This is an optimization exercise on Yosys and OpenROAD, whose aim is small area, a short achievable clock period and few clock cycles, not a production implementation.
In this exercise RTL edits were held to simulation tests only and were not proved equivalent to the original.
Not every run is shown, and edits may drop behaviour that the tests do not exercise.

`flow/config.mk`:
```
export PLATFORM = sky130hd
export DESIGN_NAME = LASER
export DESIGN_NICKNAME = LASER
export VERILOG_FILES = /design/flow/design.v
export SDC_FILE = /design/flow/constraint.sdc
export NUM_CORES = 4
export LEC_CHECK = 0
export CAP_MARGIN = 20
export CORE_MARGIN = 2
export CORE_UTILIZATION = 40
export SLEW_MARGIN = 20
```
`flow/constraint.sdc`:
```
create_clock -name core_clock -period 9.0 [get_ports {CLK}]
set_input_delay 1.8000 -clock core_clock [delete_from_list [all_inputs] [get_ports {CLK}]]
set_output_delay 1.8000 -clock core_clock [all_outputs]
set_load 0.01 [all_outputs]
```
`flow/design.v`:
```
`timescale 1ps/1ps
module LASER (
	input CLK,
	input RST,
	input [3:0] X,
	input [3:0] Y,
	output reg [3:0] C1X,
	output reg [3:0] C1Y,
	output reg [3:0] C2X,
	output reg [3:0] C2Y,
	output DONE
);
parameter State_Data_Read									= 0,
					State_Calculate_Cover 					= 1,
					State_Next_Circle 							= 2,
					State_Refresh_Max_Cover_Circle	= 3,
					State_Data_Out 									= 4;
reg [2:0] State;
reg [3:0] DATA [39:0][1:0];  
reg [3:0] CNT_X,CNT_Y;
reg [5:0] CNT;
reg [2:0] STEP_CNT;
reg [6:0] ITER;  
reg [8:0] Calculate_REG;
reg [3:0] Distance1,Distance2,Distance3,Distance4;
reg S;
wire [3:0] Set_Circle [1:0];
reg [5:0] Max_Cover,Cover;
reg [3:0] Max_Cover_X,Max_Cover_Y;
reg inC1,inC2;
reg [7:0] sqrd1,sqrd2,sqrd3,sqrd4;
assign Set_Circle[0] = S ? C1X:C2X;
assign Set_Circle[1] = S ? C1Y:C2Y;
assign DONE = State== State_Data_Out ? 1'b1:1'b0;
always@(posedge CLK or posedge RST)begin
	if(RST)begin
		State <= State_Data_Read;	
		S<=0;
		{CNT_Y,CNT_X} <= 0;
		CNT <= 0;
		STEP_CNT <= 0;
		ITER <= 0;
		{Cover,Max_Cover} <= 0;
		{C1X,C1Y,C2X,C2Y} <= 0;
		{Max_Cover_Y,Max_Cover_X} <= 0; 
	end
	else begin
		case(State)
			State_Data_Read								:begin
				if(CNT>=39) begin
					State <= State_Calculate_Cover;
					CNT <= 0;
				end
				else CNT <= CNT+1;
				DATA[CNT][0] <= X;
				DATA[CNT][1] <= Y;
			end
			State_Calculate_Cover 				:begin  
				if(CNT>=39)begin
					State <= State_Next_Circle;
					CNT <= 0;
				end
				else begin
					CNT <= CNT+1;
				end
				if(inC1||inC2)begin
					Cover <= Cover+1;
				end
			end
			State_Next_Circle 						:begin  
				if(Cover>=Max_Cover)begin
					Max_Cover <= Cover;
					Max_Cover_Y <= CNT_Y;
					Max_Cover_X <= CNT_X;
				end
				if(Cover<=3)begin
					if(CNT_Y==15 && (CNT_X+10)>15)begin
						State <= State_Refresh_Max_Cover_Circle;
						CNT_Y <= 0;
						CNT_X <= 0;
					end
					else if((CNT_X+10)>15)begin
						CNT_Y <= CNT_Y+1;
						CNT_X <= 0;
						State <= State_Calculate_Cover;
					end
					else begin
						CNT_X <= CNT_X+10;
						State <= State_Calculate_Cover;
					end
				end
				else if(Cover<=10)begin
					if(CNT_Y==15 && (CNT_X+7)>15)begin
						State <= State_Refresh_Max_Cover_Circle;
						CNT_Y <= 0;
						CNT_X <= 0;
					end
					else if((CNT_X+7)>15)begin
						CNT_Y <= CNT_Y+1;
						CNT_X <= 0;
						State <= State_Calculate_Cover;
					end
					else begin
						CNT_X <= CNT_X+7;
						State <= State_Calculate_Cover;
					end
				end
				else if(Cover<=20)begin
					if(CNT_Y==15 && (CNT_X+3)>15)begin
						State <= State_Refresh_Max_Cover_Circle;
						CNT_Y <= 0;
						CNT_X <= 0;
					end
					else if((CNT_X+3)>15)begin
						CNT_Y <= CNT_Y+1;
						CNT_X <= 0;
						State <= State_Calculate_Cover;
					end
					else begin
						CNT_X <= CNT_X+3;
						State <= State_Calculate_Cover;
					end
				end
				else begin
					{CNT_Y,CNT_X}<= &{CNT_Y,CNT_X} ? 0:{CNT_Y,CNT_X}+1 ;
					State <= &{CNT_Y,CNT_X} ? State_Refresh_Max_Cover_Circle : State_Calculate_Cover;
				end
				Cover<=0;
			end
			State_Refresh_Max_Cover_Circle 	:begin 
				if(  (S&&{Max_Cover_Y,Max_Cover_X}=={C2Y,C2X}) ||
				 			(~S&&{Max_Cover_Y,Max_Cover_X}=={C1Y,C1X}) || (&ITER) ) State <= State_Data_Out;
				else begin 
					if(S) {C2Y,C2X} <= {Max_Cover_Y,Max_Cover_X};
					else {C1Y,C1X} <= {Max_Cover_Y,Max_Cover_X};
					State <= State_Calculate_Cover ; 
				end
				{CNT_Y,CNT_X} <= 0;
				CNT <= 0;
				STEP_CNT <= 0;
				ITER <= ITER+1;
				Cover<=0;
				S <= ~S;
			end
			State_Data_Out 								:begin 
				State <= State_Data_Read;	
				{CNT_Y,CNT_X} <= 0;
				S <= 0;
				CNT <= 0;
				STEP_CNT <= 0;
				ITER <= 0;
				{Cover,Max_Cover} <= 0;
				{C1X,C1Y,C2X,C2Y} <= 0;
				{Max_Cover_Y,Max_Cover_X} <= 0; 
			end
		endcase
	end
end
always@(*)begin
	if(State==State_Calculate_Cover)begin
		Distance1 = (CNT_X>DATA[CNT][0]) ? (CNT_X-DATA[CNT][0]):(DATA[CNT][0]-CNT_X);
		Distance2 = (CNT_Y>DATA[CNT][1]) ? (CNT_Y-DATA[CNT][1]):(DATA[CNT][1]-CNT_Y);	
		sqrd1 = Distance1*Distance1;
		sqrd2 = Distance2*Distance2;
		if( (sqrd1+sqrd2)<=16) inC1 = 1;
		else inC1 = 0;
		Distance3 = (Set_Circle[0]>DATA[CNT][0]) ? (Set_Circle[0]-DATA[CNT][0]):(DATA[CNT][0]-Set_Circle[0]);
		Distance4 = (Set_Circle[1]>DATA[CNT][1]) ? (Set_Circle[1]-DATA[CNT][1]):(DATA[CNT][1]-Set_Circle[1]);
		sqrd4 = Distance3*Distance3;
    sqrd3 = Distance4*Distance4;
		if( (sqrd3+sqrd4)<=16) inC2 = 1;
		else inC2 = 0;
	end
	else {Distance1,Distance2,inC1,inC2} = 0;
end
endmodule
```
`flow/run.sh`:
```
#!/bin/bash
# synth_recipe.tcl (not shown) runs the flow's synth.tcl, then flattens the netlist and writes it again
# the make line also repeats each setting of config.mk as NAME=value (left out here)
make -C /OpenROAD-flow-scripts/flow DESIGN_CONFIG=/design/flow/config.mk WORK_HOME=/design/flow/orfs CLKGATE_MAP_FILE= SYNTH_SCRIPT=/design/flow/synth_recipe.tcl finish
```
==> notes.md, run 1 <==
crit-path max FO = 15
number of synthesized flops with an enable pin = 320
DR WL met3 = 5110 um
Simple-Gate Fraction of Synth Area = 0.0990
Inverters = 96
DR pass1 iterations = 6
R2R Path End = Cover[3]
largest net degree at the start of global routing = 81
Syn Inst Count = 1670
NonClk Buf Share = 0.0828
TritonCTS Buffers = 42
Regs by FF count = DATA (320), ITER (7)
DRT antenna net count = 0
final hold slack = 0.494 ns
DR top layer = met4
sequential cell area share = 0.451
most common cell after layout, fill and taps aside = edfxtp_1
clock root buffer = clkbuf_16
slowest cell on the critical path = nor3_1
Hold Violations, Final = 0
DR DRC count = 0
Critical Path RT = 9.46 ns
first-pass GRT wire length = 97000 um
Hold Crit Class = register to register
n_diodes = 0
number of global-route vias before repair = 14700
yosys warns = 2
H-tree Lvls = 2
post-synth top area cell = edfxtp_1
most common cell in the netlist = edfxtp_1
Worst path depth = 35
CTS tree = built
post-synthesis sequential area ratio = 0.548
delay-heaviest family, CP = adder cells
Clock Tree Buf Depth = 3
final RePlAce weighted congestion = 0.961
FILL cells = 4406
Die W = 229 um
most frequent cells after synthesis = edfxtp_1, mux2_2, a22oi_1
Critical Path Sink Type = register
Non-clk bufs = 243
Layout clock area frac = 0.0532
clock skew = 0.0199 ns
# clock sinks = 381
CP Launch Point = CNT[3]
die area = 52600 um^2
Place WS = -0.171 ns
Fin Setup TNS = 0 ns
most frequent cells in the layout = edfxtp_1, buf_4, mux2_2
layout cells sized above 1 = 0.301
combinational family with the most area after synthesis = compound AO/OA/AOI/OAI gates
Die Ht = 229 um
met1 WL = 26200 um
R2R Setup Slk = 0.33 ns
CP endpoint = Cover[3]
IO Port Bufs = 26
Synth Area in XOR/XNOR = 0.0155
Multi-Input Combinational = 1074
Finished Layout Cells = 2538
Post-Syn Nets = 1795
endpoints failing setup = 0
ys async rst share = 0.160
Main synth FF type = edfxtp_1
synthesis-to-finish area growth = 21.5%
multi-input combinational area share = 0.364
CP Class = register to register
DP Cell Count = 2446
num sequential = 381
Max-slew headroom = 0.245
final net count = 1963
share of the synthesized area in the top cell type = 0.473
synthesized flop and latch total = 381
drt initial violations = 1449
most flop-heavy register = DATA
# rows = 82
post-route minimum period = 8.67 ns
Register Area = 11100 um^2
io pins = 27
final worst setup slack = 0.328 ns
Adder-Cell Fraction of Synth Area = 0.0819
Final Max Tran Viols = 0
max cap viols = 0
GRT Resource Usage Total = 0.246
critical path data arrival time = 9.13 ns
Worst R2R Start = CNT[3]
min-delay src = ITER[6]
grt ovf = 0
initial antenna violation count = 0
met2 Usage GRT = 0.403
Synth cell types = 61
R2R depth = 35
outcome = finished clean
max FFs per register = 320
max incr delay on CP = 0.55 ns
crit path buf inv count = 10
# clk buffers = 54
Most Used Layer, Global Route = met2
compound-gate portion of the synthesized area = 0.107
most used cell, CP = buf_4
Mapped Area = 20300 um^2
clock slew at reported path FFs = 0.06 ns
wire length per cell = 25.7 um
fmax = 0.115 GHz
synth top area cells = edfxtp_1, mux2_2, dfrtp_1, ha_1, a22oi_1
post-synthesis mux area share = 0.107
worst-margin pin slew = 1.12 ns
footprint of the multi-input gates = 8990 um^2
CP startpoint kind = register
Biggest Area Class = flip-flops and latches
Period Utilization, post-route = 0.964
Skew-Pair Late Insertion Delay = 0.59 ns
DP Wirelength = 44600 um
met2 wire length = 31000 um
Testbench counts for the RTL of run 1, summed over its fixed seeds: cycles 3,865,014.
==> run 1: what timing repair did <==
action | 4_1_cts | 5_1_grt
pin swaps | 0 | 27
setup buffers | 3 | 16
endpoints found under the setup margin | 6 | 6
hold buffers | 0 | 0
hold endpoints to repair | 0 | 0
cloned | 0 | 1
resized for setup | 5 | 83
==> run 1: how the worst min path moves through the flow <==
stage	to	slack, ns	depth (start not counted)
after floorplan	ITER[6]	0.45	1
final	ITER[6]	0.49	1
after global placement	ITER[6]	0.47	1
after global routing	ITER[6]	0.52	1
after CTS	ITER[6]	0.49	1
after detailed placement	ITER[6]	0.48	1
==> run 1: stage by stage <==
step	instance area, um^2
2_1_floorplan	20300
6_report	24700
4_1_cts	24200
3_3_place_gp	22800
5_1_grt	24700
3_5_place_dp	22800
==> run 1: kinds of logic after synthesis <==
group / after synthesis
muxes: 196
adders and majority gates: 115
xor gates and xnor gates: 35
and+or+nand+nor: 413
DFF: 381
AOI/OAI and AO/OA: 315
buffers and inverters: 215
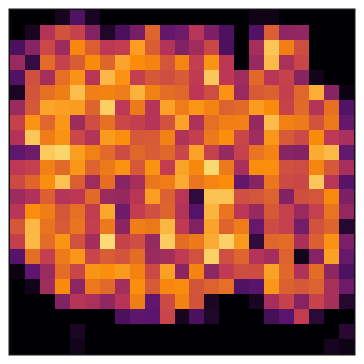
**Above:** run 1 (cell density map).
Scale: 1.5 px per um. The die is cut into 23 by 23 equal tiles; black is low, pale yellow is high, 0 to 100% covered.
mean over tiles	45%
fullest tile	92%
nearly empty tiles	17%
tiles over 75% full	14%
Finished Core Util: 0.492
Initial Util: 0.405
core area: 50200 um^2

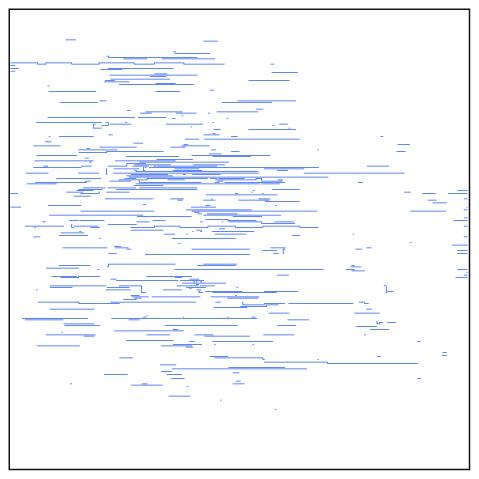
**Above:** run 1 (metal 3).
Scale: 2 px per um.
wire length on this layer	5110 um
share of all routed wire	7.9%
met3 usage: 0.0376
Routed Wire Length: 65100 um
Vias: 15000

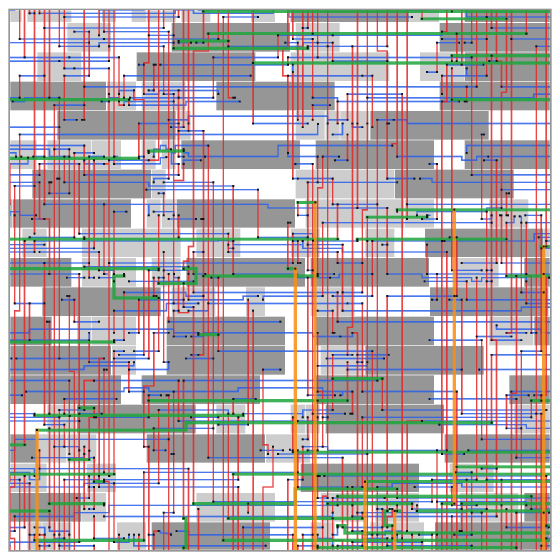
**Above:** run 1 (a small window of the routed layout).
Window x 32 to 82, y 147 to 197 um. Cells in grey, sequential cells in the stronger grey; small squares are vias.
colour	layer
blue	M1
red	M2
green	M3
orange	M4
netlist names of flops here include	DATA (38)
most frequent	edfxtp_1 (38), mux2_2 (16), a22oi_1 (14)
sequential cells in the window	38
cells with their middle in the window	103

--- run 2 (changed files replaced; the others as in run 1) ---
==> flow/design.v <==
`timescale 1ps/1ps
module LASER (
	input CLK,
	input RST,
	input [3:0] X,
	input [3:0] Y,
	output reg [3:0] C1X,
	output reg [3:0] C1Y,
	output reg [3:0] C2X,
	output reg [3:0] C2Y,
	output DONE
);
localparam ST_LOAD = 3'd0, ST_ROWS = 3'd1, ST_WAIT1 = 3'd2, ST_WAIT2 = 3'd3, ST_REFR = 3'd4;
reg [2:0] State;
reg [5:0] CNT;
reg [3:0] ROW;
reg [6:0] ITER;
reg S;                        
reg [5:0] Max_Cover;
reg [3:0] Max_X, Max_Y;
reg [159:0] PX, PY;
reg [39:0]  PF;               
reg [95:0] COV2;
reg [3:0]  Y2, Y3;
reg        V2, V3;
reg [5:0]  RMAX3;
reg [3:0]  RPOS3;
wire refresh = (State == ST_REFR);
wire [3:0] FX = S ? C1X : C2X;
wire [3:0] FY = S ? C1Y : C2Y;
wire term = (S ? ({Max_Y, Max_X} == {C2Y, C2X}) : ({Max_Y, Max_X} == {C1Y, C1X})) || (&ITER);
assign DONE = refresh & term;
wire [3:0] yS1 = refresh ? Max_Y : ROW;
wire [39:0] M [0:15];
wire [39:0] FT;               
genvar gi, gx;
generate
for (gi = 0; gi < 40; gi = gi + 1) begin : g_pt
	wire [3:0] px = PX[4*gi +: 4];
	wire [3:0] py = PY[4*gi +: 4];
	wire [3:0] dy = (py > yS1) ? (py - yS1) : (yS1 - py);
	wire r4 = (dy == 4'd0);
	wire r3 = (dy == 4'd1) || (dy == 4'd2);
	wire r2 = (dy == 4'd3);
	wire r0 = (dy == 4'd4);
	for (gx = 0; gx < 16; gx = gx + 1) begin : g_x
		wire [3:0] dx = (px > gx) ? (px - gx) : (gx - px);
		assign M[gx][gi] = PF[gi] | (r4 & (dx <= 4'd4)) | (r3 & (dx <= 4'd3)) |
		                   (r2 & (dx <= 4'd2)) | (r0 & (dx == 4'd0));
	end
	wire [3:0] dxf = (px > Max_X) ? (px - Max_X) : (Max_X - px);
	assign FT[gi] = (r4 & (dxf <= 4'd4)) | (r3 & (dxf <= 4'd3)) |
	                (r2 & (dxf <= 4'd2)) | (r0 & (dxf == 4'd0));
end
for (gx = 0; gx < 16; gx = gx + 1) begin : g_pc
	wire [5:0] c;
	LASER_pc40 u_pc (.b(M[gx]), .s(c));
	always @(posedge CLK) COV2[6*gx +: 6] <= c;
end
endgenerate
wire [5:0] cv [0:15];
wire [15:0] s1, s3, s7, s10, vis;
generate
for (gx = 0; gx < 16; gx = gx + 1) begin : g_st
	assign cv[gx] = COV2[6*gx +: 6];
	assign s10[gx] = (cv[gx] <= 6'd3);
	assign s7[gx]  = (cv[gx] > 6'd3)  && (cv[gx] <= 6'd10);
	assign s3[gx]  = (cv[gx] > 6'd10) && (cv[gx] <= 6'd20);
	assign s1[gx]  = (cv[gx] > 6'd20);
	if (gx == 0) begin : g_v0
		assign vis[gx] = 1'b1;
	end else begin : g_vn
		assign vis[gx] = (vis[gx-1] & s1[gx-1]) |
		                 ((gx >= 3)  ? (vis[(gx>=3)?gx-3:0]   & s3[(gx>=3)?gx-3:0])   : 1'b0) |
		                 ((gx >= 7)  ? (vis[(gx>=7)?gx-7:0]   & s7[(gx>=7)?gx-7:0])   : 1'b0) |
		                 ((gx >= 10) ? (vis[(gx>=10)?gx-10:0] & s10[(gx>=10)?gx-10:0]) : 1'b0);
	end
end
endgenerate
wire [6:0] tv [0:30];
wire [3:0] tp [0:30];
generate
for (gx = 0; gx < 16; gx = gx + 1) begin : g_leaf
	assign tv[15+gx] = {vis[gx], cv[gx]};
	assign tp[15+gx] = gx;
end
for (gx = 0; gx < 15; gx = gx + 1) begin : g_node
	wire right = (tv[2*gx+2] >= tv[2*gx+1]);
	assign tv[gx] = right ? tv[2*gx+2] : tv[2*gx+1];
	assign tp[gx] = right ? tp[2*gx+2] : tp[2*gx+1];
end
endgenerate
always @(posedge CLK) begin
	RMAX3 <= tv[0][5:0];
	RPOS3 <= tp[0];
	Y3 <= Y2;
	Y2 <= ROW;
end
wire f00 = ({1'b0, X} * {1'b0, X} + {1'b0, Y} * {1'b0, Y}) <= 10'd16;
always @(posedge CLK) begin
	PX <= {PX[155:0], (State == ST_LOAD) ? X : PX[159:156]};
	PY <= {PY[155:0], (State == ST_LOAD) ? Y : PY[159:156]};
	if (State == ST_LOAD)
		PF <= {PF[38:0], f00};
	else if (refresh)
		PF <= {FT[38:0], FT[39]};
	else
		PF <= {PF[38:0], PF[39]};
end
always @(posedge CLK or posedge RST) begin
	if (RST) begin
		State <= ST_LOAD;
		CNT <= 0;
		ROW <= 0;
		ITER <= 0;
		S <= 0;
		Max_Cover <= 0;
		{Max_Y, Max_X} <= 0;
		{C1X, C1Y, C2X, C2Y} <= 0;
		V2 <= 0;
		V3 <= 0;
	end else begin
		V2 <= (State == ST_ROWS);
		V3 <= V2;
		if (V3 && (RMAX3 >= Max_Cover)) begin
			Max_Cover <= RMAX3;
			{Max_Y, Max_X} <= {Y3, RPOS3};
		end
		case (State)
		ST_LOAD: begin
			CNT <= CNT + 1;
			if (CNT == 6'd39) begin
				CNT <= 0;
				State <= ST_ROWS;
				ROW <= 0;
			end
		end
		ST_ROWS: begin
			ROW <= ROW + 1;
			if (ROW == 4'd15) State <= ST_WAIT1;
		end
		ST_WAIT1: State <= ST_WAIT2;
		ST_WAIT2: State <= ST_REFR;
		ST_REFR: begin
			if (term) begin
				State <= ST_LOAD;
				CNT <= 0;
				ITER <= 0;
				S <= 0;
				Max_Cover <= 0;
				{Max_Y, Max_X} <= 0;
				{C1X, C1Y, C2X, C2Y} <= 0;
			end else begin
				if (S) {C2Y, C2X} <= {Max_Y, Max_X};
				else   {C1Y, C1X} <= {Max_Y, Max_X};
				S <= ~S;
				ITER <= ITER + 1;
				State <= ST_ROWS;
				ROW <= 0;
			end
		end
		default: State <= ST_LOAD;
		endcase
	end
end
endmodule
module LASER_pc40 (input [39:0] b, output [5:0] s);
  wire t1, t2, t3, t4, t5, t6, t7, t8, t9, t10, t11, t12, t13, t14, t15, t16, t17, t18, t19, t20, t21, t22, t23, t24, t25, t26, t27, t28, t29, t30, t31, t32, t33, t34, t35, t36, t37, t38, t39, t40, t41, t42, t43, t44, t45, t46, t47, t48, t49, t50, t51, t52, t53, t54, t55, t56, t57, t58, t59, t60, t61, t62, t63, t64, t65, t66, t67, t68;
  assign t1 = b[0] ^ b[1] ^ b[2];
  assign t2 = (b[0] & b[1]) | (b[0] & b[2]) | (b[1] & b[2]);
  assign t3 = b[3] ^ b[4] ^ b[5];
  assign t4 = (b[3] & b[4]) | (b[3] & b[5]) | (b[4] & b[5]);
  assign t5 = b[6] ^ b[7] ^ b[8];
  assign t6 = (b[6] & b[7]) | (b[6] & b[8]) | (b[7] & b[8]);
  assign t7 = b[9] ^ b[10] ^ b[11];
  assign t8 = (b[9] & b[10]) | (b[9] & b[11]) | (b[10] & b[11]);
  assign t9 = b[12] ^ b[13] ^ b[14];
  assign t10 = (b[12] & b[13]) | (b[12] & b[14]) | (b[13] & b[14]);
  assign t11 = b[15] ^ b[16] ^ b[17];
  assign t12 = (b[15] & b[16]) | (b[15] & b[17]) | (b[16] & b[17]);
  assign t13 = b[18] ^ b[19] ^ b[20];
  assign t14 = (b[18] & b[19]) | (b[18] & b[20]) | (b[19] & b[20]);
  assign t15 = b[21] ^ b[22] ^ b[23];
  assign t16 = (b[21] & b[22]) | (b[21] & b[23]) | (b[22] & b[23]);
  assign t17 = b[24] ^ b[25] ^ b[26];
  assign t18 = (b[24] & b[25]) | (b[24] & b[26]) | (b[25] & b[26]);
  assign t19 = b[27] ^ b[28] ^ b[29];
  assign t20 = (b[27] & b[28]) | (b[27] & b[29]) | (b[28] & b[29]);
  assign t21 = b[30] ^ b[31] ^ b[32];
  assign t22 = (b[30] & b[31]) | (b[30] & b[32]) | (b[31] & b[32]);
  assign t23 = b[33] ^ b[34] ^ b[35];
  assign t24 = (b[33] & b[34]) | (b[33] & b[35]) | (b[34] & b[35]);
  assign t25 = b[36] ^ b[37] ^ b[38];
  assign t26 = (b[36] & b[37]) | (b[36] & b[38]) | (b[37] & b[38]);
  assign t27 = t1 ^ t3 ^ t5;
  assign t28 = (t1 & t3) | (t1 & t5) | (t3 & t5);
  assign t29 = t7 ^ t9 ^ t11;
  assign t30 = (t7 & t9) | (t7 & t11) | (t9 & t11);
  assign t31 = t13 ^ t15 ^ t17;
  assign t32 = (t13 & t15) | (t13 & t17) | (t15 & t17);
  assign t33 = t19 ^ t21 ^ t23;
  assign t34 = (t19 & t21) | (t19 & t23) | (t21 & t23);
  assign t35 = t25 ^ b[39];
  assign t36 = t25 & b[39];
  assign t37 = t2 ^ t4 ^ t6;
  assign t38 = (t2 & t4) | (t2 & t6) | (t4 & t6);
  assign t39 = t8 ^ t10 ^ t12;
  assign t40 = (t8 & t10) | (t8 & t12) | (t10 & t12);
  assign t41 = t14 ^ t16 ^ t18;
  assign t42 = (t14 & t16) | (t14 & t18) | (t16 & t18);
  assign t43 = t20 ^ t22 ^ t24;
  assign t44 = (t20 & t22) | (t20 & t24) | (t22 & t24);
  assign t45 = t27 ^ t29 ^ t31;
  assign t46 = (t27 & t29) | (t27 & t31) | (t29 & t31);
  assign t47 = t33 ^ t35;
  assign t48 = t33 & t35;
  assign t49 = t28 ^ t30 ^ t32;
  assign t50 = (t28 & t30) | (t28 & t32) | (t30 & t32);
  assign t51 = t34 ^ t36 ^ t37;
  assign t52 = (t34 & t36) | (t34 & t37) | (t36 & t37);
  assign t53 = t39 ^ t41 ^ t43;
  assign t54 = (t39 & t41) | (t39 & t43) | (t41 & t43);
  assign t55 = t38 ^ t40 ^ t42;
  assign t56 = (t38 & t40) | (t38 & t42) | (t40 & t42);
  assign t57 = t46 ^ t48 ^ t49;
  assign t58 = (t46 & t48) | (t46 & t49) | (t48 & t49);
  assign t59 = t51 ^ t53 ^ t26;
  assign t60 = (t51 & t53) | (t51 & t26) | (t53 & t26);
  assign t61 = t50 ^ t52 ^ t54;
  assign t62 = (t50 & t52) | (t50 & t54) | (t52 & t54);
  assign t63 = t55 ^ t44;
  assign t64 = t55 & t44;
  assign t65 = t58 ^ t60 ^ t61;
  assign t66 = (t58 & t60) | (t58 & t61) | (t60 & t61);
  assign t67 = t62 ^ t64 ^ t56;
  assign t68 = (t62 & t64) | (t62 & t56) | (t64 & t56);
  assign s = {1'b0, t68, t66, t65, t57, t45} + {1'b0, 1'b0, t67, t63, t59, t47};
endmodule
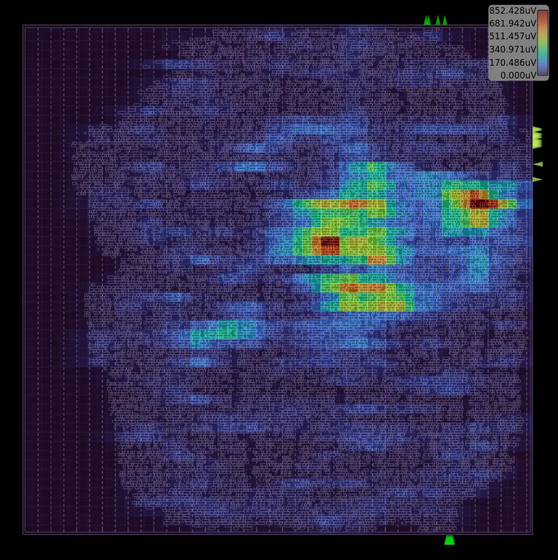
**Above:** run 2 (IR drop over the die).

==> run 2 against run 1 <==
Compared with the run above: count of clock-buffer cells in the layout grew 51; critical path type unchanged; area after synthesis grew to 5.8 times the previous value; still clean; worst setup slack got worse by 0.070 ns; die area rose to 5.7 times the previous value; highest routed layer is now met5; design area rose to 5.2 times the previous value; non-clock buffer count up 192.
==> notes.md, run 2 <==
Post-Syn Nets = 17800
Register Area = 10800 um^2
io pins = 27
met2 Usage GRT = 0.441
final net count = 17500
crit path buf inv count = 3
drt initial violations = 15000
min-delay src = Y2[0]
# rows = 199
post-synth top area cell = ha_1
die area = 299000 um^2
IO Port Bufs = 26
most frequent cells after synthesis = a21oi_1, ha_1, nand2_1
NonClk Buf Share = 0.0273
most frequent cells in the layout = a21oi_1, ha_1, nand2_1
Biggest Area Class = multi-input combinational cells
met1 WL = 206000 um
Setup Fix Bufs, Post-CTS = 1
FILL cells = 29800
Finished Layout Cells = 19200
DP Wirelength = 356000 um
first-pass GRT wire length = 693000 um
synthesis-to-finish area growth = 8.47%
Hold Violations, Final = 0
CP startpoint kind = register
Placed Instance Area = 125000 um^2
Place WS = -0.0108 ns
max cap viols = 0
TritonCTS Buffers = 79
final worst setup slack = 0.258 ns
Mapped Area = 118000 um^2
post-synthesis sequential area ratio = 0.0917
clock slew at reported path FFs = 0.07 ns
Syn Inst Count = 15500
initial antenna violation count = 15
final hold slack = 0.326 ns
DR DRC count = 0
GRT Resource Usage Total = 0.299
DR pass1 iterations = 7
synthesized flop and latch total = 527
number of global-route vias before repair = 105000
most common cell in the netlist = a21oi_1
crit-path max FO = 5
ys async rst share = 0.101
Worst path depth = 45
delay-heaviest family, CP = compound AO/OA/AOI/OAI gates
Non-clk bufs = 435
Inverters = 1341
fmax = 0.114 GHz
grt ovf = 0
Clock Tree Buf Depth = 3
core area = 294000 um^2
Most Used Layer, Global Route = met2
endpoints failing setup = 0
final RePlAce weighted congestion = 1.04
Critical Path RT = 9.64 ns
largest net degree at the start of global routing = 54
Layout clock area frac = 0.0212
sequential cell area share = 0.0847
outcome = finished clean
final instance area = 128000 um^2
most common cell after layout, fill and taps aside = a21oi_1
clock root buffer = clkbuf_16
Finished Core Util = 0.436
max incr delay on CP = 0.38 ns
Resized Gates After CTS = 3
slowest cell on the critical path = o311ai_4
Die W = 547 um
post-route minimum period = 8.74 ns
hold_buf cts = 0
H-tree Lvls = 3
# clk buffers = 105
Die Ht = 547 um
Main synth FF type = dfxtp_1
Initial Util = 0.402
n_diodes = 9
Period Utilization, post-route = 0.971
Fin Setup TNS = 0 ns
Testbench counts for the RTL of run 2, summed over its fixed seeds: cycles 21,633.
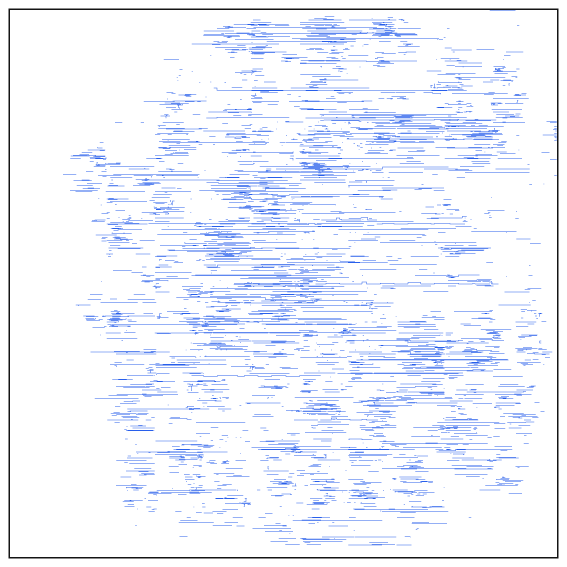
**Above:** run 2 (metal 3).
Scale: 1 px per um.
longest straight run	250 um
wire length on this layer	39.1 mm
share of all routed wire	8.4%
nets with wire on the layer	1788
main direction	horizontal
Routed Wire Length: 467000 um
Vias: 115000
met3 usage: 0.0468

==> run 2: how the worst min path moves through the flow <==
stage | slack, ns | end | depth (start not counted)
2_1_floorplan | 0.31 | Y3[0] | 0
3_3_place_gp | 0.31 | Y3[1] | 0
3_5_place_dp | 0.31 | Y3[3] | 0
4_1_cts | 0.33 | Y3[0] | 0
5_1_grt | 0.33 | Y3[3] | 0
6_report | 0.33 | Y3[0] | 0
==> run 2: cells by family (layout without fill, tap and decap cells) <==
group,Yosys count,after routing,synth area share
AO/OA/AOI/OAI,5036,5036,0.269
XOR/XNOR,889,889,0.0662
adder cells (fa/ha/maj),2278,2278,0.285
buffers and inverters,2172,1917,0.0694
flip-flops,527,527,0.0917
multiplexers,824,824,0.0715
other,1,10,0.0000318
AND/OR/NAND/NOR,3801,3801,0.147
## Run 3: files that changed since run 2, shown whole
==> flow/design.v <==
`timescale 1ps/1ps
module LASER (
	input CLK,
	input RST,
	input [3:0] X,
	input [3:0] Y,
	output reg [3:0] C1X,
	output reg [3:0] C1Y,
	output reg [3:0] C2X,
	output reg [3:0] C2Y,
	output reg DONE
);
localparam ST_LOAD = 2'd0, ST_ROWS = 2'd1, ST_DRAIN = 2'd2, ST_REFR = 2'd3;
reg [1:0] State;
reg [5:0] CNT;                
reg [3:0] ROW;
reg [6:0] ITER;
reg S;                        
reg [5:0] Max_Cover;
reg [3:0] Max_X, Max_Y;
reg TERM;
reg [159:0] PX, PY;
reg [39:0]  PF;               
wire refresh = (State == ST_REFR);
wire [39:0] M [0:15];
wire [39:0] FT;               
reg  [159:0] CLS;             
wire [3:0] yN;                
wire [159:0] PYN = {PY[155:0], (State == ST_LOAD) ? Y : PY[159:156]};
function TT(input [15:0] t, input integer k);
	TT = (k < 0) ? 1'b0 : (k > 15) ? 1'b1 : t[k];
endfunction
function GE7(input [6:0] a, input [6:0] b);
	reg g, e; integer i;
	begin
		g = 1'b0; e = 1'b1;
		for (i = 6; i >= 0; i = i - 1) begin
			g = g | (e & a[i] & ~b[i]);
			e = e & ~(a[i] ^ b[i]);
		end
		GE7 = g | e;
	end
endfunction
genvar gi, gx;
generate
for (gi = 0; gi < 40; gi = gi + 1) begin : g_pt
	wire [3:0] px = PX[4*gi +: 4];
	wire [3:0] pyn = PYN[4*gi +: 4];
	wire [4:0] d = {1'b0, pyn} - {1'b0, yN};
	always @(posedge CLK)
		CLS[4*gi +: 4] <= {(d == 5'd4) || (d == 5'h1c), (d == 5'd3) || (d == 5'h1d),
		                   (d == 5'd1) || (d == 5'd2) || (d == 5'h1f) || (d == 5'h1e),
		                   (d == 5'd0)};
	wire r4 = CLS[4*gi];
	wire r3 = CLS[4*gi+1];
	wire r2 = CLS[4*gi+2];
	wire r0 = CLS[4*gi+3];
	wire [15:0] t;
	for (gx = 0; gx < 16; gx = gx + 1) begin : g_t
		assign t[gx] = (px <= gx);
	end
	wire [15:0] raw;
	for (gx = 0; gx < 16; gx = gx + 1) begin : g_x
		assign raw[gx] =
			(r4 & TT(t, gx+4) & ~TT(t, gx-5)) | (r3 & TT(t, gx+3) & ~TT(t, gx-4)) |
			(r2 & TT(t, gx+2) & ~TT(t, gx-3)) | (r0 & TT(t, gx) & ~TT(t, gx-1));
		assign M[gx][gi] = PF[gi] | raw[gx];
	end
	assign FT[gi] = raw[Max_X];
end
endgenerate
reg [5:0] COVC [0:15];
reg [1:0] STC [0:15];         
generate
for (gx = 0; gx < 16; gx = gx + 1) begin : g_pc
	wire [5:0] c;
	LASER_pc40 u_pc (.clk(CLK), .b(M[gx]), .s(c));
	always @(posedge CLK) begin
		COVC[gx] <= c;
		STC[gx] <= (c <= 6'd3) ? 2'd0 : (c <= 6'd10) ? 2'd1 : (c <= 6'd20) ? 2'd2 : 2'd3;
	end
end
endgenerate
wire [15:0] k1, k3, k7, k10;
generate
for (gx = 0; gx < 16; gx = gx + 1) begin : g_k
	assign k1[gx]  = (STC[gx] == 2'd3);
	assign k3[gx]  = (STC[gx] == 2'd2);
	assign k7[gx]  = (STC[gx] == 2'd1);
	assign k10[gx] = (STC[gx] == 2'd0);
end
endgenerate
function STEP(input [15:0] k1, input [15:0] k3, input [15:0] k7, input [15:0] k10,
              input integer a, input integer b);
	STEP = (b - a == 1)  ? k1[a]  :
	       (b - a == 3)  ? k3[a]  :
	       (b - a == 7)  ? k7[a]  :
	       (b - a == 10) ? k10[a] : 1'b0;
endfunction
wire [15:0] vis;
wire [7:0] ent;               
wire [15:0] rv [8:15];        
assign vis[0] = 1'b1;
genvar ge, gj;
generate
for (gx = 1; gx < 8; gx = gx + 1) begin : g_lo
	wire [7:0] t;
	for (gj = 0; gj < 8; gj = gj + 1) begin : g_t
		assign t[gj] = (gj < gx) ? (vis[gj] & STEP(k1, k3, k7, k10, gj, gx)) : 1'b0;
	end
	assign vis[gx] = |t;
end
for (ge = 8; ge < 16; ge = ge + 1) begin : g_ent
	wire [7:0] t;
	for (gj = 0; gj < 8; gj = gj + 1) begin : g_t
		assign t[gj] = vis[gj] & STEP(k1, k3, k7, k10, gj, ge);
	end
	assign ent[ge-8] = |t;
	for (gx = 0; gx < 16; gx = gx + 1) begin : g_rv
		if (gx < ge) begin : g_z
			assign rv[ge][gx] = 1'b0;
		end else if (gx == ge) begin : g_o
			assign rv[ge][gx] = 1'b1;
		end else begin : g_r
			wire [15:0] u;
			for (gj = 0; gj < 16; gj = gj + 1) begin : g_u
				assign u[gj] = (gj >= ge && gj < gx) ? (rv[ge][gj] & STEP(k1, k3, k7, k10, gj, gx)) : 1'b0;
			end
			assign rv[ge][gx] = |u;
		end
	end
end
for (gx = 8; gx < 16; gx = gx + 1) begin : g_hi
	wire [7:0] t;
	for (ge = 8; ge < 16; ge = ge + 1) begin : g_t
		assign t[ge-8] = (ge <= gx) ? (ent[ge-8] & rv[ge][gx]) : 1'b0;
	end
	assign vis[gx] = |t;
end
endgenerate
reg [5:0]  COVD [0:15];
reg [15:0] VISD;
reg [23:0] GED;               
generate
for (gx = 0; gx < 16; gx = gx + 1) begin : g_cd
	always @(posedge CLK) COVD[gx] <= COVC[gx];
end
for (gx = 0; gx < 4; gx = gx + 1) begin : g_ge
	always @(posedge CLK) begin
		GED[6*gx+0] <= GE7({1'b0, COVC[4*gx+1]}, {1'b0, COVC[4*gx+0]});
		GED[6*gx+1] <= GE7({1'b0, COVC[4*gx+2]}, {1'b0, COVC[4*gx+0]});
		GED[6*gx+2] <= GE7({1'b0, COVC[4*gx+3]}, {1'b0, COVC[4*gx+0]});
		GED[6*gx+3] <= GE7({1'b0, COVC[4*gx+2]}, {1'b0, COVC[4*gx+1]});
		GED[6*gx+4] <= GE7({1'b0, COVC[4*gx+3]}, {1'b0, COVC[4*gx+1]});
		GED[6*gx+5] <= GE7({1'b0, COVC[4*gx+3]}, {1'b0, COVC[4*gx+2]});
	end
end
endgenerate
always @(posedge CLK) VISD <= vis;
wire [6:0] gv [0:3];          
wire [3:0] gp [0:3];
generate
for (gx = 0; gx < 4; gx = gx + 1) begin : g_grp
	localparam [1:0] G = gx;
	wire [3:0] v = VISD[4*gx +: 4];
	wire [5:0] g = GED[6*gx +: 6];
	wire [3:0] w;
	assign w[0] = v[0] & ~(v[1] & g[0]) & ~(v[2] & g[1]) & ~(v[3] & g[2]);
	assign w[1] = v[1] & (~v[0] | g[0]) & ~(v[2] & g[3]) & ~(v[3] & g[4]);
	assign w[2] = v[2] & (~v[0] | g[1]) & (~v[1] | g[3]) & ~(v[3] & g[5]);
	assign w[3] = v[3] & (~v[0] | g[2]) & (~v[1] | g[4]) & (~v[2] | g[5]);
	assign gv[gx] = {|v, ({6{w[0]}} & COVD[4*gx]) | ({6{w[1]}} & COVD[4*gx+1]) |
	                     ({6{w[2]}} & COVD[4*gx+2]) | ({6{w[3]}} & COVD[4*gx+3])};
	assign gp[gx] = {G, w[3] | w[2], w[3] | w[1]};
end
endgenerate
wire r01 = GE7(gv[1], gv[0]);
wire r23 = GE7(gv[3], gv[2]);
wire [6:0] v01 = r01 ? gv[1] : gv[0];
wire [3:0] p01 = r01 ? gp[1] : gp[0];
wire [6:0] v23 = r23 ? gv[3] : gv[2];
wire [3:0] p23 = r23 ? gp[3] : gp[2];
wire rr = GE7(v23, v01);
wire [6:0] tv0 = rr ? v23 : v01;
wire [3:0] tp0 = rr ? p23 : p01;
reg [5:0] RMAXE;
reg [3:0] RPOSE;
always @(posedge CLK) begin
	RMAXE <= tv0[5:0];
	RPOSE <= tp0;
end
reg [3:0] YB, YC, YD, YE;
reg VB, VC, VD, VE;
always @(posedge CLK) begin
	YB <= ROW; YC <= YB; YD <= YC; YE <= YD;
end
wire upd = VE && GE7({1'b0, RMAXE}, {1'b0, Max_Cover});
wire [3:0] nX = upd ? RPOSE : Max_X;
wire [3:0] nY = upd ? YE : Max_Y;
wire nterm = (S ? ({nY, nX} == {C2Y, C2X}) : ({nY, nX} == {C1Y, C1X})) || (&ITER);
wire last_drain = (State == ST_DRAIN) && (CNT == 6'd3);
assign yN = last_drain ? nY : (State == ST_ROWS) ? ROW + 4'd1 : 4'd0;
wire f00 = (X == 4'd0) ? (Y <= 4'd4) :
           (X <= 4'd2) ? (Y <= 4'd3) :
           (X == 4'd3) ? (Y <= 4'd2) :
           (X == 4'd4) ? (Y == 4'd0) : 1'b0;
always @(posedge CLK) begin
	PX <= {PX[155:0], (State == ST_LOAD) ? X : PX[159:156]};
	PY <= PYN;
	if (State == ST_LOAD)
		PF <= {PF[38:0], f00};
	else if (refresh)
		PF <= {FT[38:0], FT[39]};
	else
		PF <= {PF[38:0], PF[39]};
end
always @(posedge CLK or posedge RST) begin
	if (RST) begin
		State <= ST_LOAD;
		CNT <= 0;
		ROW <= 0;
		ITER <= 0;
		S <= 0;
		Max_Cover <= 0;
		{Max_Y, Max_X} <= 0;
		{C1X, C1Y, C2X, C2Y} <= 0;
		VB <= 0; VC <= 0; VD <= 0; VE <= 0;
		TERM <= 0;
		DONE <= 0;
	end else begin
		VB <= (State == ST_ROWS);
		VC <= VB; VD <= VC; VE <= VD;
		if (upd) begin
			Max_Cover <= RMAXE;
			{Max_Y, Max_X} <= {YE, RPOSE};
		end
		DONE <= last_drain & nterm;
		TERM <= nterm;
		case (State)
		ST_LOAD: begin
			CNT <= CNT + 1;
			if (CNT == 6'd39) begin
				CNT <= 0;
				State <= ST_ROWS;
				ROW <= 0;
			end
		end
		ST_ROWS: begin
			ROW <= ROW + 1;
			if (ROW == 4'd15) begin
				State <= ST_DRAIN;
				CNT <= 0;
			end
		end
		ST_DRAIN: begin
			CNT <= CNT + 1;
			if (CNT == 6'd3) State <= ST_REFR;
		end
		ST_REFR: begin
			CNT <= 0;
			ROW <= 0;
			if (TERM) begin
				State <= ST_LOAD;
				ITER <= 0;
				S <= 0;
				Max_Cover <= 0;
				{Max_Y, Max_X} <= 0;
				{C1X, C1Y, C2X, C2Y} <= 0;
			end else begin
				if (S) {C2Y, C2X} <= {Max_Y, Max_X};
				else   {C1Y, C1X} <= {Max_Y, Max_X};
				S <= ~S;
				ITER <= ITER + 1;
				State <= ST_ROWS;
			end
		end
		endcase
	end
end
endmodule
module LASER_pc40 (input clk, input [39:0] b, output [5:0] s);
  wire t1, t2, t3, t4, t5, t6, t7, t8, t9, t10, t11, t12, t13, t14, t15, t16, t17, t18, t19, t20, t21, t22, t23, t24, t25, t26, t27, t28, t29, t30, t31, t32, t33, t34, t35, t36, t37, t38, t39, t40, t41, t42, t43, t44, t45, t46, t47, t48, t49, t50, t51, t52, t53, t54, t55, t56, t57, t58, t59, t60, t61, t62, t63, t64, t65, t66;
  reg q0, q1, q2, q3, q4, q5, q6, q7, q8, q9, q10, q11, q12;
  assign t1 = b[0] ^ b[1] ^ b[2];
  assign t2 = (b[0] & b[1]) | (b[0] & b[2]) | (b[1] & b[2]);
  assign t3 = b[3] ^ b[4] ^ b[5];
  assign t4 = (b[3] & b[4]) | (b[3] & b[5]) | (b[4] & b[5]);
  assign t5 = b[6] ^ b[7] ^ b[8];
  assign t6 = (b[6] & b[7]) | (b[6] & b[8]) | (b[7] & b[8]);
  assign t7 = b[9] ^ b[10] ^ b[11];
  assign t8 = (b[9] & b[10]) | (b[9] & b[11]) | (b[10] & b[11]);
  assign t9 = b[12] ^ b[13] ^ b[14];
  assign t10 = (b[12] & b[13]) | (b[12] & b[14]) | (b[13] & b[14]);
  assign t11 = b[15] ^ b[16] ^ b[17];
  assign t12 = (b[15] & b[16]) | (b[15] & b[17]) | (b[16] & b[17]);
  assign t13 = b[18] ^ b[19] ^ b[20];
  assign t14 = (b[18] & b[19]) | (b[18] & b[20]) | (b[19] & b[20]);
  assign t15 = b[21] ^ b[22] ^ b[23];
  assign t16 = (b[21] & b[22]) | (b[21] & b[23]) | (b[22] & b[23]);
  assign t17 = b[24] ^ b[25] ^ b[26];
  assign t18 = (b[24] & b[25]) | (b[24] & b[26]) | (b[25] & b[26]);
  assign t19 = b[27] ^ b[28] ^ b[29];
  assign t20 = (b[27] & b[28]) | (b[27] & b[29]) | (b[28] & b[29]);
  assign t21 = b[30] ^ b[31] ^ b[32];
  assign t22 = (b[30] & b[31]) | (b[30] & b[32]) | (b[31] & b[32]);
  assign t23 = b[33] ^ b[34] ^ b[35];
  assign t24 = (b[33] & b[34]) | (b[33] & b[35]) | (b[34] & b[35]);
  assign t25 = b[36] ^ b[37] ^ b[38];
  assign t26 = (b[36] & b[37]) | (b[36] & b[38]) | (b[37] & b[38]);
  assign t27 = t1 ^ t3 ^ t5;
  assign t28 = (t1 & t3) | (t1 & t5) | (t3 & t5);
  assign t29 = t7 ^ t9 ^ t11;
  assign t30 = (t7 & t9) | (t7 & t11) | (t9 & t11);
  assign t31 = t13 ^ t15 ^ t17;
  assign t32 = (t13 & t15) | (t13 & t17) | (t15 & t17);
  assign t33 = t19 ^ t21 ^ t23;
  assign t34 = (t19 & t21) | (t19 & t23) | (t21 & t23);
  assign t35 = t2 ^ t4 ^ t6;
  assign t36 = (t2 & t4) | (t2 & t6) | (t4 & t6);
  assign t37 = t8 ^ t10 ^ t12;
  assign t38 = (t8 & t10) | (t8 & t12) | (t10 & t12);
  assign t39 = t14 ^ t16 ^ t18;
  assign t40 = (t14 & t16) | (t14 & t18) | (t16 & t18);
  assign t41 = t20 ^ t22 ^ t24;
  assign t42 = (t20 & t22) | (t20 & t24) | (t22 & t24);
  assign t43 = t27 ^ t29 ^ t31;
  assign t44 = (t27 & t29) | (t27 & t31) | (t29 & t31);
  assign t45 = t33 ^ t25 ^ b[39];
  assign t46 = (t33 & t25) | (t33 & b[39]) | (t25 & b[39]);
  assign t47 = t28 ^ t30 ^ t32;
  assign t48 = (t28 & t30) | (t28 & t32) | (t30 & t32);
  assign t49 = t34 ^ t35 ^ t37;
  assign t50 = (t34 & t35) | (t34 & t37) | (t35 & t37);
  assign t51 = t39 ^ t41 ^ t26;
  assign t52 = (t39 & t41) | (t39 & t26) | (t41 & t26);
  assign t53 = t36 ^ t38 ^ t40;
  assign t54 = (t36 & t38) | (t36 & t40) | (t38 & t40);
  assign t55 = q2 ^ q3 ^ q4;
  assign t56 = (q2 & q3) | (q2 & q4) | (q3 & q4);
  assign t57 = q7 ^ q8 ^ q9;
  assign t58 = (q7 & q8) | (q7 & q9) | (q8 & q9);
  assign t59 = t55 ^ q5 ^ q6;
  assign t60 = (t55 & q5) | (t55 & q6) | (q5 & q6);
  assign t61 = t56 ^ t57 ^ q10;
  assign t62 = (t56 & t57) | (t56 & q10) | (t57 & q10);
  assign t63 = t60 ^ t61 ^ q11;
  assign t64 = (t60 & t61) | (t60 & q11) | (t61 & q11);
  assign t65 = t62 ^ t58 ^ q12;
  assign t66 = (t62 & t58) | (t62 & q12) | (t58 & q12);
  always @(posedge clk) begin
    q0 <= t43;
    q1 <= t45;
    q2 <= t44;
    q3 <= t46;
    q4 <= t47;
    q5 <= t49;
    q6 <= t51;
    q7 <= t48;
    q8 <= t50;
    q9 <= t52;
    q10 <= t53;
    q11 <= t42;
    q12 <= t54;
  end
  assign s = {1'b0, t66, t64, t63, t59, q0} + {1'b0, 1'b0, t65, 1'b0, 1'b0, q1};
endmodule
==> flow/config.mk <==
export PLATFORM = sky130hd
export DESIGN_NAME = LASER
export DESIGN_NICKNAME = LASER
export VERILOG_FILES = /design/flow/design.v
export SDC_FILE = /design/flow/constraint.sdc
export NUM_CORES = 4
export LEC_CHECK = 0
export CAP_MARGIN = 20
export CORE_MARGIN = 2
export CORE_UTILIZATION = 35
export SETUP_SLACK_MARGIN = 5
export SLEW_MARGIN = 20
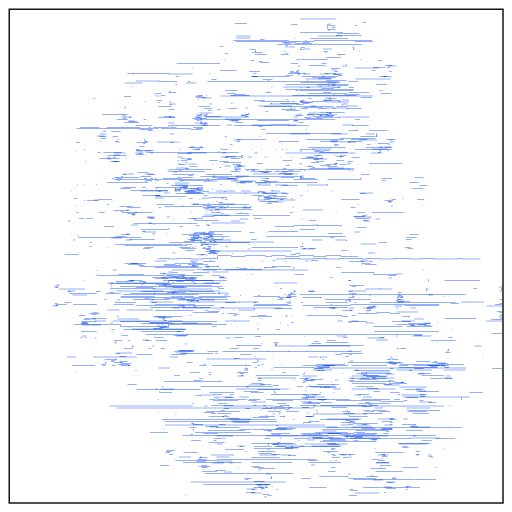
**Above:** run 3 (metal 3).
Scale: 1 px per um.
main direction	horizontal
wire length on this layer	26.3 mm
Vias: 77000
Routed Wire Length: 304000 um
met3 usage: 0.0460

==> run 3 against run 2 <==
Compared with the run above: still clean; non-clock buffer count is 231 lower; worst hold slack worse by 0.0023 ns; design area is 26% lower; via count is 33% lower; sequential share of layout area is 15 points higher; fmax is 100% higher; die area is 19% lower; area after synthesis is 29% lower; utilization is 3.8 points lower; critical path type unchanged; critical endpoint is now CLS[105]; largest cell class unchanged.
==> notes.md, run 3 <==
outcome = finished clean
DR DRC count = 0
crit-path max FO = 7
endpoints failing setup = 0
Final Max Tran Viols = 0
Critical Path RT = 9.75 ns
io pins = 27
CP Launch Point = Max_Cover[0]
Syn Inst Count = 10400
synthesis-to-finish area growth = 13.3%
Resized Gates After CTS = 319
Mapped Area = 83400 um^2
Die W = 492 um
final instance area = 94500 um^2
# clock sinks = 1071
clock root buffer = clkbuf_16
combinational family with the most area after synthesis = compound AO/OA/AOI/OAI gates
R2R Path End = CLS[105]
die area = 242000 um^2
H-tree Lvls = 3
DR WL met3 = 26300 um
most common cell in the netlist = nor2_1
clock slew at reported path FFs = 0.06 ns
drt initial violations = 9549
min-delay src = YC[3]
DRT antenna net count = 0
largest net degree at the start of global routing = 74
CP Class = register to register
Worst R2R Start = Max_Cover[0]
Die Ht = 492 um
number of synthesized flops with an enable pin = 0
Period Utilization, post-route = 0.481
IO Port Bufs = 26
footprint of the multi-input gates = 58100 um^2
final hold slack = 0.324 ns
ys async rst share = 0.0523
Simple-Gate Fraction of Synth Area = 0.185
grt ovf = 0
most frequent cells after synthesis = nor2_1, dfxtp_1, inv_1
Max-slew headroom = 0.157
TritonCTS Buffers = 120
max cap viols = 0
met2 Usage GRT = 0.364
DP Cell Count = 13000
yosys warns = 8
DR top layer = met5
fmax = 0.231 GHz
Synth Area in XOR/XNOR = 0.0191
R2R depth = 18
final RePlAce weighted congestion = 1.00
Place WS = 3.71 ns
Clock Tree Buf Depth = 3
synth top area cells = dfxtp_1, fa_1, a21oi_1, o21ai_0, nor2_1
Synth cell types = 105
CP startpoint kind = register
Post-Syn Nets = 11300
final worst setup slack = 4.67 ns
share of the synthesized area in the top cell type = 0.244
R2R Setup Slk = 4.67 ns
GRT Resource Usage Total = 0.237
post-synthesis sequential area ratio = 0.260
critical path data arrival time = 5.08 ns
post-synth top area cell = dfxtp_1
wire length per cell = 22.8 um
Most Used Layer, Global Route = met2
# rows = 179
met1 WL = 128000 um
worst-margin pin slew = 1.26 ns
Hold Crit Class = register to register
Testbench counts for the RTL of run 3, summed over its fixed seeds: cycles 23,103.
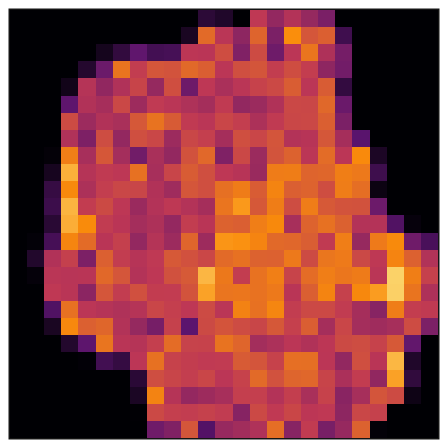
**Above:** run 3 (cell density map).
The die is cut into 25 by 25 equal tiles; black is low, pale yellow is high, 0 to 100% covered.
emptiest ninth of the die	lower left
fullest tile	90%
nearly empty tiles	27%
densest ninth of the die	centre
tiles over 75% full	2.2%
mean over tiles	37%
core area: 237000 um^2
Finished Core Util: 0.398
Initial Util: 0.351

[run 3: worst max-delay path: stages (launching register included)]
cell and delay, ns:
dfrtp_1 0.39, nor2b_4 0.13, maj3_2 0.30, maj3_2 0.30, maj3_2 0.35, nor3b_4 0.24, o31ai_4 0.14, mux2i_4 0.23
o21ai_4 0.19, buf_12 0.23, buf_16 0.24, buf_6 0.13, ha_4 0.12, inv_2 0.04, fa_2 0.40, xnor2_4 0.22
o21ai_2 0.10, or2_4 0.26, o31ai_1 0.17
[run 3: logic make-up after synthesis]
family,after synthesis
simple gates,3306
other cells,1
mux,262
compound gates,3100
fa+ha+maj,863
buf+inv,1651
xor+xnor,182
flops,1071
[run 3: final cells by class]
cell class	instances	share of cell area
sequential	1071	0.232
timing repair buffer	204	0.0257
clock inverter	74	0.0115
antenna	6	0.000159
clock buffer	154	0.0357
tap	3167	0.0419
multi-input combinational	7714	0.615
inverter	955	0.0384
## Run 4: what changed since run 3
--- a/flow/design.v
+++ b/flow/design.v
@@ -201,4 +201,18 @@
 wire last_drain = (State == ST_DRAIN) && (CNT == 6'd3);
 assign yN = last_drain ? nY : (State == ST_ROWS) ? ROW + 4'd1 : 4'd0;
+wire [15:0] full;
+generate
+for (gx = 0; gx < 16; gx = gx + 1) begin : g_full
+	assign full[gx] = (COVC[gx] == 6'd40);
+end
+endgenerate
+wire early = VC & (|full);
+reg [3:0] xf;
+integer fi;
+always @* begin
+	xf = 4'd0;
+	for (fi = 15; fi >= 0; fi = fi - 1)
+		if (full[fi]) xf = fi;
+end
 wire f00 = (X == 4'd0) ? (Y <= 4'd4) :
            (X <= 4'd2) ? (Y <= 4'd3) :
@@ -276,4 +290,12 @@
 		end
 		endcase
+		if (early) begin
+			if (S) {C2Y, C2X} <= {YC, xf};
+			else   {C1Y, C1X} <= {YC, xf};
+			State <= ST_REFR;
+			TERM <= 1'b1;
+			DONE <= 1'b1;
+			VB <= 0; VC <= 0; VD <= 0; VE <= 0;
+		end
 	end
 end
--- a/flow/config.mk
+++ b/flow/config.mk
@@ -6,4 +6,5 @@
 export NUM_CORES = 4
 export LEC_CHECK = 0
+export ABC_AREA = 1
 export CAP_MARGIN = 20
 export CORE_MARGIN = 2
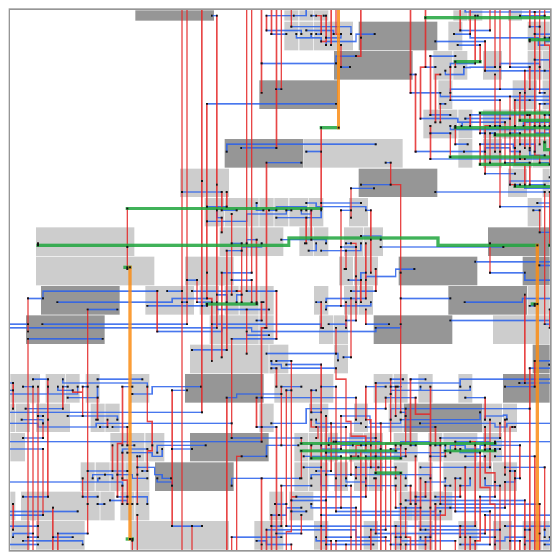
**Above:** run 4 (a small window of the routed layout).
Window x 97 to 147, y 340 to 390 um. Cells in grey, sequential cells in the stronger grey; small squares are vias.
colour	layer
green	M3
red	M2
orange	M4
blue	M1
most frequent	inv_1 (25), nand2_1 (25), dfxtp_1 (15)
cells with their middle in the window	142
sequential cells in the window	16
netlist names of flops here include	CLS (9), PY (4), PX (3)

==> run 4 against run 3 <==
Compared with the run above: global-route usage grew 2.3 points; non-clock buffer count decreased by 140; largest cell class unchanged; sequential share of layout area is 0.96 points higher; worst setup slack improved by 0.33 ns; fmax is 8.2% higher; still clean on timing, DRC and antenna.
==> notes.md, run 4 <==
CP startpoint kind = register
Critical Path RT = 9.65 ns
critical path data arrival time = 4.66 ns
Final Max Tran Viols = 0
first-pass GRT wire length = 476000 um
most common cell after layout, fill and taps aside = inv_1
# clock sinks = 1071
worst-margin pin slew = 1.07 ns
share of the synthesized area in the top cell type = 0.249
crit path buf inv count = 2
Critical Path Sink Type = register
Vias = 82100
Period Utilization, post-route = 0.445
Place WS = 4.36 ns
Main synth FF type = dfxtp_1
Synth cell types = 77
most common cell in the netlist = inv_1
layout cells sized above 1 = 0.0491
die area = 237000 um^2
Finished Core Util = 0.388
worst-path cell chain = inv_1 -> nand2_1 -> nand2_1 -> inv_1 -> o22ai_1 -> a311oi_1 -> nand2_1 -> fa_1 -> fa_1 -> fa_1
# rows = 177
CP Class = register to register
io pins = 27
grt ovf = 0
number of synthesized flops with an enable pin = 0
final RePlAce weighted congestion = 1.07
outcome = finished clean
DP Wirelength = 249000 um
Hold Crit Class = register to register
DP Cell Count = 14300
Placed Instance Area = 84800 um^2
Die Ht = 487 um
final hold slack = 0.324 ns
fmax = 0.250 GHz
DR DRC count = 0
Max-slew headroom = 0.266
clock root buffer = clkbuf_16
Routed Wire Length = 319000 um
initial antenna violation count = 3
final instance area = 90200 um^2
CTS tree = built
Syn Inst Count = 11500
clock slew at reported path FFs = 0.06 ns
max cap viols = 0
post-synth top area cell = dfxtp_1
largest net degree at the start of global routing = 86
endpoints failing setup = 0
most frequent cells after synthesis = inv_1, nand2_1, nor2_1
most frequent cells in the layout = inv_1, nand2_1, nor2_1
crit-path max FO = 10
core area = 232000 um^2
synth top area cells = dfxtp_1, fa_1, inv_1, nand2_1, nor2_1
synthesis-to-finish area growth = 10.3%
Fin Setup TNS = 0 ns
final net count = 12200
Finished Layout Cells = 14500
Regs by FF count = CLS (160), PX (160), PY (160)
Initial Util = 0.352
ys async rst share = 0.0523
Post-Syn Nets = 12400
Testbench counts for the RTL of run 4, summed over its fixed seeds: cycles 21,000.
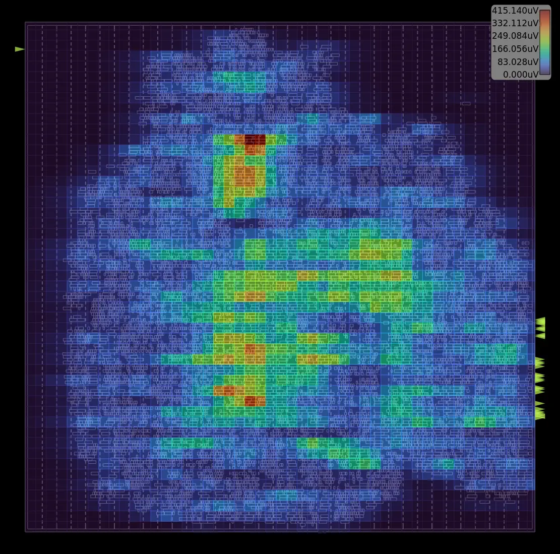
**Above:** run 4 (IR drop over the die).

run 4: kinds of logic after synthesis:
logic type / synth area share
and+or+nand+nor: 0.262
buffers and inverters: 0.114
xor gates and xnor gates: 0.0131
other: 0.0000459
adders and majority gates: 0.176
DFF: 0.266
AOI/OAI and AO/OA: 0.168
muxes: 0.000643
run 4: layer usage:
layer  wire, um  global-route usage  vias up
met5          0                   0        -
met4      17600               0.122        0
li1           -                   -    38200
met3      34300              0.0639      816
met2     137000               0.396     5145
met1     130000               0.345    38000
run 4: layout make-up:
class | instances | area [um^2]
Fill cell | 24100 | 142000
Multi-Input combinational cell | 7989 | 51200
Sequential cell | 1071 | 21800
Inverter | 2128 | 8030
Tap cell | 3043 | 3810
Clock buffer | 169 | 3760
Clock inverter | 65 | 921
Timing Repair Buffer | 64 | 644
Antenna cell | 4 | 10.0
run 4: final timing paths:
path,from,endpoint,slack [ns],depth (start not counted)
worst min-delay path,YD[3],YE[3],0.32,0
worst min register to register,YD[3],YE[3],0.32,0
worst max-delay path,PX[143],g_pc[3].u_pc.q3,4.99,10
max in group asynchronous,RST,Max_X[0],6.90,3
worst max register to register,PX[143],g_pc[3].u_pc.q3,4.99,10
min in group asynchronous,RST,Max_Cover[2],1.51,3
## Run 5: what changed since run 4
--- a/flow/design.v
+++ b/flow/design.v
@@ -11,6 +11,7 @@
 	output reg DONE
 );
-localparam ST_LOAD = 2'd0, ST_ROWS = 2'd1, ST_DRAIN = 2'd2, ST_REFR = 2'd3;
-reg [1:0] State;
+localparam ST_LOAD = 3'd0, ST_ROWS = 3'd1, ST_SREFR = 3'd2, ST_SROWS = 3'd3, ST_REFR = 3'd4;
+reg [2:0] State;
+reg [3:0] SPX, SPY;            
 reg [5:0] CNT;                
 reg [3:0] ROW;
@@ -22,5 +23,6 @@
 reg [159:0] PX, PY;
 reg [39:0]  PF;               
-wire refresh = (State == ST_REFR);
+wire refresh = (State == ST_REFR) || (State == ST_SREFR);
+wire [3:0] FXSEL = (State == ST_SREFR) ? SPX : Max_X;
 wire [39:0] M [0:15];
 wire [39:0] FT;               
@@ -67,5 +69,5 @@
 		assign M[gx][gi] = PF[gi] | raw[gx];
 	end
-	assign FT[gi] = raw[Max_X];
+	assign FT[gi] = raw[FXSEL];
 end
 endgenerate
@@ -192,4 +194,5 @@
 reg [3:0] YB, YC, YD, YE;
 reg VB, VC, VD, VE;
+reg SPB, SPC;                 
 always @(posedge CLK) begin
 	YB <= ROW; YC <= YB; YD <= YC; YE <= YD;
@@ -199,6 +202,10 @@
 wire [3:0] nY = upd ? YE : Max_Y;
 wire nterm = (S ? ({nY, nX} == {C2Y, C2X}) : ({nY, nX} == {C1Y, C1X})) || (&ITER);
-wire last_drain = (State == ST_DRAIN) && (CNT == 6'd3);
-assign yN = last_drain ? nY : (State == ST_ROWS) ? ROW + 4'd1 : 4'd0;
+wire guess_at = (State == ST_ROWS) && (ROW == 4'd15);
+wire last_merge = (State == ST_SROWS) && (CNT == 6'd2);
+wire check_at = (State == ST_SROWS) && (CNT == 6'd3);
+wire miss = check_at && ({Max_Y, Max_X} != {SPY, SPX});
+assign yN = guess_at ? nY : miss ? Max_Y :
+            ((State == ST_ROWS) || (State == ST_SROWS)) ? ROW + 4'd1 : 4'd0;
 wire [15:0] full;
 generate
@@ -207,5 +214,5 @@
 end
 endgenerate
-wire early = VC & (|full);
+wire early = VC & ~SPC & (|full);
 reg [3:0] xf;
 integer fi;
@@ -238,17 +245,21 @@
 		Max_Cover <= 0;
 		{Max_Y, Max_X} <= 0;
+		{SPY, SPX} <= 0;
 		{C1X, C1Y, C2X, C2Y} <= 0;
 		VB <= 0; VC <= 0; VD <= 0; VE <= 0;
+		SPB <= 0; SPC <= 0;
 		TERM <= 0;
 		DONE <= 0;
 	end else begin
-		VB <= (State == ST_ROWS);
+		VB <= (State == ST_ROWS) || (State == ST_SROWS);
+		SPB <= (State == ST_SROWS);
 		VC <= VB; VD <= VC; VE <= VD;
+		SPC <= SPB;
 		if (upd) begin
 			Max_Cover <= RMAXE;
 			{Max_Y, Max_X} <= {YE, RPOSE};
 		end
-		DONE <= last_drain & nterm;
-		TERM <= nterm;
+		DONE <= last_merge & nterm;
+		TERM <= last_merge & nterm;
 		case (State)
 		ST_LOAD: begin
@@ -263,11 +274,31 @@
 			ROW <= ROW + 1;
 			if (ROW == 4'd15) begin
-				State <= ST_DRAIN;
-				CNT <= 0;
+				State <= ST_SREFR;
+				{SPY, SPX} <= {nY, nX};
 			end
 		end
-		ST_DRAIN: begin
+		ST_SREFR: begin
+			CNT <= 0;
+			ROW <= 0;
+			State <= ST_SROWS;
+		end
+		ST_SROWS: begin
+			ROW <= ROW + 1;
 			CNT <= CNT + 1;
-			if (CNT == 6'd3) State <= ST_REFR;
+			if (last_merge && nterm) begin
+				State <= ST_REFR;
+				VB <= 0; VC <= 0; VD <= 0; VE <= 0;
+			end else if (check_at) begin
+				if (miss) begin
+					State <= ST_REFR;
+					VB <= 0; VC <= 0; VD <= 0; VE <= 0;
+				end else begin
+					if (S) {C2Y, C2X} <= {Max_Y, Max_X};
+					else   {C1Y, C1X} <= {Max_Y, Max_X};
+					S <= ~S;
+					ITER <= ITER + 1;
+					State <= ST_ROWS;
+				end
+			end
 		end
 		ST_REFR: begin
@@ -289,4 +320,5 @@
 			end
 		end
+		default: State <= ST_LOAD;
 		endcase
 		if (early) begin
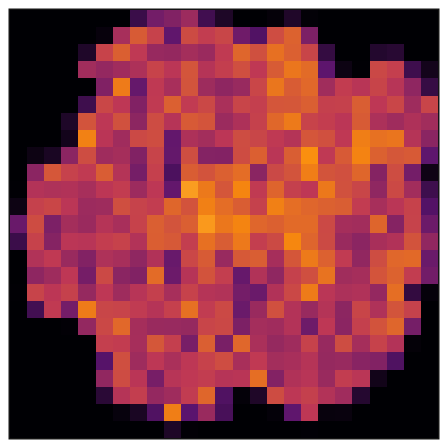
**Above:** run 5 (cell density map).
The die is cut into 25 by 25 equal tiles; black is low, pale yellow is high, 0 to 100% covered.
tiles over 75% full	0.50%
nearly empty tiles	23%
fullest tile	79%
Initial Util: 0.352
Finished Core Util: 0.389

==> run 5 against run 4 <==
Compared with the run above: flip-flop and latch count up 10; count of clock-buffer cells in the layout shrank 6.
==> notes.md, run 5 <==
outcome = finished clean
crit path buf inv count = 3
delay-heaviest family, CP = adder cells
fmax = 0.245 GHz
Layout clock area frac = 0.0512
clock skew = 0.0467 ns
R2R Path End = g_pc[7].u_pc.q0
# Taps = 3167
Most Used Layer, Global Route = met2
DRT antenna net count = 0
Critical Path RT = 9.72 ns
Placed Instance Area = 86800 um^2
met3 usage = 0.0557
share of the synthesized area in the top cell type = 0.243
final RePlAce weighted congestion = 1.00
IO Port Bufs = 26
most frequent cells in the layout = inv_1, nand2_1, nor2_1
Hold Violations, Final = 0
met1 WL = 132000 um
R2R depth = 11
met2 Usage GRT = 0.398
Critical Path Sink Type = register
NonClk Buf Share = 0.00790
post-synth top area cell = dfxtp_1
FILL cells = 24700
max incr delay on CP = 0.69 ns
Hold Crit Class = register to register
footprint of the multi-input gates = 52700 um^2
die area = 242000 um^2
ys async rst share = 0.0611
sequential cell area share = 0.238
most frequent cells after synthesis = inv_1, nand2_1, nor2_1
Max-slew headroom = 0.287
synthesized flop and latch total = 1081
Main synth FF type = dfxtp_1
Fin Setup TNS = 0 ns
multi-input combinational area share = 0.570
TritonCTS Buffers = 132
Final Max Tran Viols = 0
num sequential = 1081
worst-margin pin slew = 1.07 ns
Syn Inst Count = 11900
R2R Setup Slk = 4.92 ns
Die Ht = 492 um
number of global-route vias before repair = 79500
synthesis-to-finish area growth = 10.8%
Setup Fix Bufs, Post-CTS = 5
final instance area = 92500 um^2
yosys warns = 8
Clock Tree Buf Depth = 3
final net count = 12500
slowest cell on the critical path = fa_1
Multi-Input Combinational = 8228
Die W = 492 um
synth top area cells = dfxtp_1, fa_1, inv_1, nand2_1, nor2_1
Biggest Area Class = multi-input combinational cells
drt initial violations = 11800
final hold slack = 0.324 ns
Non-clk bufs = 65
DR pass1 iterations = 9
layout cells sized above 1 = 0.0532
Mapped Area = 83500 um^2
post-synthesis sequential area ratio = 0.263
M1 GR Usage = 0.339
post-route minimum period = 4.08 ns
grt ovf = 0
DR DRC count = 0
min-delay src = YD[0]
endpoints failing setup = 0
Synth cell types = 70
hold_buf cts = 0
H-tree Lvls = 4
hold depth = 0
CTS tree = built
n_diodes = 7
critical path data arrival time = 4.81 ns
# clock sinks = 1081
# rows = 179
# clk buffers = 163
Regs by FF count = CLS (160), PX (160), PY (160)
DR top layer = met5
DP Cell Count = 14700
first-pass GRT wire length = 489000 um
most common cell after layout, fill and taps aside = inv_1
max cap viols = 0
CP Class = register to register
core area = 237000 um^2
Inverters = 2200
worst-path cell chain = nor2_1 -> inv_1 -> nand2_1 -> inv_1 -> nor2_1 -> inv_1 -> a311oi_1 -> nand2_1 -> fa_1 -> fa_1 -> fa_1
Register Area = 22000 um^2
Period Utilization, post-route = 0.454
met2 wire length = 140000 um
Skew-Pair Late Insertion Delay = 0.82 ns
Post-Syn Nets = 12700
Resized Gates After CTS = 73
final worst setup slack = 4.92 ns
clock slew at reported path FFs = 0.06 ns
clock root buffer = clkbuf_16
Place WS = 4.12 ns
Worst R2R Start = PX[0]
CP startpoint kind = register
DR WL met3 = 33200 um
Testbench counts for the RTL of run 5, summed over its fixed seeds: cycles 19,761.
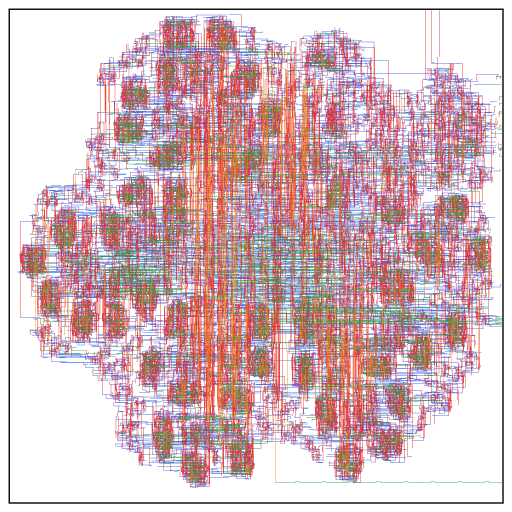
**Above:** run 5 (wiring by layer).
Scale: 1 px per um.
colour	layer	wire length
purple	M5	28.5 um
orange	M4	20.5 mm
red	M2	140 mm
blue	M1	132 mm
green	M3	33.2 mm
Routed Wire Length: 326000 um
Vias: 85000
GRT Resource Usage Total: 0.258
wire length per cell: 21.8 um

-- run 5: changes by cell type after synthesis, sizes merged, moves of 34 or more --
cell    before   now
nand2     1749  1984
nor3       652   824
inv       2054  2147
nor2      1351  1259
a21oi      416   359
o221ai     126    71
nor4       124   173
o21ai      529   485
or2         65    31
-- run 5: worst max-delay path by stage --
stage,from,end,slack [ns],depth (start not counted)
3_5_place_dp,Max_Cover[5],CLS[34],4.12,21
5_1_grt,State[2],PF[9],4.87,11
3_3_place_gp,Max_Cover[5],CLS[66],4.15,21
6_report,PX[0],g_pc[7].u_pc.q0,4.92,11
4_1_cts,PX[89],g_pc[12].u_pc.q0,4.98,11
2_1_floorplan,CNT[1],CLS[113],4.81,17
-- run 5: cells by family after synthesis --
group,synth area share
buffers and inverters,0.116
multiplexers,0.000360
flip-flops,0.263
adder cells (fa/ha/maj),0.172
AND/OR/NAND/NOR,0.276
XOR/XNOR,0.0133
AO/OA/AOI/OAI,0.159
other,0.0000449
## Run 6: what changed since run 5
--- a/flow/design.v
+++ b/flow/design.v
@@ -206,5 +206,5 @@
 wire check_at = (State == ST_SROWS) && (CNT == 6'd3);
 wire miss = check_at && ({Max_Y, Max_X} != {SPY, SPX});
-assign yN = guess_at ? nY : miss ? Max_Y :
+assign yN = (guess_at | miss) ? Max_Y :
             ((State == ST_ROWS) || (State == ST_SROWS)) ? ROW + 4'd1 : 4'd0;
 wire [15:0] full;
@@ -275,5 +275,5 @@
 			if (ROW == 4'd15) begin
 				State <= ST_SREFR;
-				{SPY, SPX} <= {nY, nX};
+				{SPY, SPX} <= {Max_Y, Max_X};
 			end
 		end
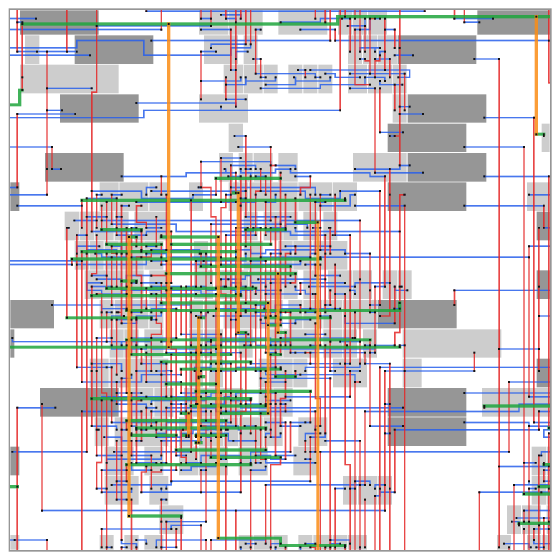
**Above:** run 6 (a small window of the routed layout).
Window x 98 to 148, y 344 to 394 um. Cells in grey, sequential cells in the stronger grey; small squares are vias.
colour	layer
green	M3
blue	M1
red	M2
orange	M4
netlist names of flops here include	CLS (6), PX (6), PY (3)
cells with their middle in the window	164
most frequent	inv_1 (30), nor3_1 (23), nand2_1 (22)
sequential cells in the window	15

==> run 6 against run 5 <==
Compared with the run above: flip-flop and latch count unchanged; utilization about the same; first-iteration DRC count rose by 6.4%.
==> notes.md, run 6 <==
most common cell in the netlist = inv_1
DR top layer = met5
synth top area cells = dfxtp_1, fa_1, inv_1, nand2_1, nor2_1
Layout clock area frac = 0.0493
clock root buffer = clkbuf_16
IO Port Bufs = 26
Hold Crit Class = register to register
Simple-Gate Fraction of Synth Area = 0.276
most frequent cells in the layout = inv_1, nand2_1, nor2_1
num sequential = 1081
ys async rst share = 0.0611
layout cells sized above 1 = 0.0525
clock skew = 0.0502 ns
slowest cell on the critical path = fa_1
number of synthesized flops with an enable pin = 0
Fin Setup TNS = 0 ns
delay-heaviest family, CP = adder cells
Clock Tree Buf Depth = 3
Synth Area in XOR/XNOR = 0.0135
final worst setup slack = 5.03 ns
RSZ-0062 raised after global routing = true
Non-clk bufs = 77
clock slew at reported path FFs = 0.07 ns
Final Max Tran Viols = 0
sequential cell area share = 0.239
die area = 242000 um^2
initial antenna violation count = 6
met2 Usage GRT = 0.399
R2R Setup Slk = 5.03 ns
post-synth top area cell = dfxtp_1
DP Cell Count = 14700
NonClk Buf Share = 0.0105
compound-gate portion of the synthesized area = 0.160
drt initial violations = 12600
footprint of the multi-input gates = 52700 um^2
TritonCTS Buffers = 130
critical path data arrival time = 4.66 ns
first-pass GRT wire length = 490000 um
Regs by FF count = CLS (160), PX (160), PY (160)
# Taps = 3167
final hold slack = 0.326 ns
max cap viols = 0
DR WL met3 = 32600 um
Most Used Layer, Global Route = met2
GRT Resource Usage Total = 0.261
Mapped Avg Cell Area = 7.02 um^2
number of global-route vias before repair = 77700
met2 wire length = 142000 um
fmax = 0.252 GHz
io pins = 27
met3 usage = 0.0457
Post-Syn Nets = 12700
Main synth FF type = dfxtp_1
H-tree Lvls = 4
DR pass1 iterations = 8
most frequent cells after synthesis = inv_1, nand2_1, nor2_1
CTS tree = built
n_diodes = 6
final RePlAce weighted congestion = 1.03
Critical Path Sink Type = register
DRT antenna net count = 0
Synth cell types = 70
Routed Wire Length = 333000 um
largest net degree at the start of global routing = 176
worst-path cell chain = nor2_2 -> inv_1 -> o21ai_0 -> inv_1 -> a221oi_1 -> nand2_1 -> fa_1 -> fa_1 -> fa_1
Vias per Instance = 5.68
# rows = 179
multi-input combinational area share = 0.571
yosys warns = 8
Mapped Area = 83200 um^2
final instance area = 92300 um^2
most common cell after layout, fill and taps aside = inv_1
Period Utilization, post-route = 0.441
Placed Instance Area = 86400 um^2
grt ovf = 0
CP startpoint kind = register
crit-path max FO = 9
met1 WL = 137000 um
crit path buf inv count = 2
Place WS = 4.22 ns
share of the synthesized area in the top cell type = 0.244
final net count = 12500
synthesis-to-finish area growth = 10.9%
Register Area = 22000 um^2
post-synthesis sequential area ratio = 0.264
DP Wirelength = 254000 um
max incr delay on CP = 0.66 ns
Biggest Area Class = multi-input combinational cells
Syn Inst Count = 11900
worst-margin pin slew = 1.05 ns
Die Ht = 492 um
Finished Layout Cells = 15000
FILL cells = 24500
wire length per cell = 22.2 um
Critical Path RT = 9.69 ns
endpoints failing setup = 0
DR DRC count = 0
post-route minimum period = 3.97 ns
post-synthesis mux area share = 0.000120
outcome = finished clean
M1 GR Usage = 0.352
synthesized flop and latch total = 1081
Skew-Pair Late Insertion Delay = 0.83 ns
Vias = 85000
Die W = 492 um
Hold Violations, Final = 0
most used cell, CP = fa_1
Max-slew headroom = 0.290
combinational family with the most area after synthesis = simple AND/OR/NAND/NOR gates
CP Class = register to register
# clk buffers = 176
hold_buf cts = 0
Inverters = 2157
# clock sinks = 1081
Adder-Cell Fraction of Synth Area = 0.173
Multi-Input Combinational = 8245
Testbench counts for the RTL of run 6, summed over its fixed seeds: cycles 19,951.
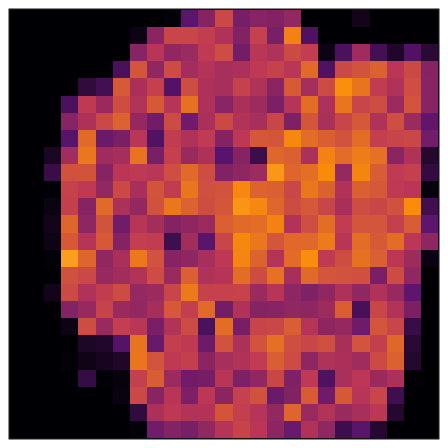
**Above:** run 6 (cell density map).
The die is cut into 25 by 25 equal tiles; black is low, pale yellow is high, 0 to 100% covered.
fullest tile	79%
mean over tiles	37%
tiles over 75% full	0.80%
emptiest ninth of the die	lower left
nearly empty tiles	21%
Initial Util: 0.351
Finished Core Util: 0.389
core area: 237000 um^2

run 6: cell types whose count changed after synthesis, sizes merged, moves of 17 or more:
cell	change
nand3	-64
o21ai	+37
nor2	+34
inv	-28
nor4	+19
a221oi	-17
run 6: final timing paths:
check                                         to     from  cells past startpoint
worst max-delay path            g_pc[12].u_pc.q1  PX[133]                      9
worst min-delay path                       YE[1]    YD[1]                      0
worst max register to register  g_pc[12].u_pc.q1  PX[133]                      9
worst min register to register             YE[1]    YD[1]                      0
max in group asynchronous               State[2]      RST                      3
min in group asynchronous                 C1X[0]      RST                      3
run 6: repair_timing:
| item | in CTS | in global routing |
|---|---|---|
| setup endpoints to repair | 277 | 302 |
| pin swaps | 3 | 10 |
| cloned | 2 | 6 |
| resized for setup | 104 | 186 |
| setup buffers | 4 | 7 |
## Run 7: what changed since run 6
--- a/flow/design.v
+++ b/flow/design.v
@@ -73,5 +73,4 @@
 endgenerate
 reg [5:0] COVC [0:15];
-reg [1:0] STC [0:15];         
 generate
 for (gx = 0; gx < 16; gx = gx + 1) begin : g_pc
@@ -80,5 +79,4 @@
 	always @(posedge CLK) begin
 		COVC[gx] <= c;
-		STC[gx] <= (c <= 6'd3) ? 2'd0 : (c <= 6'd10) ? 2'd1 : (c <= 6'd20) ? 2'd2 : 2'd3;
 	end
 end
@@ -87,8 +85,8 @@
 generate
 for (gx = 0; gx < 16; gx = gx + 1) begin : g_k
-	assign k1[gx]  = (STC[gx] == 2'd3);
-	assign k3[gx]  = (STC[gx] == 2'd2);
-	assign k7[gx]  = (STC[gx] == 2'd1);
-	assign k10[gx] = (STC[gx] == 2'd0);
+	assign k10[gx] = (COVC[gx] <= 6'd3);
+	assign k7[gx]  = (COVC[gx] > 6'd3) && (COVC[gx] <= 6'd10);
+	assign k3[gx]  = (COVC[gx] > 6'd10) && (COVC[gx] <= 6'd20);
+	assign k1[gx]  = (COVC[gx] > 6'd20);
 end
 endgenerate
@@ -335,5 +333,5 @@
 module LASER_pc40 (input clk, input [39:0] b, output [5:0] s);
   wire t1, t2, t3, t4, t5, t6, t7, t8, t9, t10, t11, t12, t13, t14, t15, t16, t17, t18, t19, t20, t21, t22, t23, t24, t25, t26, t27, t28, t29, t30, t31, t32, t33, t34, t35, t36, t37, t38, t39, t40, t41, t42, t43, t44, t45, t46, t47, t48, t49, t50, t51, t52, t53, t54, t55, t56, t57, t58, t59, t60, t61, t62, t63, t64, t65, t66;
-  reg q0, q1, q2, q3, q4, q5, q6, q7, q8, q9, q10, q11, q12;
+  reg q0, q1, q2, q3, q4, q5, q6, q7, q8, q9, q10, q11, q12, q13, q14, q15, q16, q17, q18;
   assign t1 = b[0] ^ b[1] ^ b[2];
   assign t2 = (b[0] & b[1]) | (b[0] & b[2]) | (b[1] & b[2]);
@@ -378,43 +376,49 @@
   assign t41 = t20 ^ t22 ^ t24;
   assign t42 = (t20 & t22) | (t20 & t24) | (t22 & t24);
-  assign t43 = t27 ^ t29 ^ t31;
-  assign t44 = (t27 & t29) | (t27 & t31) | (t29 & t31);
-  assign t45 = t33 ^ t25 ^ b[39];
-  assign t46 = (t33 & t25) | (t33 & b[39]) | (t25 & b[39]);
-  assign t47 = t28 ^ t30 ^ t32;
-  assign t48 = (t28 & t30) | (t28 & t32) | (t30 & t32);
-  assign t49 = t34 ^ t35 ^ t37;
-  assign t50 = (t34 & t35) | (t34 & t37) | (t35 & t37);
-  assign t51 = t39 ^ t41 ^ t26;
-  assign t52 = (t39 & t41) | (t39 & t26) | (t41 & t26);
-  assign t53 = t36 ^ t38 ^ t40;
-  assign t54 = (t36 & t38) | (t36 & t40) | (t38 & t40);
-  assign t55 = q2 ^ q3 ^ q4;
-  assign t56 = (q2 & q3) | (q2 & q4) | (q3 & q4);
-  assign t57 = q7 ^ q8 ^ q9;
-  assign t58 = (q7 & q8) | (q7 & q9) | (q8 & q9);
-  assign t59 = t55 ^ q5 ^ q6;
-  assign t60 = (t55 & q5) | (t55 & q6) | (q5 & q6);
-  assign t61 = t56 ^ t57 ^ q10;
-  assign t62 = (t56 & t57) | (t56 & q10) | (t57 & q10);
-  assign t63 = t60 ^ t61 ^ q11;
-  assign t64 = (t60 & t61) | (t60 & q11) | (t61 & q11);
-  assign t65 = t62 ^ t58 ^ q12;
-  assign t66 = (t62 & t58) | (t62 & q12) | (t58 & q12);
+  assign t43 = q0 ^ q1 ^ q2;
+  assign t44 = (q0 & q1) | (q0 & q2) | (q1 & q2);
+  assign t45 = q3 ^ q4 ^ q5;
+  assign t46 = (q3 & q4) | (q3 & q5) | (q4 & q5);
+  assign t47 = q6 ^ q7 ^ q8;
+  assign t48 = (q6 & q7) | (q6 & q8) | (q7 & q8);
+  assign t49 = q9 ^ q10 ^ q11;
+  assign t50 = (q9 & q10) | (q9 & q11) | (q10 & q11);
+  assign t51 = q12 ^ q13 ^ q14;
+  assign t52 = (q12 & q13) | (q12 & q14) | (q13 & q14);
+  assign t53 = q15 ^ q16 ^ q17;
+  assign t54 = (q15 & q16) | (q15 & q17) | (q16 & q17);
+  assign t55 = t44 ^ t46 ^ t47;
+  assign t56 = (t44 & t46) | (t44 & t47) | (t46 & t47);
+  assign t57 = t48 ^ t50 ^ t52;
+  assign t58 = (t48 & t50) | (t48 & t52) | (t50 & t52);
+  assign t59 = t55 ^ t49 ^ t51;
+  assign t60 = (t55 & t49) | (t55 & t51) | (t49 & t51);
+  assign t61 = t56 ^ t57 ^ t53;
+  assign t62 = (t56 & t57) | (t56 & t53) | (t57 & t53);
+  assign t63 = t60 ^ t61 ^ q18;
+  assign t64 = (t60 & t61) | (t60 & q18) | (t61 & q18);
+  assign t65 = t62 ^ t58 ^ t54;
+  assign t66 = (t62 & t58) | (t62 & t54) | (t58 & t54);
   always @(posedge clk) begin
-    q0 <= t43;
-    q1 <= t45;
-    q2 <= t44;
-    q3 <= t46;
-    q4 <= t47;
-    q5 <= t49;
-    q6 <= t51;
-    q7 <= t48;
-    q8 <= t50;
-    q9 <= t52;
-    q10 <= t53;
-    q11 <= t42;
-    q12 <= t54;
+    q0 <= t27;
+    q1 <= t29;
+    q2 <= t31;
+    q3 <= t33;
+    q4 <= t25;
+    q5 <= b[39];
+    q6 <= t28;
+    q7 <= t30;
+    q8 <= t32;
+    q9 <= t34;
+    q10 <= t35;
+    q11 <= t37;
+    q12 <= t39;
+    q13 <= t41;
+    q14 <= t26;
+    q15 <= t36;
+    q16 <= t38;
+    q17 <= t40;
+    q18 <= t42;
   end
-  assign s = {1'b0, t66, t64, t63, t59, q0} + {1'b0, 1'b0, t65, 1'b0, 1'b0, q1};
+  assign s = {1'b0, t66, t64, t63, t59, t43} + {1'b0, 1'b0, t65, 1'b0, 1'b0, t45};
 endmodule
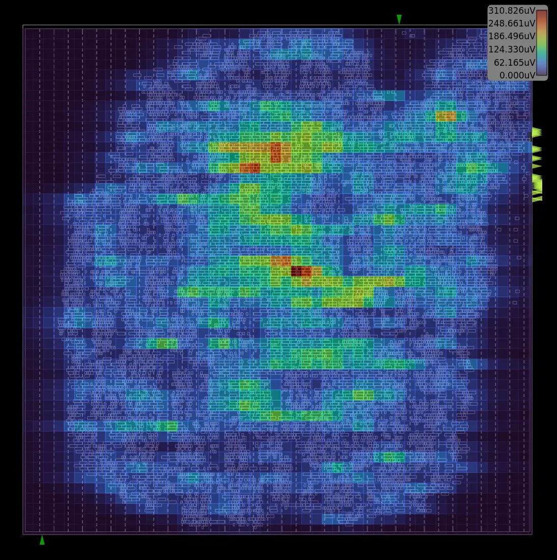
**Above:** run 7 (IR drop over the die).

==> run 7 against run 6 <==
Compared with the run above: die area rose by 0.65%; global-route usage rose by 0.35 points; fmax rose by 1.3%; non-clock buffer count rose by 6.
==> notes.md, run 7 <==
Period Utilization, post-route = 0.435
Register Area = 23300 um^2
die area = 243000 um^2
DR pass1 iterations = 12
n_diodes = 5
Mapped Area = 83800 um^2
Hold Crit Class = register to register
initial antenna violation count = 9
crit-path max FO = 52
Main synth FF type = dfxtp_1
# Taps = 3167
DR WL met3 = 34800 um
Non-clk bufs = 83
CP Launch Point = State[1]
Skew-Pair Late Insertion Delay = 0.84 ns
DR DRC count = 0
endpoints failing setup = 0
Max-slew headroom = 0.184
hold worst-path end = YC[0]
Mapped Avg Cell Area = 7.18 um^2
wire length per cell = 22.6 um
R2R Setup Slk = 5.09 ns
RSZ-0062 raised after global routing = false
io pins = 27
met2 Usage GRT = 0.412
Worst path depth = 11
largest net degree at the start of global routing = 130
clock slew at reported path FFs = 0.07 ns
post-synthesis sequential area ratio = 0.278
Synth cell types = 72
final net count = 12300
drt initial violations = 12200
grt ovf = 0
Initial Util = 0.352
final hold slack = 0.322 ns
synthesized flop and latch total = 1147
critical path data arrival time = 4.56 ns
Final Max Tran Viols = 0
Hold Violations, Final = 0
DRT antenna net count = 0
DP Wirelength = 259000 um
GRT Resource Usage Total = 0.265
Fin Setup TNS = 0 ns
clock skew = 0.0493 ns
post-route minimum period = 3.91 ns
Syn Inst Count = 11700
Post-Syn Nets = 12500
Worst R2R Start = State[1]
Layout clock area frac = 0.0538
synthesis-to-finish area growth = 10.4%
multi-input combinational area share = 0.561
final RePlAce weighted congestion = 1.00
most used cell, CP = o211ai_1
Critical Path Sink Type = register
CP endpoint = PF[27]
most common cell in the netlist = nand2_1
core area = 238000 um^2
Most Used Layer, Global Route = met2
most common cell after layout, fill and taps aside = nand2_1
Die W = 493 um
H-tree Lvls = 4
delay-heaviest family, CP = buffers and inverters
hold_buf cts = 0
met1 WL = 134000 um
Die Ht = 493 um
IO Port Bufs = 26
clock root buffer = clkbuf_16
first-pass GRT wire length = 496000 um
post-synth top area cell = dfxtp_1
CTS tree = built
share of the synthesized area in the top cell type = 0.258
# clock sinks = 1147
R2R depth = 11
yosys warns = 6
min-delay src = YB[0]
max cap viols = 0
M1 GR Usage = 0.346
CP startpoint kind = register
most frequent cells in the layout = nand2_1, inv_1, nor2_1
R2R Path End = PF[27]
num sequential = 1147
worst-margin pin slew = 1.19 ns
CP Class = register to register
Vias per Instance = 5.70
hold depth = 0
outcome = finished clean
number of global-route vias before repair = 78100
Regs by FF count = CLS (160), PX (160), PY (160)
max incr delay on CP = 0.72 ns
Multi-Input Combinational = 8195
number of synthesized flops with an enable pin = 0
# rows = 179
worst-path cell chain = inv_1 -> nor3_2 -> inv_2 -> nand2_1 -> o21ai_4 -> inv_4 -> buf_4 -> o21ai_0 -> o211ai_1 -> o211ai_1 -> a31oi_1
fmax = 0.256 GHz
ys async rst share = 0.0575
TritonCTS Buffers = 137
FILL cells = 24500
layout cells sized above 1 = 0.0400
Critical Path RT = 9.65 ns
DR top layer = met5
slowest cell on the critical path = a31oi_1
# clk buffers = 175
most frequent cells after synthesis = nand2_1, inv_1, nor2_1
Clock Tree Buf Depth = 3
met2 wire length = 146000 um
sequential cell area share = 0.252
Biggest Area Class = multi-input combinational cells
crit path buf inv count = 4
synth top area cells = dfxtp_1, fa_1, nand2_1, inv_1, nand3_1
footprint of the multi-input gates = 51900 um^2
Inverters = 1965
NonClk Buf Share = 0.0107
Finished Core Util = 0.389
Testbench counts for the RTL of run 7, summed over its fixed seeds: cycles 19,951.
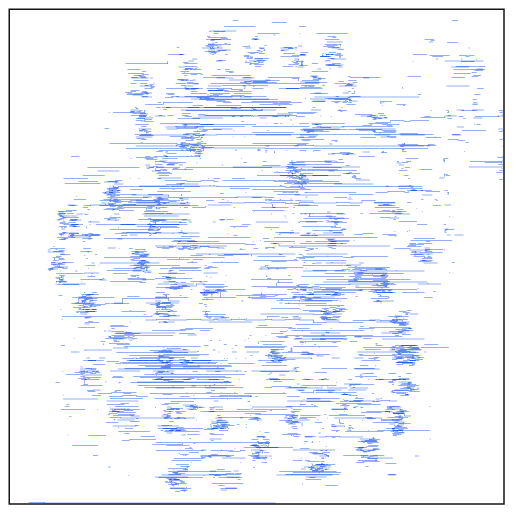
**Above:** run 7 (metal 3).
Scale: 1 px per um.
share of all routed wire	10%
nets with wire on the layer	1861
main direction	horizontal
Vias: 84400
met3 usage: 0.0573
Routed Wire Length: 335000 um

==> run 7: cell families (layout without fill, tap and decap cells) <==
group | count (synthesis) | after routing | synth area share
other | 1 | 6 | 0.0000448
and+or+nand+nor | 5234 | 5237 | 0.273
xor gates and xnor gates | 138 | 138 | 0.0144
buffers and inverters | 2332 | 2296 | 0.105
muxes | 7 | 7 | 0.000851
AOI/OAI and AO/OA | 2001 | 2001 | 0.157
DFF | 1147 | 1147 | 0.278
adders and majority gates | 811 | 811 | 0.172
==> run 7: through the flow <==
step                cell area [um^2]  std cells  setup WS [ns]
finish                         92500      14800           5.09
global route                   92500      14800           5.01
CTS                            92200      14800           5.02
detailed placement             87000      14500           3.63
global placement               87000      14500           3.37
floorplan                      83800      11700           4.47
==> run 7: what timing repair did <==
item                       CTS  global route
pin swaps                    4             2
gates cloned                 2             5
setup endpoints to repair  175           175
buffers inserted             7             6
gates resized for setup     26            32
## Run 8: what changed since run 7
--- a/flow/design.v
+++ b/flow/design.v
@@ -200,10 +200,43 @@
 wire [3:0] nY = upd ? YE : Max_Y;
 wire nterm = (S ? ({nY, nX} == {C2Y, C2X}) : ({nY, nX} == {C1Y, C1X})) || (&ITER);
-wire guess_at = (State == ST_ROWS) && (ROW == 4'd15);
+reg  [5:0] BAND [0:15];
+reg  [5:0] CNTF;
+reg  [15:0] SK;               
+reg  FV;                      
+wire [5:0] cntf;
+LASER_cnt40 u_cntf (.clk(CLK), .b(PF), .s(cntf));
+wire pf_chg = (State == ST_LOAD) || refresh;
+wire [6:0] lim = {1'b0, Max_Cover} - {1'b0, CNTF};    
+wire [15:0] sk;
+generate
+for (gx = 0; gx < 16; gx = gx + 1) begin : g_band
+	wire inwin = ((Y >= gx) ? (Y - gx) : (gx - Y)) <= 4'd4;
+	always @(posedge CLK) begin
+		if (State == ST_LOAD)
+			BAND[gx] <= ((CNT == 6'd0) ? 6'd0 : BAND[gx]) + {5'd0, inwin};
+	end
+	assign sk[gx] = ~lim[6] && ({1'b0, BAND[gx]} < lim);
+end
+endgenerate
+always @(posedge CLK) begin
+	CNTF <= cntf;
+	FV <= ~pf_chg;
+	SK <= (FV & ~pf_chg) ? sk : 16'd0;
+end
+wire [15:0] after = ~SK & ~((16'd2 << ROW) - 16'd1);
+reg [3:0] nxt;
+integer ni;
+always @* begin
+	nxt = 4'd0;
+	for (ni = 15; ni >= 0; ni = ni - 1)
+		if (after[ni]) nxt = ni;
+end
+wire nxt_none = ~|after;
+wire guess_at = (State == ST_ROWS) && nxt_none;
 wire last_merge = (State == ST_SROWS) && (CNT == 6'd2);
 wire check_at = (State == ST_SROWS) && (CNT == 6'd3);
 wire miss = check_at && ({Max_Y, Max_X} != {SPY, SPX});
 assign yN = (guess_at | miss) ? Max_Y :
-            ((State == ST_ROWS) || (State == ST_SROWS)) ? ROW + 4'd1 : 4'd0;
+            (State == ST_ROWS) ? nxt : (State == ST_SROWS) ? ROW + 4'd1 : 4'd0;
 wire [15:0] full;
 generate
@@ -270,6 +303,6 @@
 		end
 		ST_ROWS: begin
-			ROW <= ROW + 1;
-			if (ROW == 4'd15) begin
+			ROW <= nxt;
+			if (nxt_none) begin
 				State <= ST_SREFR;
 				{SPY, SPX} <= {Max_Y, Max_X};
@@ -423,2 +456,72 @@
   assign s = {1'b0, t66, t64, t63, t59, t43} + {1'b0, 1'b0, t65, 1'b0, 1'b0, t45};
 endmodule
+module LASER_cnt40 (input clk, input [39:0] b, output [5:0] s);
+  wire t1, t2, t3, t4, t5, t6, t7, t8, t9, t10, t11, t12, t13, t14, t15, t16, t17, t18, t19, t20, t21, t22, t23, t24, t25, t26, t27, t28, t29, t30, t31, t32, t33, t34, t35, t36, t37, t38, t39, t40, t41, t42, t43, t44, t45, t46, t47, t48, t49, t50, t51, t52, t53, t54, t55, t56, t57, t58, t59, t60, t61, t62, t63, t64, t65, t66;
+  assign t1 = b[0] ^ b[1] ^ b[2];
+  assign t2 = (b[0] & b[1]) | (b[0] & b[2]) | (b[1] & b[2]);
+  assign t3 = b[3] ^ b[4] ^ b[5];
+  assign t4 = (b[3] & b[4]) | (b[3] & b[5]) | (b[4] & b[5]);
+  assign t5 = b[6] ^ b[7] ^ b[8];
+  assign t6 = (b[6] & b[7]) | (b[6] & b[8]) | (b[7] & b[8]);
+  assign t7 = b[9] ^ b[10] ^ b[11];
+  assign t8 = (b[9] & b[10]) | (b[9] & b[11]) | (b[10] & b[11]);
+  assign t9 = b[12] ^ b[13] ^ b[14];
+  assign t10 = (b[12] & b[13]) | (b[12] & b[14]) | (b[13] & b[14]);
+  assign t11 = b[15] ^ b[16] ^ b[17];
+  assign t12 = (b[15] & b[16]) | (b[15] & b[17]) | (b[16] & b[17]);
+  assign t13 = b[18] ^ b[19] ^ b[20];
+  assign t14 = (b[18] & b[19]) | (b[18] & b[20]) | (b[19] & b[20]);
+  assign t15 = b[21] ^ b[22] ^ b[23];
+  assign t16 = (b[21] & b[22]) | (b[21] & b[23]) | (b[22] & b[23]);
+  assign t17 = b[24] ^ b[25] ^ b[26];
+  assign t18 = (b[24] & b[25]) | (b[24] & b[26]) | (b[25] & b[26]);
+  assign t19 = b[27] ^ b[28] ^ b[29];
+  assign t20 = (b[27] & b[28]) | (b[27] & b[29]) | (b[28] & b[29]);
+  assign t21 = b[30] ^ b[31] ^ b[32];
+  assign t22 = (b[30] & b[31]) | (b[30] & b[32]) | (b[31] & b[32]);
+  assign t23 = b[33] ^ b[34] ^ b[35];
+  assign t24 = (b[33] & b[34]) | (b[33] & b[35]) | (b[34] & b[35]);
+  assign t25 = b[36] ^ b[37] ^ b[38];
+  assign t26 = (b[36] & b[37]) | (b[36] & b[38]) | (b[37] & b[38]);
+  assign t27 = t1 ^ t3 ^ t5;
+  assign t28 = (t1 & t3) | (t1 & t5) | (t3 & t5);
+  assign t29 = t7 ^ t9 ^ t11;
+  assign t30 = (t7 & t9) | (t7 & t11) | (t9 & t11);
+  assign t31 = t13 ^ t15 ^ t17;
+  assign t32 = (t13 & t15) | (t13 & t17) | (t15 & t17);
+  assign t33 = t19 ^ t21 ^ t23;
+  assign t34 = (t19 & t21) | (t19 & t23) | (t21 & t23);
+  assign t35 = t2 ^ t4 ^ t6;
+  assign t36 = (t2 & t4) | (t2 & t6) | (t4 & t6);
+  assign t37 = t8 ^ t10 ^ t12;
+  assign t38 = (t8 & t10) | (t8 & t12) | (t10 & t12);
+  assign t39 = t14 ^ t16 ^ t18;
+  assign t40 = (t14 & t16) | (t14 & t18) | (t16 & t18);
+  assign t41 = t20 ^ t22 ^ t24;
+  assign t42 = (t20 & t22) | (t20 & t24) | (t22 & t24);
+  assign t43 = t27 ^ t29 ^ t31;
+  assign t44 = (t27 & t29) | (t27 & t31) | (t29 & t31);
+  assign t45 = t33 ^ t25 ^ b[39];
+  assign t46 = (t33 & t25) | (t33 & b[39]) | (t25 & b[39]);
+  assign t47 = t28 ^ t30 ^ t32;
+  assign t48 = (t28 & t30) | (t28 & t32) | (t30 & t32);
+  assign t49 = t34 ^ t35 ^ t37;
+  assign t50 = (t34 & t35) | (t34 & t37) | (t35 & t37);
+  assign t51 = t39 ^ t41 ^ t26;
+  assign t52 = (t39 & t41) | (t39 & t26) | (t41 & t26);
+  assign t53 = t36 ^ t38 ^ t40;
+  assign t54 = (t36 & t38) | (t36 & t40) | (t38 & t40);
+  assign t55 = t44 ^ t46 ^ t47;
+  assign t56 = (t44 & t46) | (t44 & t47) | (t46 & t47);
+  assign t57 = t48 ^ t50 ^ t52;
+  assign t58 = (t48 & t50) | (t48 & t52) | (t50 & t52);
+  assign t59 = t55 ^ t49 ^ t51;
+  assign t60 = (t55 & t49) | (t55 & t51) | (t49 & t51);
+  assign t61 = t56 ^ t57 ^ t53;
+  assign t62 = (t56 & t57) | (t56 & t53) | (t57 & t53);
+  assign t63 = t60 ^ t61 ^ t42;
+  assign t64 = (t60 & t61) | (t60 & t42) | (t61 & t42);
+  assign t65 = t62 ^ t58 ^ t54;
+  assign t66 = (t62 & t58) | (t62 & t54) | (t58 & t54);
+  assign s = {1'b0, t66, t64, t63, t59, t43} + {1'b0, 1'b0, t65, 1'b0, 1'b0, t45};
+endmodule
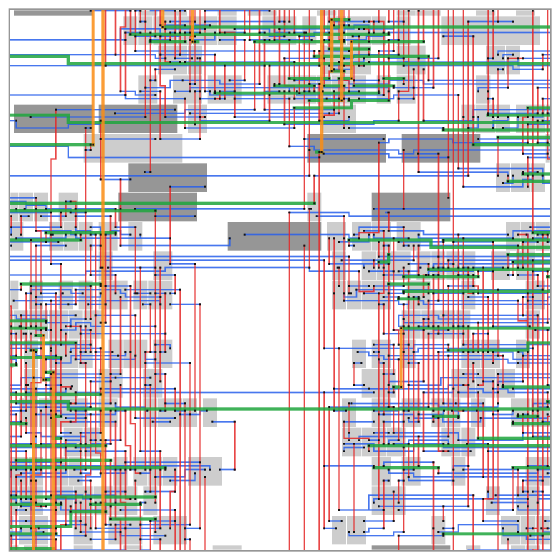
**Above:** run 8 (a small window of the routed layout).
Window x 105 to 155, y 364 to 414 um. Cells in grey, sequential cells in the stronger grey; small squares are vias.
colour	layer
green	M3
blue	M1
red	M2
orange	M4
sequential cells in the window	8
netlist names of flops here include	PX (7), PF (1)
most frequent	nor3_1 (34), inv_1 (32), nand2_1 (23)
cells with their middle in the window	176

==> run 8 against run 7 <==
Compared with the run above: die area rose by 11%; wire length increased by 10%; worst setup slack got worse by 0.62 ns; sequential share of layout area is 0.82 points lower; flip-flop and latch count is 112 higher; first-iteration DRC count grew 15%; critical path depth increased by 18; area after synthesis grew 11%; critical path type unchanged; critical endpoint is now CLS[102]; largest cell class unchanged.
==> notes.md, run 8 <==
max cap viols = 0
final instance area = 109000 um^2
synthesized flop and latch total = 1259
layout cells sized above 1 = 0.105
post-synthesis sequential area ratio = 0.285
grt ovf = 0
max incr delay on CP = 0.47 ns
endpoints failing setup = 0
first-pass GRT wire length = 543000 um
Initial Util = 0.351
Final Max Tran Viols = 0
Most Used Layer, Global Route = met2
final hold slack = 0.314 ns
GRT Resource Usage Total = 0.261
Resized Gates After CTS = 559
outcome = finished clean
CP startpoint kind = register
met3 usage = 0.0577
Skew-Pair Late Insertion Delay = 0.88 ns
Critical Path RT = 9.72 ns
met1 WL = 151000 um
most frequent cells after synthesis = nand2_1, inv_1, nor2_1
number of global-route vias before repair = 85600
number of synthesized flops with an enable pin = 90
largest net degree at the start of global routing = 132
wire length per cell = 22.5 um
Finished Core Util = 0.411
DR top layer = met5
DR WL met3 = 39300 um
crit-path max FO = 7
DRT antenna net count = 0
DR pass1 iterations = 8
Main synth FF type = dfxtp_1
met2 Usage GRT = 0.393
Die Ht = 519 um
Setup Fix Bufs, Post-CTS = 146
M1 GR Usage = 0.350
final worst setup slack = 4.47 ns
# clock sinks = 1259
most common cell after layout, fill and taps aside = nand2_1
hold_buf cts = 0
min-delay src = PY[123]
H-tree Lvls = 4
# rows = 189
post-route minimum period = 4.53 ns
FILL cells = 26600
initial antenna violation count = 27
worst-margin pin slew = 1.16 ns
Place WS = 2.57 ns
Critical Path Sink Type = register
synth top area cells = dfxtp_1, fa_1, nand2_1, inv_1, nor2_1
Period Utilization, post-route = 0.504
Mapped Area = 92900 um^2
most frequent cells in the layout = nand2_1, inv_1, nor2_1
crit path buf inv count = 9
Placed Instance Area = 96800 um^2
TritonCTS Buffers = 154
slowest cell on the critical path = dfrtp_2
ys async rst share = 0.0524
final net count = 13700
Worst R2R Start = ROW[0]
Hold Violations, Final = 0
core area = 265000 um^2
Post-Syn Nets = 13700
drt initial violations = 14100
CTS tree = built
Fin Setup TNS = 0 ns
DR DRC count = 0
clock slew at reported path FFs = 0.07 ns
fmax = 0.221 GHz
Synth Area in XOR/XNOR = 0.0174
io pins = 27
yosys warns = 8
share of the synthesized area in the top cell type = 0.238
most common cell in the netlist = nand2_1
Synth cell types = 78
Register Area = 26500 um^2
compound-gate portion of the synthesized area = 0.162
combinational family with the most area after synthesis = simple AND/OR/NAND/NOR gates
post-synth top area cell = dfxtp_1
Testbench counts for the RTL of run 8, summed over its fixed seeds: cycles 18,944.
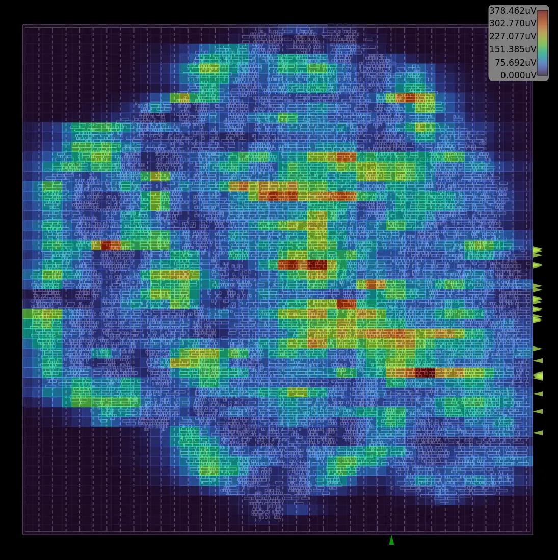
**Above:** run 8 (IR drop over the die).

[run 8: layout make-up]
cell class,count,share of cell area
inverters,2117,0.0738
well taps,3533,0.0406
clock inverters,80,0.0105
clock buffers,200,0.0405
flip-flops and latches,1259,0.244
diodes,7,0.000161
repair inverters,1,0.0000460
repair buffers,321,0.0323
multi-input cells,8905,0.558
[run 8: cell families after synthesis]
group,Yosys count
compound gates,2303
flops,1259
mux,1
simple gates,5433
other cells,1
xor+xnor,185
fa+ha+maj,979
buf+inv,2505
[run 8: path summary, 6_finish.rpt]
path | endpoint | slack (ns) | cells past startpoint
worst max-delay path | CLS[102] | 4.47 | 29
worst min-delay path | PY[127] | 0.31 | 0
worst max register to register | CLS[102] | 4.47 | 29
worst min register to register | PY[127] | 0.31 | 0
max in group asynchronous | ROW[3] | 6.83 | 3
min in group asynchronous | ITER[3] | 1.54 | 3
==> run 9: too many edits to list; what changed since run 8 <==
flow/design.v: 527 -> 418 lines; modules unchanged: 1
  LASER: edited, 364 -> 325 lines
  removed: LASER_cnt40
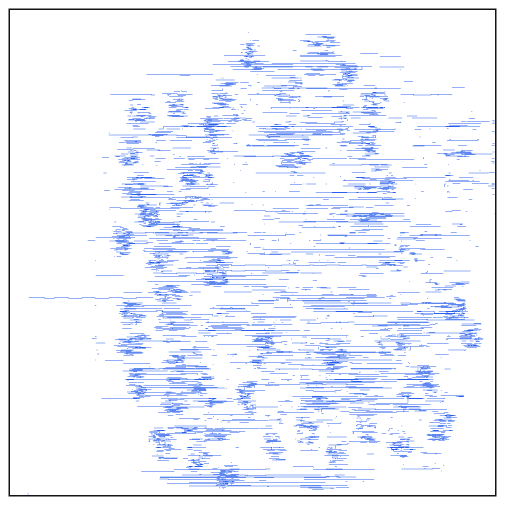
**Above:** run 9 (metal 3).
Scale: 1 px per um.
longest straight run	169 um
wire length on this layer	33.8 mm
nets with wire on the layer	1957
share of all routed wire	11%
met3 usage: 0.0536
Routed Wire Length: 310000 um

==> run 9 against run 8 <==
Compared with the run above: first-iteration DRC count fell by 7.5%; flip-flop and latch count shrank 212; final cell count is 13% lower; global-route usage decreased by 0.61 points; wire length is 16% lower; register-to-register slack improved by 0.61 ns.
==> notes.md, run 9 <==
Main synth FF type = dfxtp_1
grt ovf = 0
min-delay src = YD[0]
most used cell, CP = fa_1
slowest cell on the critical path = a2111oi_0
Setup Fix Bufs, Post-CTS = 0
post-synthesis sequential area ratio = 0.263
final instance area = 88400 um^2
final worst setup slack = 5.08 ns
hold_buf cts = 0
wire length per cell = 21.6 um
Vias per Instance = 5.75
Die Ht = 485 um
number of synthesized flops with an enable pin = 0
Mapped Area = 81000 um^2
DR top layer = met5
CP endpoint = g_pc[6].u_pc.q0
# clock sinks = 1047
synthesis-to-finish area growth = 9.09%
Finished Layout Cells = 14300
number of global-route vias before repair = 75400
Max-slew headroom = 0.213
FILL cells = 23600
synth top area cells = dfxtp_1, fa_1, inv_1, nand2_1, nor2_1
final RePlAce weighted congestion = 1.04
final hold slack = 0.324 ns
ys async rst share = 0.0630
share of the synthesized area in the top cell type = 0.242
met2 wire length = 130000 um
Placed Instance Area = 84100 um^2
Critical Path Sink Type = register
synthesized flop and latch total = 1047
io pins = 27
largest net degree at the start of global routing = 149
IO Port Bufs = 26
DRT antenna net count = 0
R2R depth = 7
critical path data arrival time = 4.58 ns
clock root buffer = clkbuf_16
outcome = finished clean
first-pass GRT wire length = 470000 um
Adder-Cell Fraction of Synth Area = 0.177
post-route minimum period = 3.92 ns
GRT Resource Usage Total = 0.254
yosys warns = 8
met1 WL = 129000 um
most frequent cells in the layout = inv_1, nand2_1, nor2_1
H-tree Lvls = 3
Skew-Pair Late Insertion Delay = 0.81 ns
compound-gate portion of the synthesized area = 0.172
Place WS = 4.73 ns
R2R Setup Slk = 5.08 ns
CP Launch Point = PX[15]
CP startpoint kind = register
core area = 230000 um^2
worst-margin pin slew = 1.15 ns
max cap viols = 0
DP Wirelength = 240000 um
crit-path max FO = 10
hold depth = 0
delay-heaviest family, CP = adder cells
initial antenna violation count = 7
combinational family with the most area after synthesis = simple AND/OR/NAND/NOR gates
final net count = 12000
most common cell in the netlist = inv_1
Worst R2R Start = PX[15]
Regs by FF count = CLS (160), PX (160), PY (160)
most frequent cells after synthesis = inv_1, nand2_1, nor2_1
clock slew at reported path FFs = 0.07 ns
hold worst-path end = YE[0]
DR DRC count = 0
Clock Tree Buf Depth = 3
CP Class = register to register
Synth Area in XOR/XNOR = 0.0155
Vias = 82500
DR pass1 iterations = 10
Mapped Avg Cell Area = 7.12 um^2
Testbench counts for the RTL of run 9, summed over its fixed seeds: cycles 19,951.
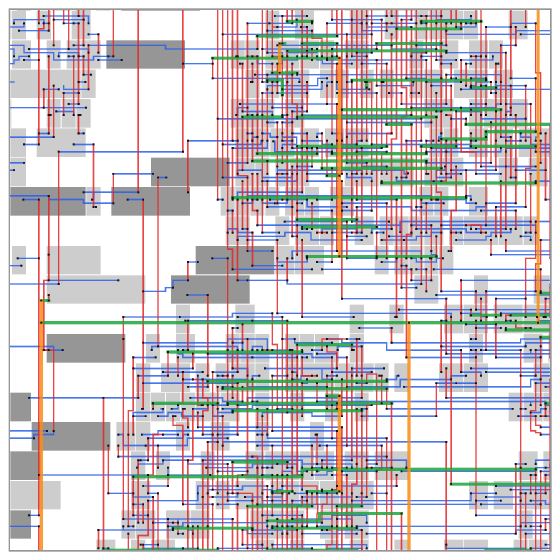
**Above:** run 9 (a small window of the routed layout).
Window x 96 to 146, y 339 to 389 um. Cells in grey, sequential cells in the stronger grey; small squares are vias.
colour	layer
orange	M4
red	M2
green	M3
blue	M1
cells with their middle in the window	199
most frequent	inv_1 (40), nor2_1 (30), nand2_1 (25)
sequential cells in the window	8
netlist names of flops here include	PX (4), CLS (3)

run 9: cell types whose count changed after synthesis, moves of 69 or more:
cell	change
inv_1	-156
edfxtp_1	-90
o21ai_0	-81
a211oi_1	-70
ha_1	-138
dfxtp_1	-122
nor2_1	-146
nand2_1	-220
nand3_1	-69
run 9: routing by layer:
metal	vias to the layer above	GRT usage
li1	38000	-
met1	37800	0.348
met2	5657	0.383
met3	918	0.0536
met4	8	0.118
met5	-	0
run 9: kinds of logic after synthesis:
family | count (synthesis)
adder cells (fa/ha/maj) | 807
AO/OA/AOI/OAI | 2132
XOR/XNOR | 143
flip-flops | 1047
other | 1
AND/OR/NAND/NOR | 4921
multiplexers | 2
buffers and inverters | 2330
run 9: area by class of cell:
type,count,area [um^2],area share
Multi-Input combinational cell,8007,51100,0.578
Sequential cell,1047,21300,0.241
Inverter,1972,7430,0.0840
Tap cell,3026,3790,0.0428
Clock buffer,154,3350,0.0379
Clock inverter,65,798,0.00903
Timing Repair Buffer,63,601,0.00680
Antenna cell,4,10.0,0.000113
## Run 10: what changed since run 9
--- a/flow/design.v
+++ b/flow/design.v
@@ -178,23 +178,25 @@
 wire [3:0] p23 = r23 ? {2'd3, GPD[3]} : {2'd2, GPD[2]};
 wire rr = GE7(v23, v01);
-reg [5:0] RMAXE;
-reg [3:0] RPOSE;
-always @(posedge CLK) begin
-	RMAXE <= rr ? v23[5:0] : v01[5:0];
-	RPOSE <= rr ? p23 : p01;
-end
-reg [3:0] YB, YC, YD, YE;
-reg VB, VC, VD, VE;
+wire [5:0] RMAXE = rr ? v23[5:0] : v01[5:0];
+wire [3:0] RPOSE = rr ? p23 : p01;
+reg [3:0] YB, YC, YD;
+reg VB, VC, VD;
 reg SPB, SPC;                 
 always @(posedge CLK) begin
-	YB <= ROW; YC <= YB; YD <= YC; YE <= YD;
+	YB <= ROW; YC <= YB; YD <= YC;
 end
-wire upd = VE && GE7({1'b0, RMAXE}, {1'b0, Max_Cover});
+wire [3:0] ug;
+generate
+for (gx = 0; gx < 4; gx = gx + 1) begin : g_ug
+	assign ug[gx] = GVD[gx][6] & GE7({1'b0, GVD[gx][5:0]}, {1'b0, Max_Cover});
+end
+endgenerate
+wire upd = VD && (|ug);
 wire [3:0] nX = upd ? RPOSE : Max_X;
-wire [3:0] nY = upd ? YE : Max_Y;
+wire [3:0] nY = upd ? YD : Max_Y;
 wire nterm = (S ? ({nY, nX} == {C2Y, C2X}) : ({nY, nX} == {C1Y, C1X})) || (&ITER);
 wire guess_at = (State == ST_ROWS) && (ROW == 4'd15);
-wire last_merge = (State == ST_SROWS) && (CNT == 6'd2);
-wire check_at = (State == ST_SROWS) && (CNT == 6'd3);
+wire last_merge = (State == ST_SROWS) && (CNT == 6'd1);
+wire check_at = (State == ST_SROWS) && (CNT == 6'd2);
 wire miss = check_at && ({Max_Y, Max_X} != {SPY, SPX});
 assign yN = (guess_at | miss) ? Max_Y :
@@ -239,5 +241,5 @@
 		{SPY, SPX} <= 0;
 		{C1X, C1Y, C2X, C2Y} <= 0;
-		VB <= 0; VC <= 0; VD <= 0; VE <= 0;
+		VB <= 0; VC <= 0; VD <= 0;
 		SPB <= 0; SPC <= 0;
 		TERM <= 0;
@@ -246,9 +248,9 @@
 		VB <= (State == ST_ROWS) || (State == ST_SROWS);
 		SPB <= (State == ST_SROWS);
-		VC <= VB; VD <= VC; VE <= VD;
+		VC <= VB; VD <= VC;
 		SPC <= SPB;
 		if (upd) begin
 			Max_Cover <= RMAXE;
-			{Max_Y, Max_X} <= {YE, RPOSE};
+			{Max_Y, Max_X} <= {YD, RPOSE};
 		end
 		DONE <= last_merge & nterm;
@@ -280,9 +282,9 @@
 			if (last_merge && nterm) begin
 				State <= ST_REFR;
-				VB <= 0; VC <= 0; VD <= 0; VE <= 0;
+				VB <= 0; VC <= 0; VD <= 0;
 			end else if (check_at) begin
 				if (miss) begin
 					State <= ST_REFR;
-					VB <= 0; VC <= 0; VD <= 0; VE <= 0;
+					VB <= 0; VC <= 0; VD <= 0;
 				end else begin
 					if (S) {C2Y, C2X} <= {Max_Y, Max_X};
@@ -320,5 +322,5 @@
 			TERM <= 1'b1;
 			DONE <= 1'b1;
-			VB <= 0; VC <= 0; VD <= 0; VE <= 0;
+			VB <= 0; VC <= 0; VD <= 0;
 		end
 	end
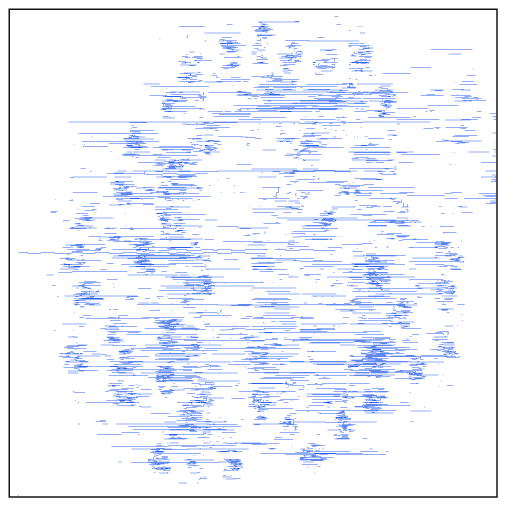
**Above:** run 10 (metal 3).
Scale: 1 px per um.
main direction	horizontal
wire length on this layer	33.5 mm
longest straight run	231 um
Vias: 83900
met3 usage: 0.0463
Routed Wire Length: 325000 um

==> run 10 against run 9 <==
Compared with the run above: sequential share of layout area decreased by 0.68 points; non-clock buffer count increased by 38; register-to-register slack improved by 0.04 ns; critical endpoint is now g_pc[5].u_pc.q1; largest cell class unchanged.
==> notes.md, run 10 <==
Post-Syn Nets = 12300
final RePlAce weighted congestion = 1.02
Worst R2R Start = PX[39]
Regs by FF count = CLS (160), PX (160), PY (160)
NonClk Buf Share = 0.0132
most frequent cells after synthesis = nand2_1, inv_1, nor2_1
worst-margin pin slew = 1.08 ns
initial antenna violation count = 21
delay-heaviest family, CP = simple AND/OR/NAND/NOR gates
Die Ht = 486 um
crit-path max FO = 13
DRT antenna net count = 0
Hold Violations, Final = 0
compound-gate portion of the synthesized area = 0.175
post-synthesis sequential area ratio = 0.258
Synth cell types = 74
most frequent cells in the layout = nand2_1, inv_1, nor2_1
synthesis-to-finish area growth = 10.1%
grt ovf = 0
Period Utilization, post-route = 0.431
# clock sinks = 1032
Layout clock area frac = 0.0487
CP Launch Point = PX[39]
Simple-Gate Fraction of Synth Area = 0.266
first-pass GRT wire length = 483000 um
synthesized flop and latch total = 1032
Max-slew headroom = 0.258
DR pass1 iterations = 9
Mapped Avg Cell Area = 7.08 um^2
Non-clk bufs = 101
Inverters = 1981
number of global-route vias before repair = 76600
CP startpoint kind = register
Mapped Area = 81400 um^2
Worst path depth = 10
met2 Usage GRT = 0.399
die area = 237000 um^2
share of the synthesized area in the top cell type = 0.238
clock root buffer = clkbuf_16
RSZ-0062 raised after global routing = true
met2 wire length = 138000 um
footprint of the multi-input gates = 51800 um^2
post-synthesis mux area share = 0.000369
Final Max Tran Viols = 0
Die W = 486 um
Synth Area in XOR/XNOR = 0.0146
clock slew at reported path FFs = 0.06 ns
CTS tree = built
hold_buf cts = 0
endpoints failing setup = 0
most common cell in the netlist = nand2_1
fmax = 0.258 GHz
Main synth FF type = dfxtp_1
Multi-Input Combinational = 8107
drt initial violations = 12000
min-delay src = YB[2]
Critical Path Sink Type = register
outcome = finished clean
TritonCTS Buffers = 121
post-route minimum period = 3.88 ns
H-tree Lvls = 3
io pins = 27
# clk buffers = 157
DR top layer = met5
DR WL met3 = 33500 um
FILL cells = 23900
Hold Crit Class = register to register
most used cell, CP = nor2_1
CP endpoint = g_pc[5].u_pc.q1
# rows = 177
largest net degree at the start of global routing = 170
met1 WL = 133000 um
most common cell after layout, fill and taps aside = nand2_1
final net count = 12200
CP Class = register to register
Syn Inst Count = 11500
hold worst-path end = YC[2]
combinational family with the most area after synthesis = simple AND/OR/NAND/NOR gates
Fin Setup TNS = 0 ns
R2R Setup Slk = 5.12 ns
DR DRC count = 0
number of synthesized flops with an enable pin = 0
num sequential = 1032
R2R depth = 10
sequential cell area share = 0.234
critical path data arrival time = 4.53 ns
yosys warns = 8
crit path buf inv count = 2
multi-input combinational area share = 0.578
Initial Util = 0.351
synth top area cells = dfxtp_1, fa_1, nand2_1, inv_1, nor2_1
ys async rst share = 0.0630
Register Area = 21000 um^2
M1 GR Usage = 0.357
Most Used Layer, Global Route = met2
Adder-Cell Fraction of Synth Area = 0.177
slowest cell on the critical path = a2111oi_0
Critical Path RT = 9.66 ns
Skew-Pair Late Insertion Delay = 0.83 ns
clock skew = 0.0610 ns
core area = 232000 um^2
Testbench counts for the RTL of run 10, summed over its fixed seeds: cycles 19,488.
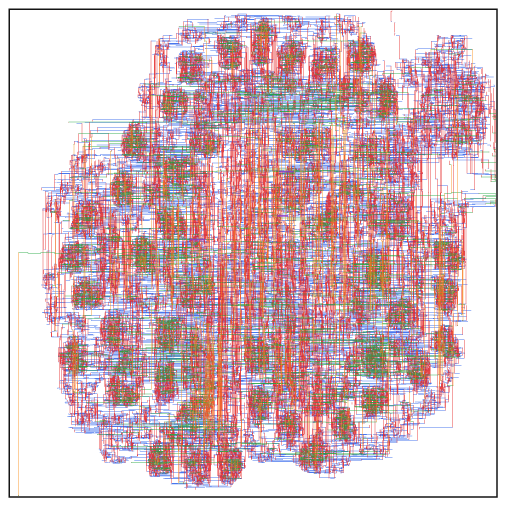
**Above:** run 10 (wiring by layer).
Scale: 1 px per um.
colour	layer	wire length
orange	M4	20.4 mm
purple	M5	36.1 um
green	M3	33.5 mm
blue	M1	133 mm
red	M2	138 mm
wire length per cell: 22.4 um
GRT Resource Usage Total: 0.263

run 10: cell types whose count changed after synthesis, moves of 19 or more:
cell / previous run / this run
a2111oi_0: 19 / 62
a21oi_1: 384 / 339
a31oi_1: 111 / 84
clkbuf_1: 296 / 332
clkinv_1: 82 / 63
inv_1: 1880 / 1903
nand2_1: 1856 / 1906
nand4_1: 104 / 69
nor2_1: 1215 / 1277
run 10: metrics by stage:
step                cell area, um^2  hold slack (ns)  utilization  cells
detailed placement            84500            0.312        0.365  14200
CTS                           89100            0.327        0.384  14500
floorplan                     81500            0.310            -  11500
global route                  89600            0.329        0.386  14500
global placement              84500            0.312        0.365  14200
finish                        89600            0.326        0.387  14500
run 10: repair_timing:
| action | in CTS | in global routing |
|---|---|---|
| endpoints found under the setup margin | 215 | 225 |
| gates resized for setup | 39 | 46 |
| pin swaps | 2 | 4 |
| cloned | 1 | 5 |
| setup buffers | 2 | 25 |

==> gallery <==
Wiring by layer.
shot_01.png
Scale: 1 px per um.
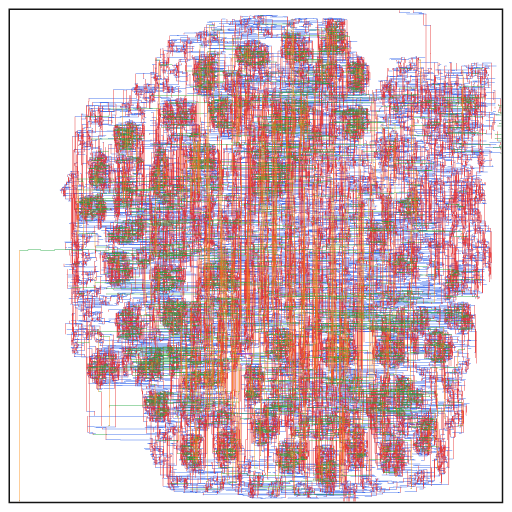
shot_02.png
Scale: 1 px per um.
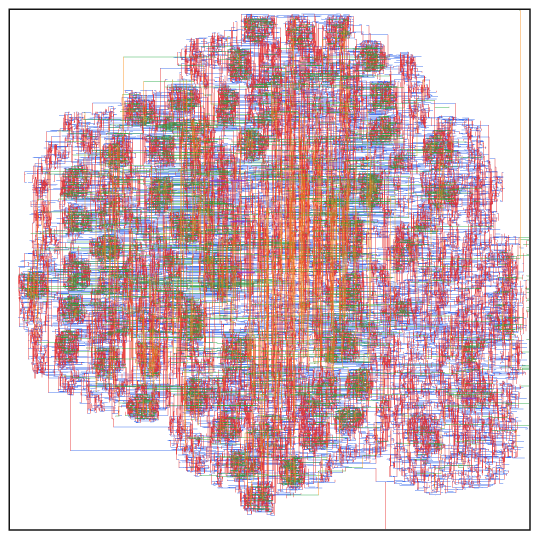
shot_03.png
Scale: 1.5 px per um.
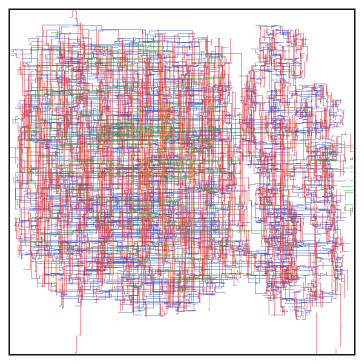
shot_04.png
Scale: 1 px per um.
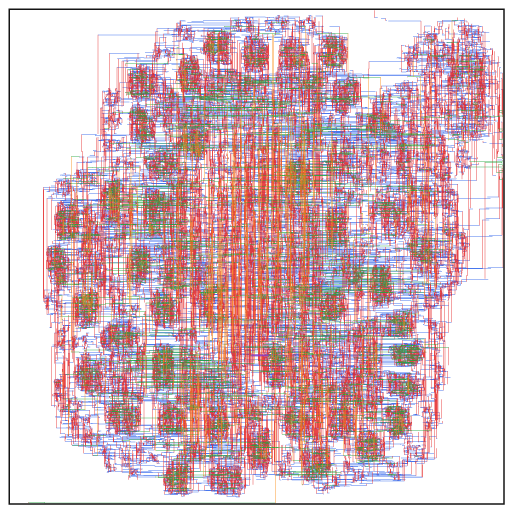
shot_05.png
Scale: 1 px per um.
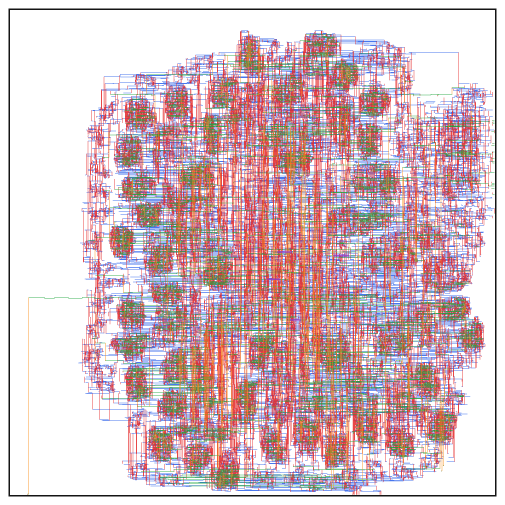
shot_06.png
Scale: 1 px per um.
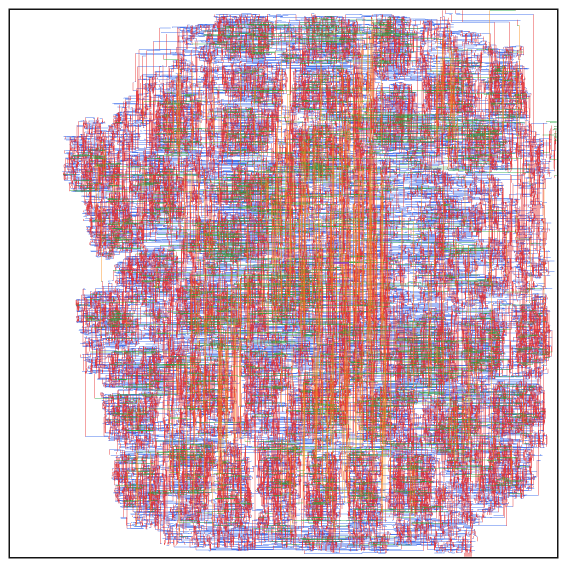
shot_04.png is run 7.
shot_05.png is run 9.
shot_06.png is run 2.
shot_03.png is run 1.
shot_01.png is run 6.
shot_02.png is run 8.

Key to shot_01.png:
colour	layer	wire length
red	M2	142 mm
purple	M5	13.8 um
orange	M4	21.5 mm
blue	M1	137 mm
green	M3	32.6 mm


==> screenshots <==
A small window of the routed layout.
(a)
Window x 98 to 148, y 344 to 394 um. Cells in grey, sequential cells in the stronger grey; small squares are vias.
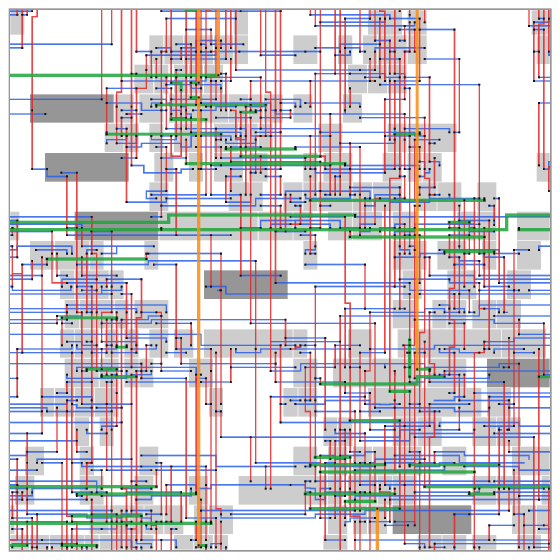
(b)
Window x 97 to 147, y 340 to 390 um. Cells in grey, sequential cells in the stronger grey; small squares are vias.
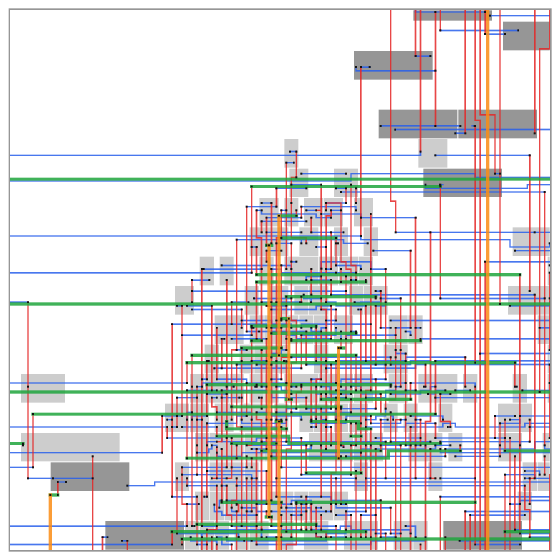
(c)
Window x 112 to 162, y 385 to 435 um. Cells in grey, sequential cells in the stronger grey; small squares are vias.
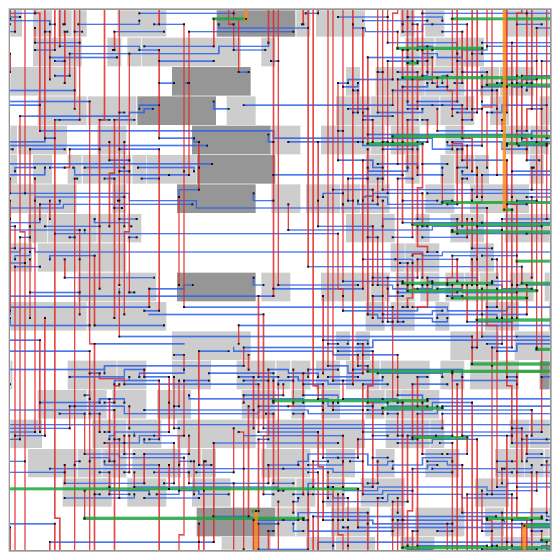
(d)
Window x 98 to 148, y 344 to 394 um. Cells in grey, sequential cells in the stronger grey; small squares are vias.
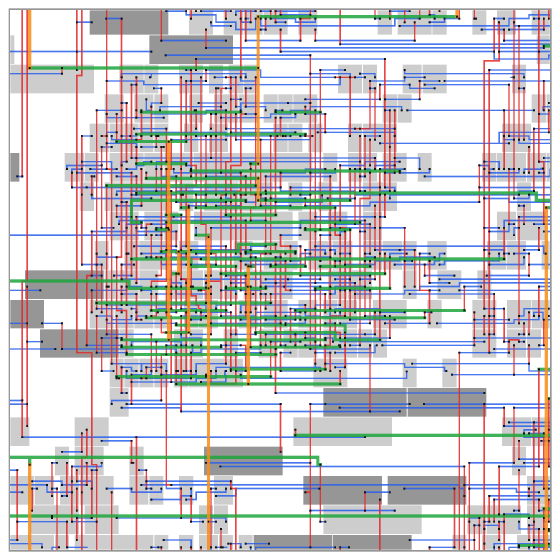
(e)
Window x 98 to 148, y 345 to 395 um. Cells in grey, sequential cells in the stronger grey; small squares are vias.
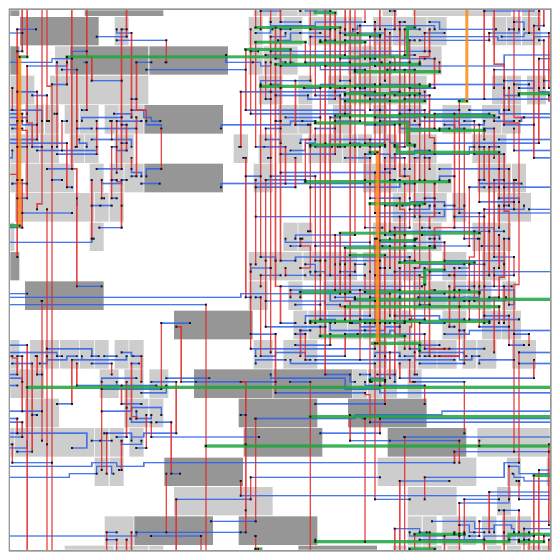
(c) comes from run 2.
(d) comes from run 5.
(b) comes from run 10.
(e) comes from run 7.
(a) comes from run 3.

Key to (b):
colour	layer
blue	M1
orange	M4
red	M2
green	M3
cells with their middle in the window	115
most frequent	inv_1 (19), nor2_1 (17), nand2_1 (17)
netlist names of flops here include	PY (4), PX (3)
sequential cells in the window	8

what the ideal ports hide:
No port has a modelled driver above. Below, the same layouts with a new extraction and two added sets of constraints.
Step 1 (the two cells are an assumption about what drives the block):
set clk [get_ports {CLK}]
set_driving_cell -lib_cell sky130_fd_sc_hd__clkbuf_16 $clk
set_driving_cell -lib_cell sky130_fd_sc_hd__buf_2 [delete_from_list [all_inputs] $clk]
Step 2, shift: input delay + t, output delay - t, t = (earliest + latest rising clock arrival at the registers) / 2. This alone moves slack from input paths to output paths.
a / b / c = ideal / step 1 / step 2; a / b = the first two.
| run | t, ns | slack for setup (ns) | worst setup path at the end | slew at the worst register clock pin (ns) |
|---|---|---|---|---|
| run 1 | 0.632 | 0.328 / 0.328 / 0.328 | register to register | 0.07 / 0.07 |
| run 2 | 0.857 | 0.258 / 0.258 / 0.258 | register to register | 0.07 / 0.07 |
| run 3 | 0.887 | 4.667 / 4.667 / 4.624 | input to register | 0.08 / 0.08 |
| run 4 | 0.887 | 4.994 / 4.994 / 4.860 | input to register | 0.07 / 0.07 |
| run 5 | 0.892 | 4.916 / 4.916 / 4.683 | input to register | 0.07 / 0.07 |
| run 6 | 0.905 | 5.035 / 5.035 / 4.677 | input to register | 0.07 / 0.07 |
| run 7 | 0.912 | 5.087 / 5.064 / 4.758 | input to register | 0.08 / 0.08 |
| run 8 | 0.933 | 4.467 / 4.467 / 4.445 | input to register | 0.08 / 0.08 |
| run 9 | 0.879 | 5.081 / 5.081 / 4.811 | input to register | 0.08 / 0.08 |
| run 10 | 0.893 | 5.124 / 5.108 / 4.336 | input to register | 0.07 / 0.07 |
After both steps every run listed still meets setup and hold. The setup slack of run 10, which loses most, moves by -0.016 ns with the drivers and by -0.788 ns with both steps.
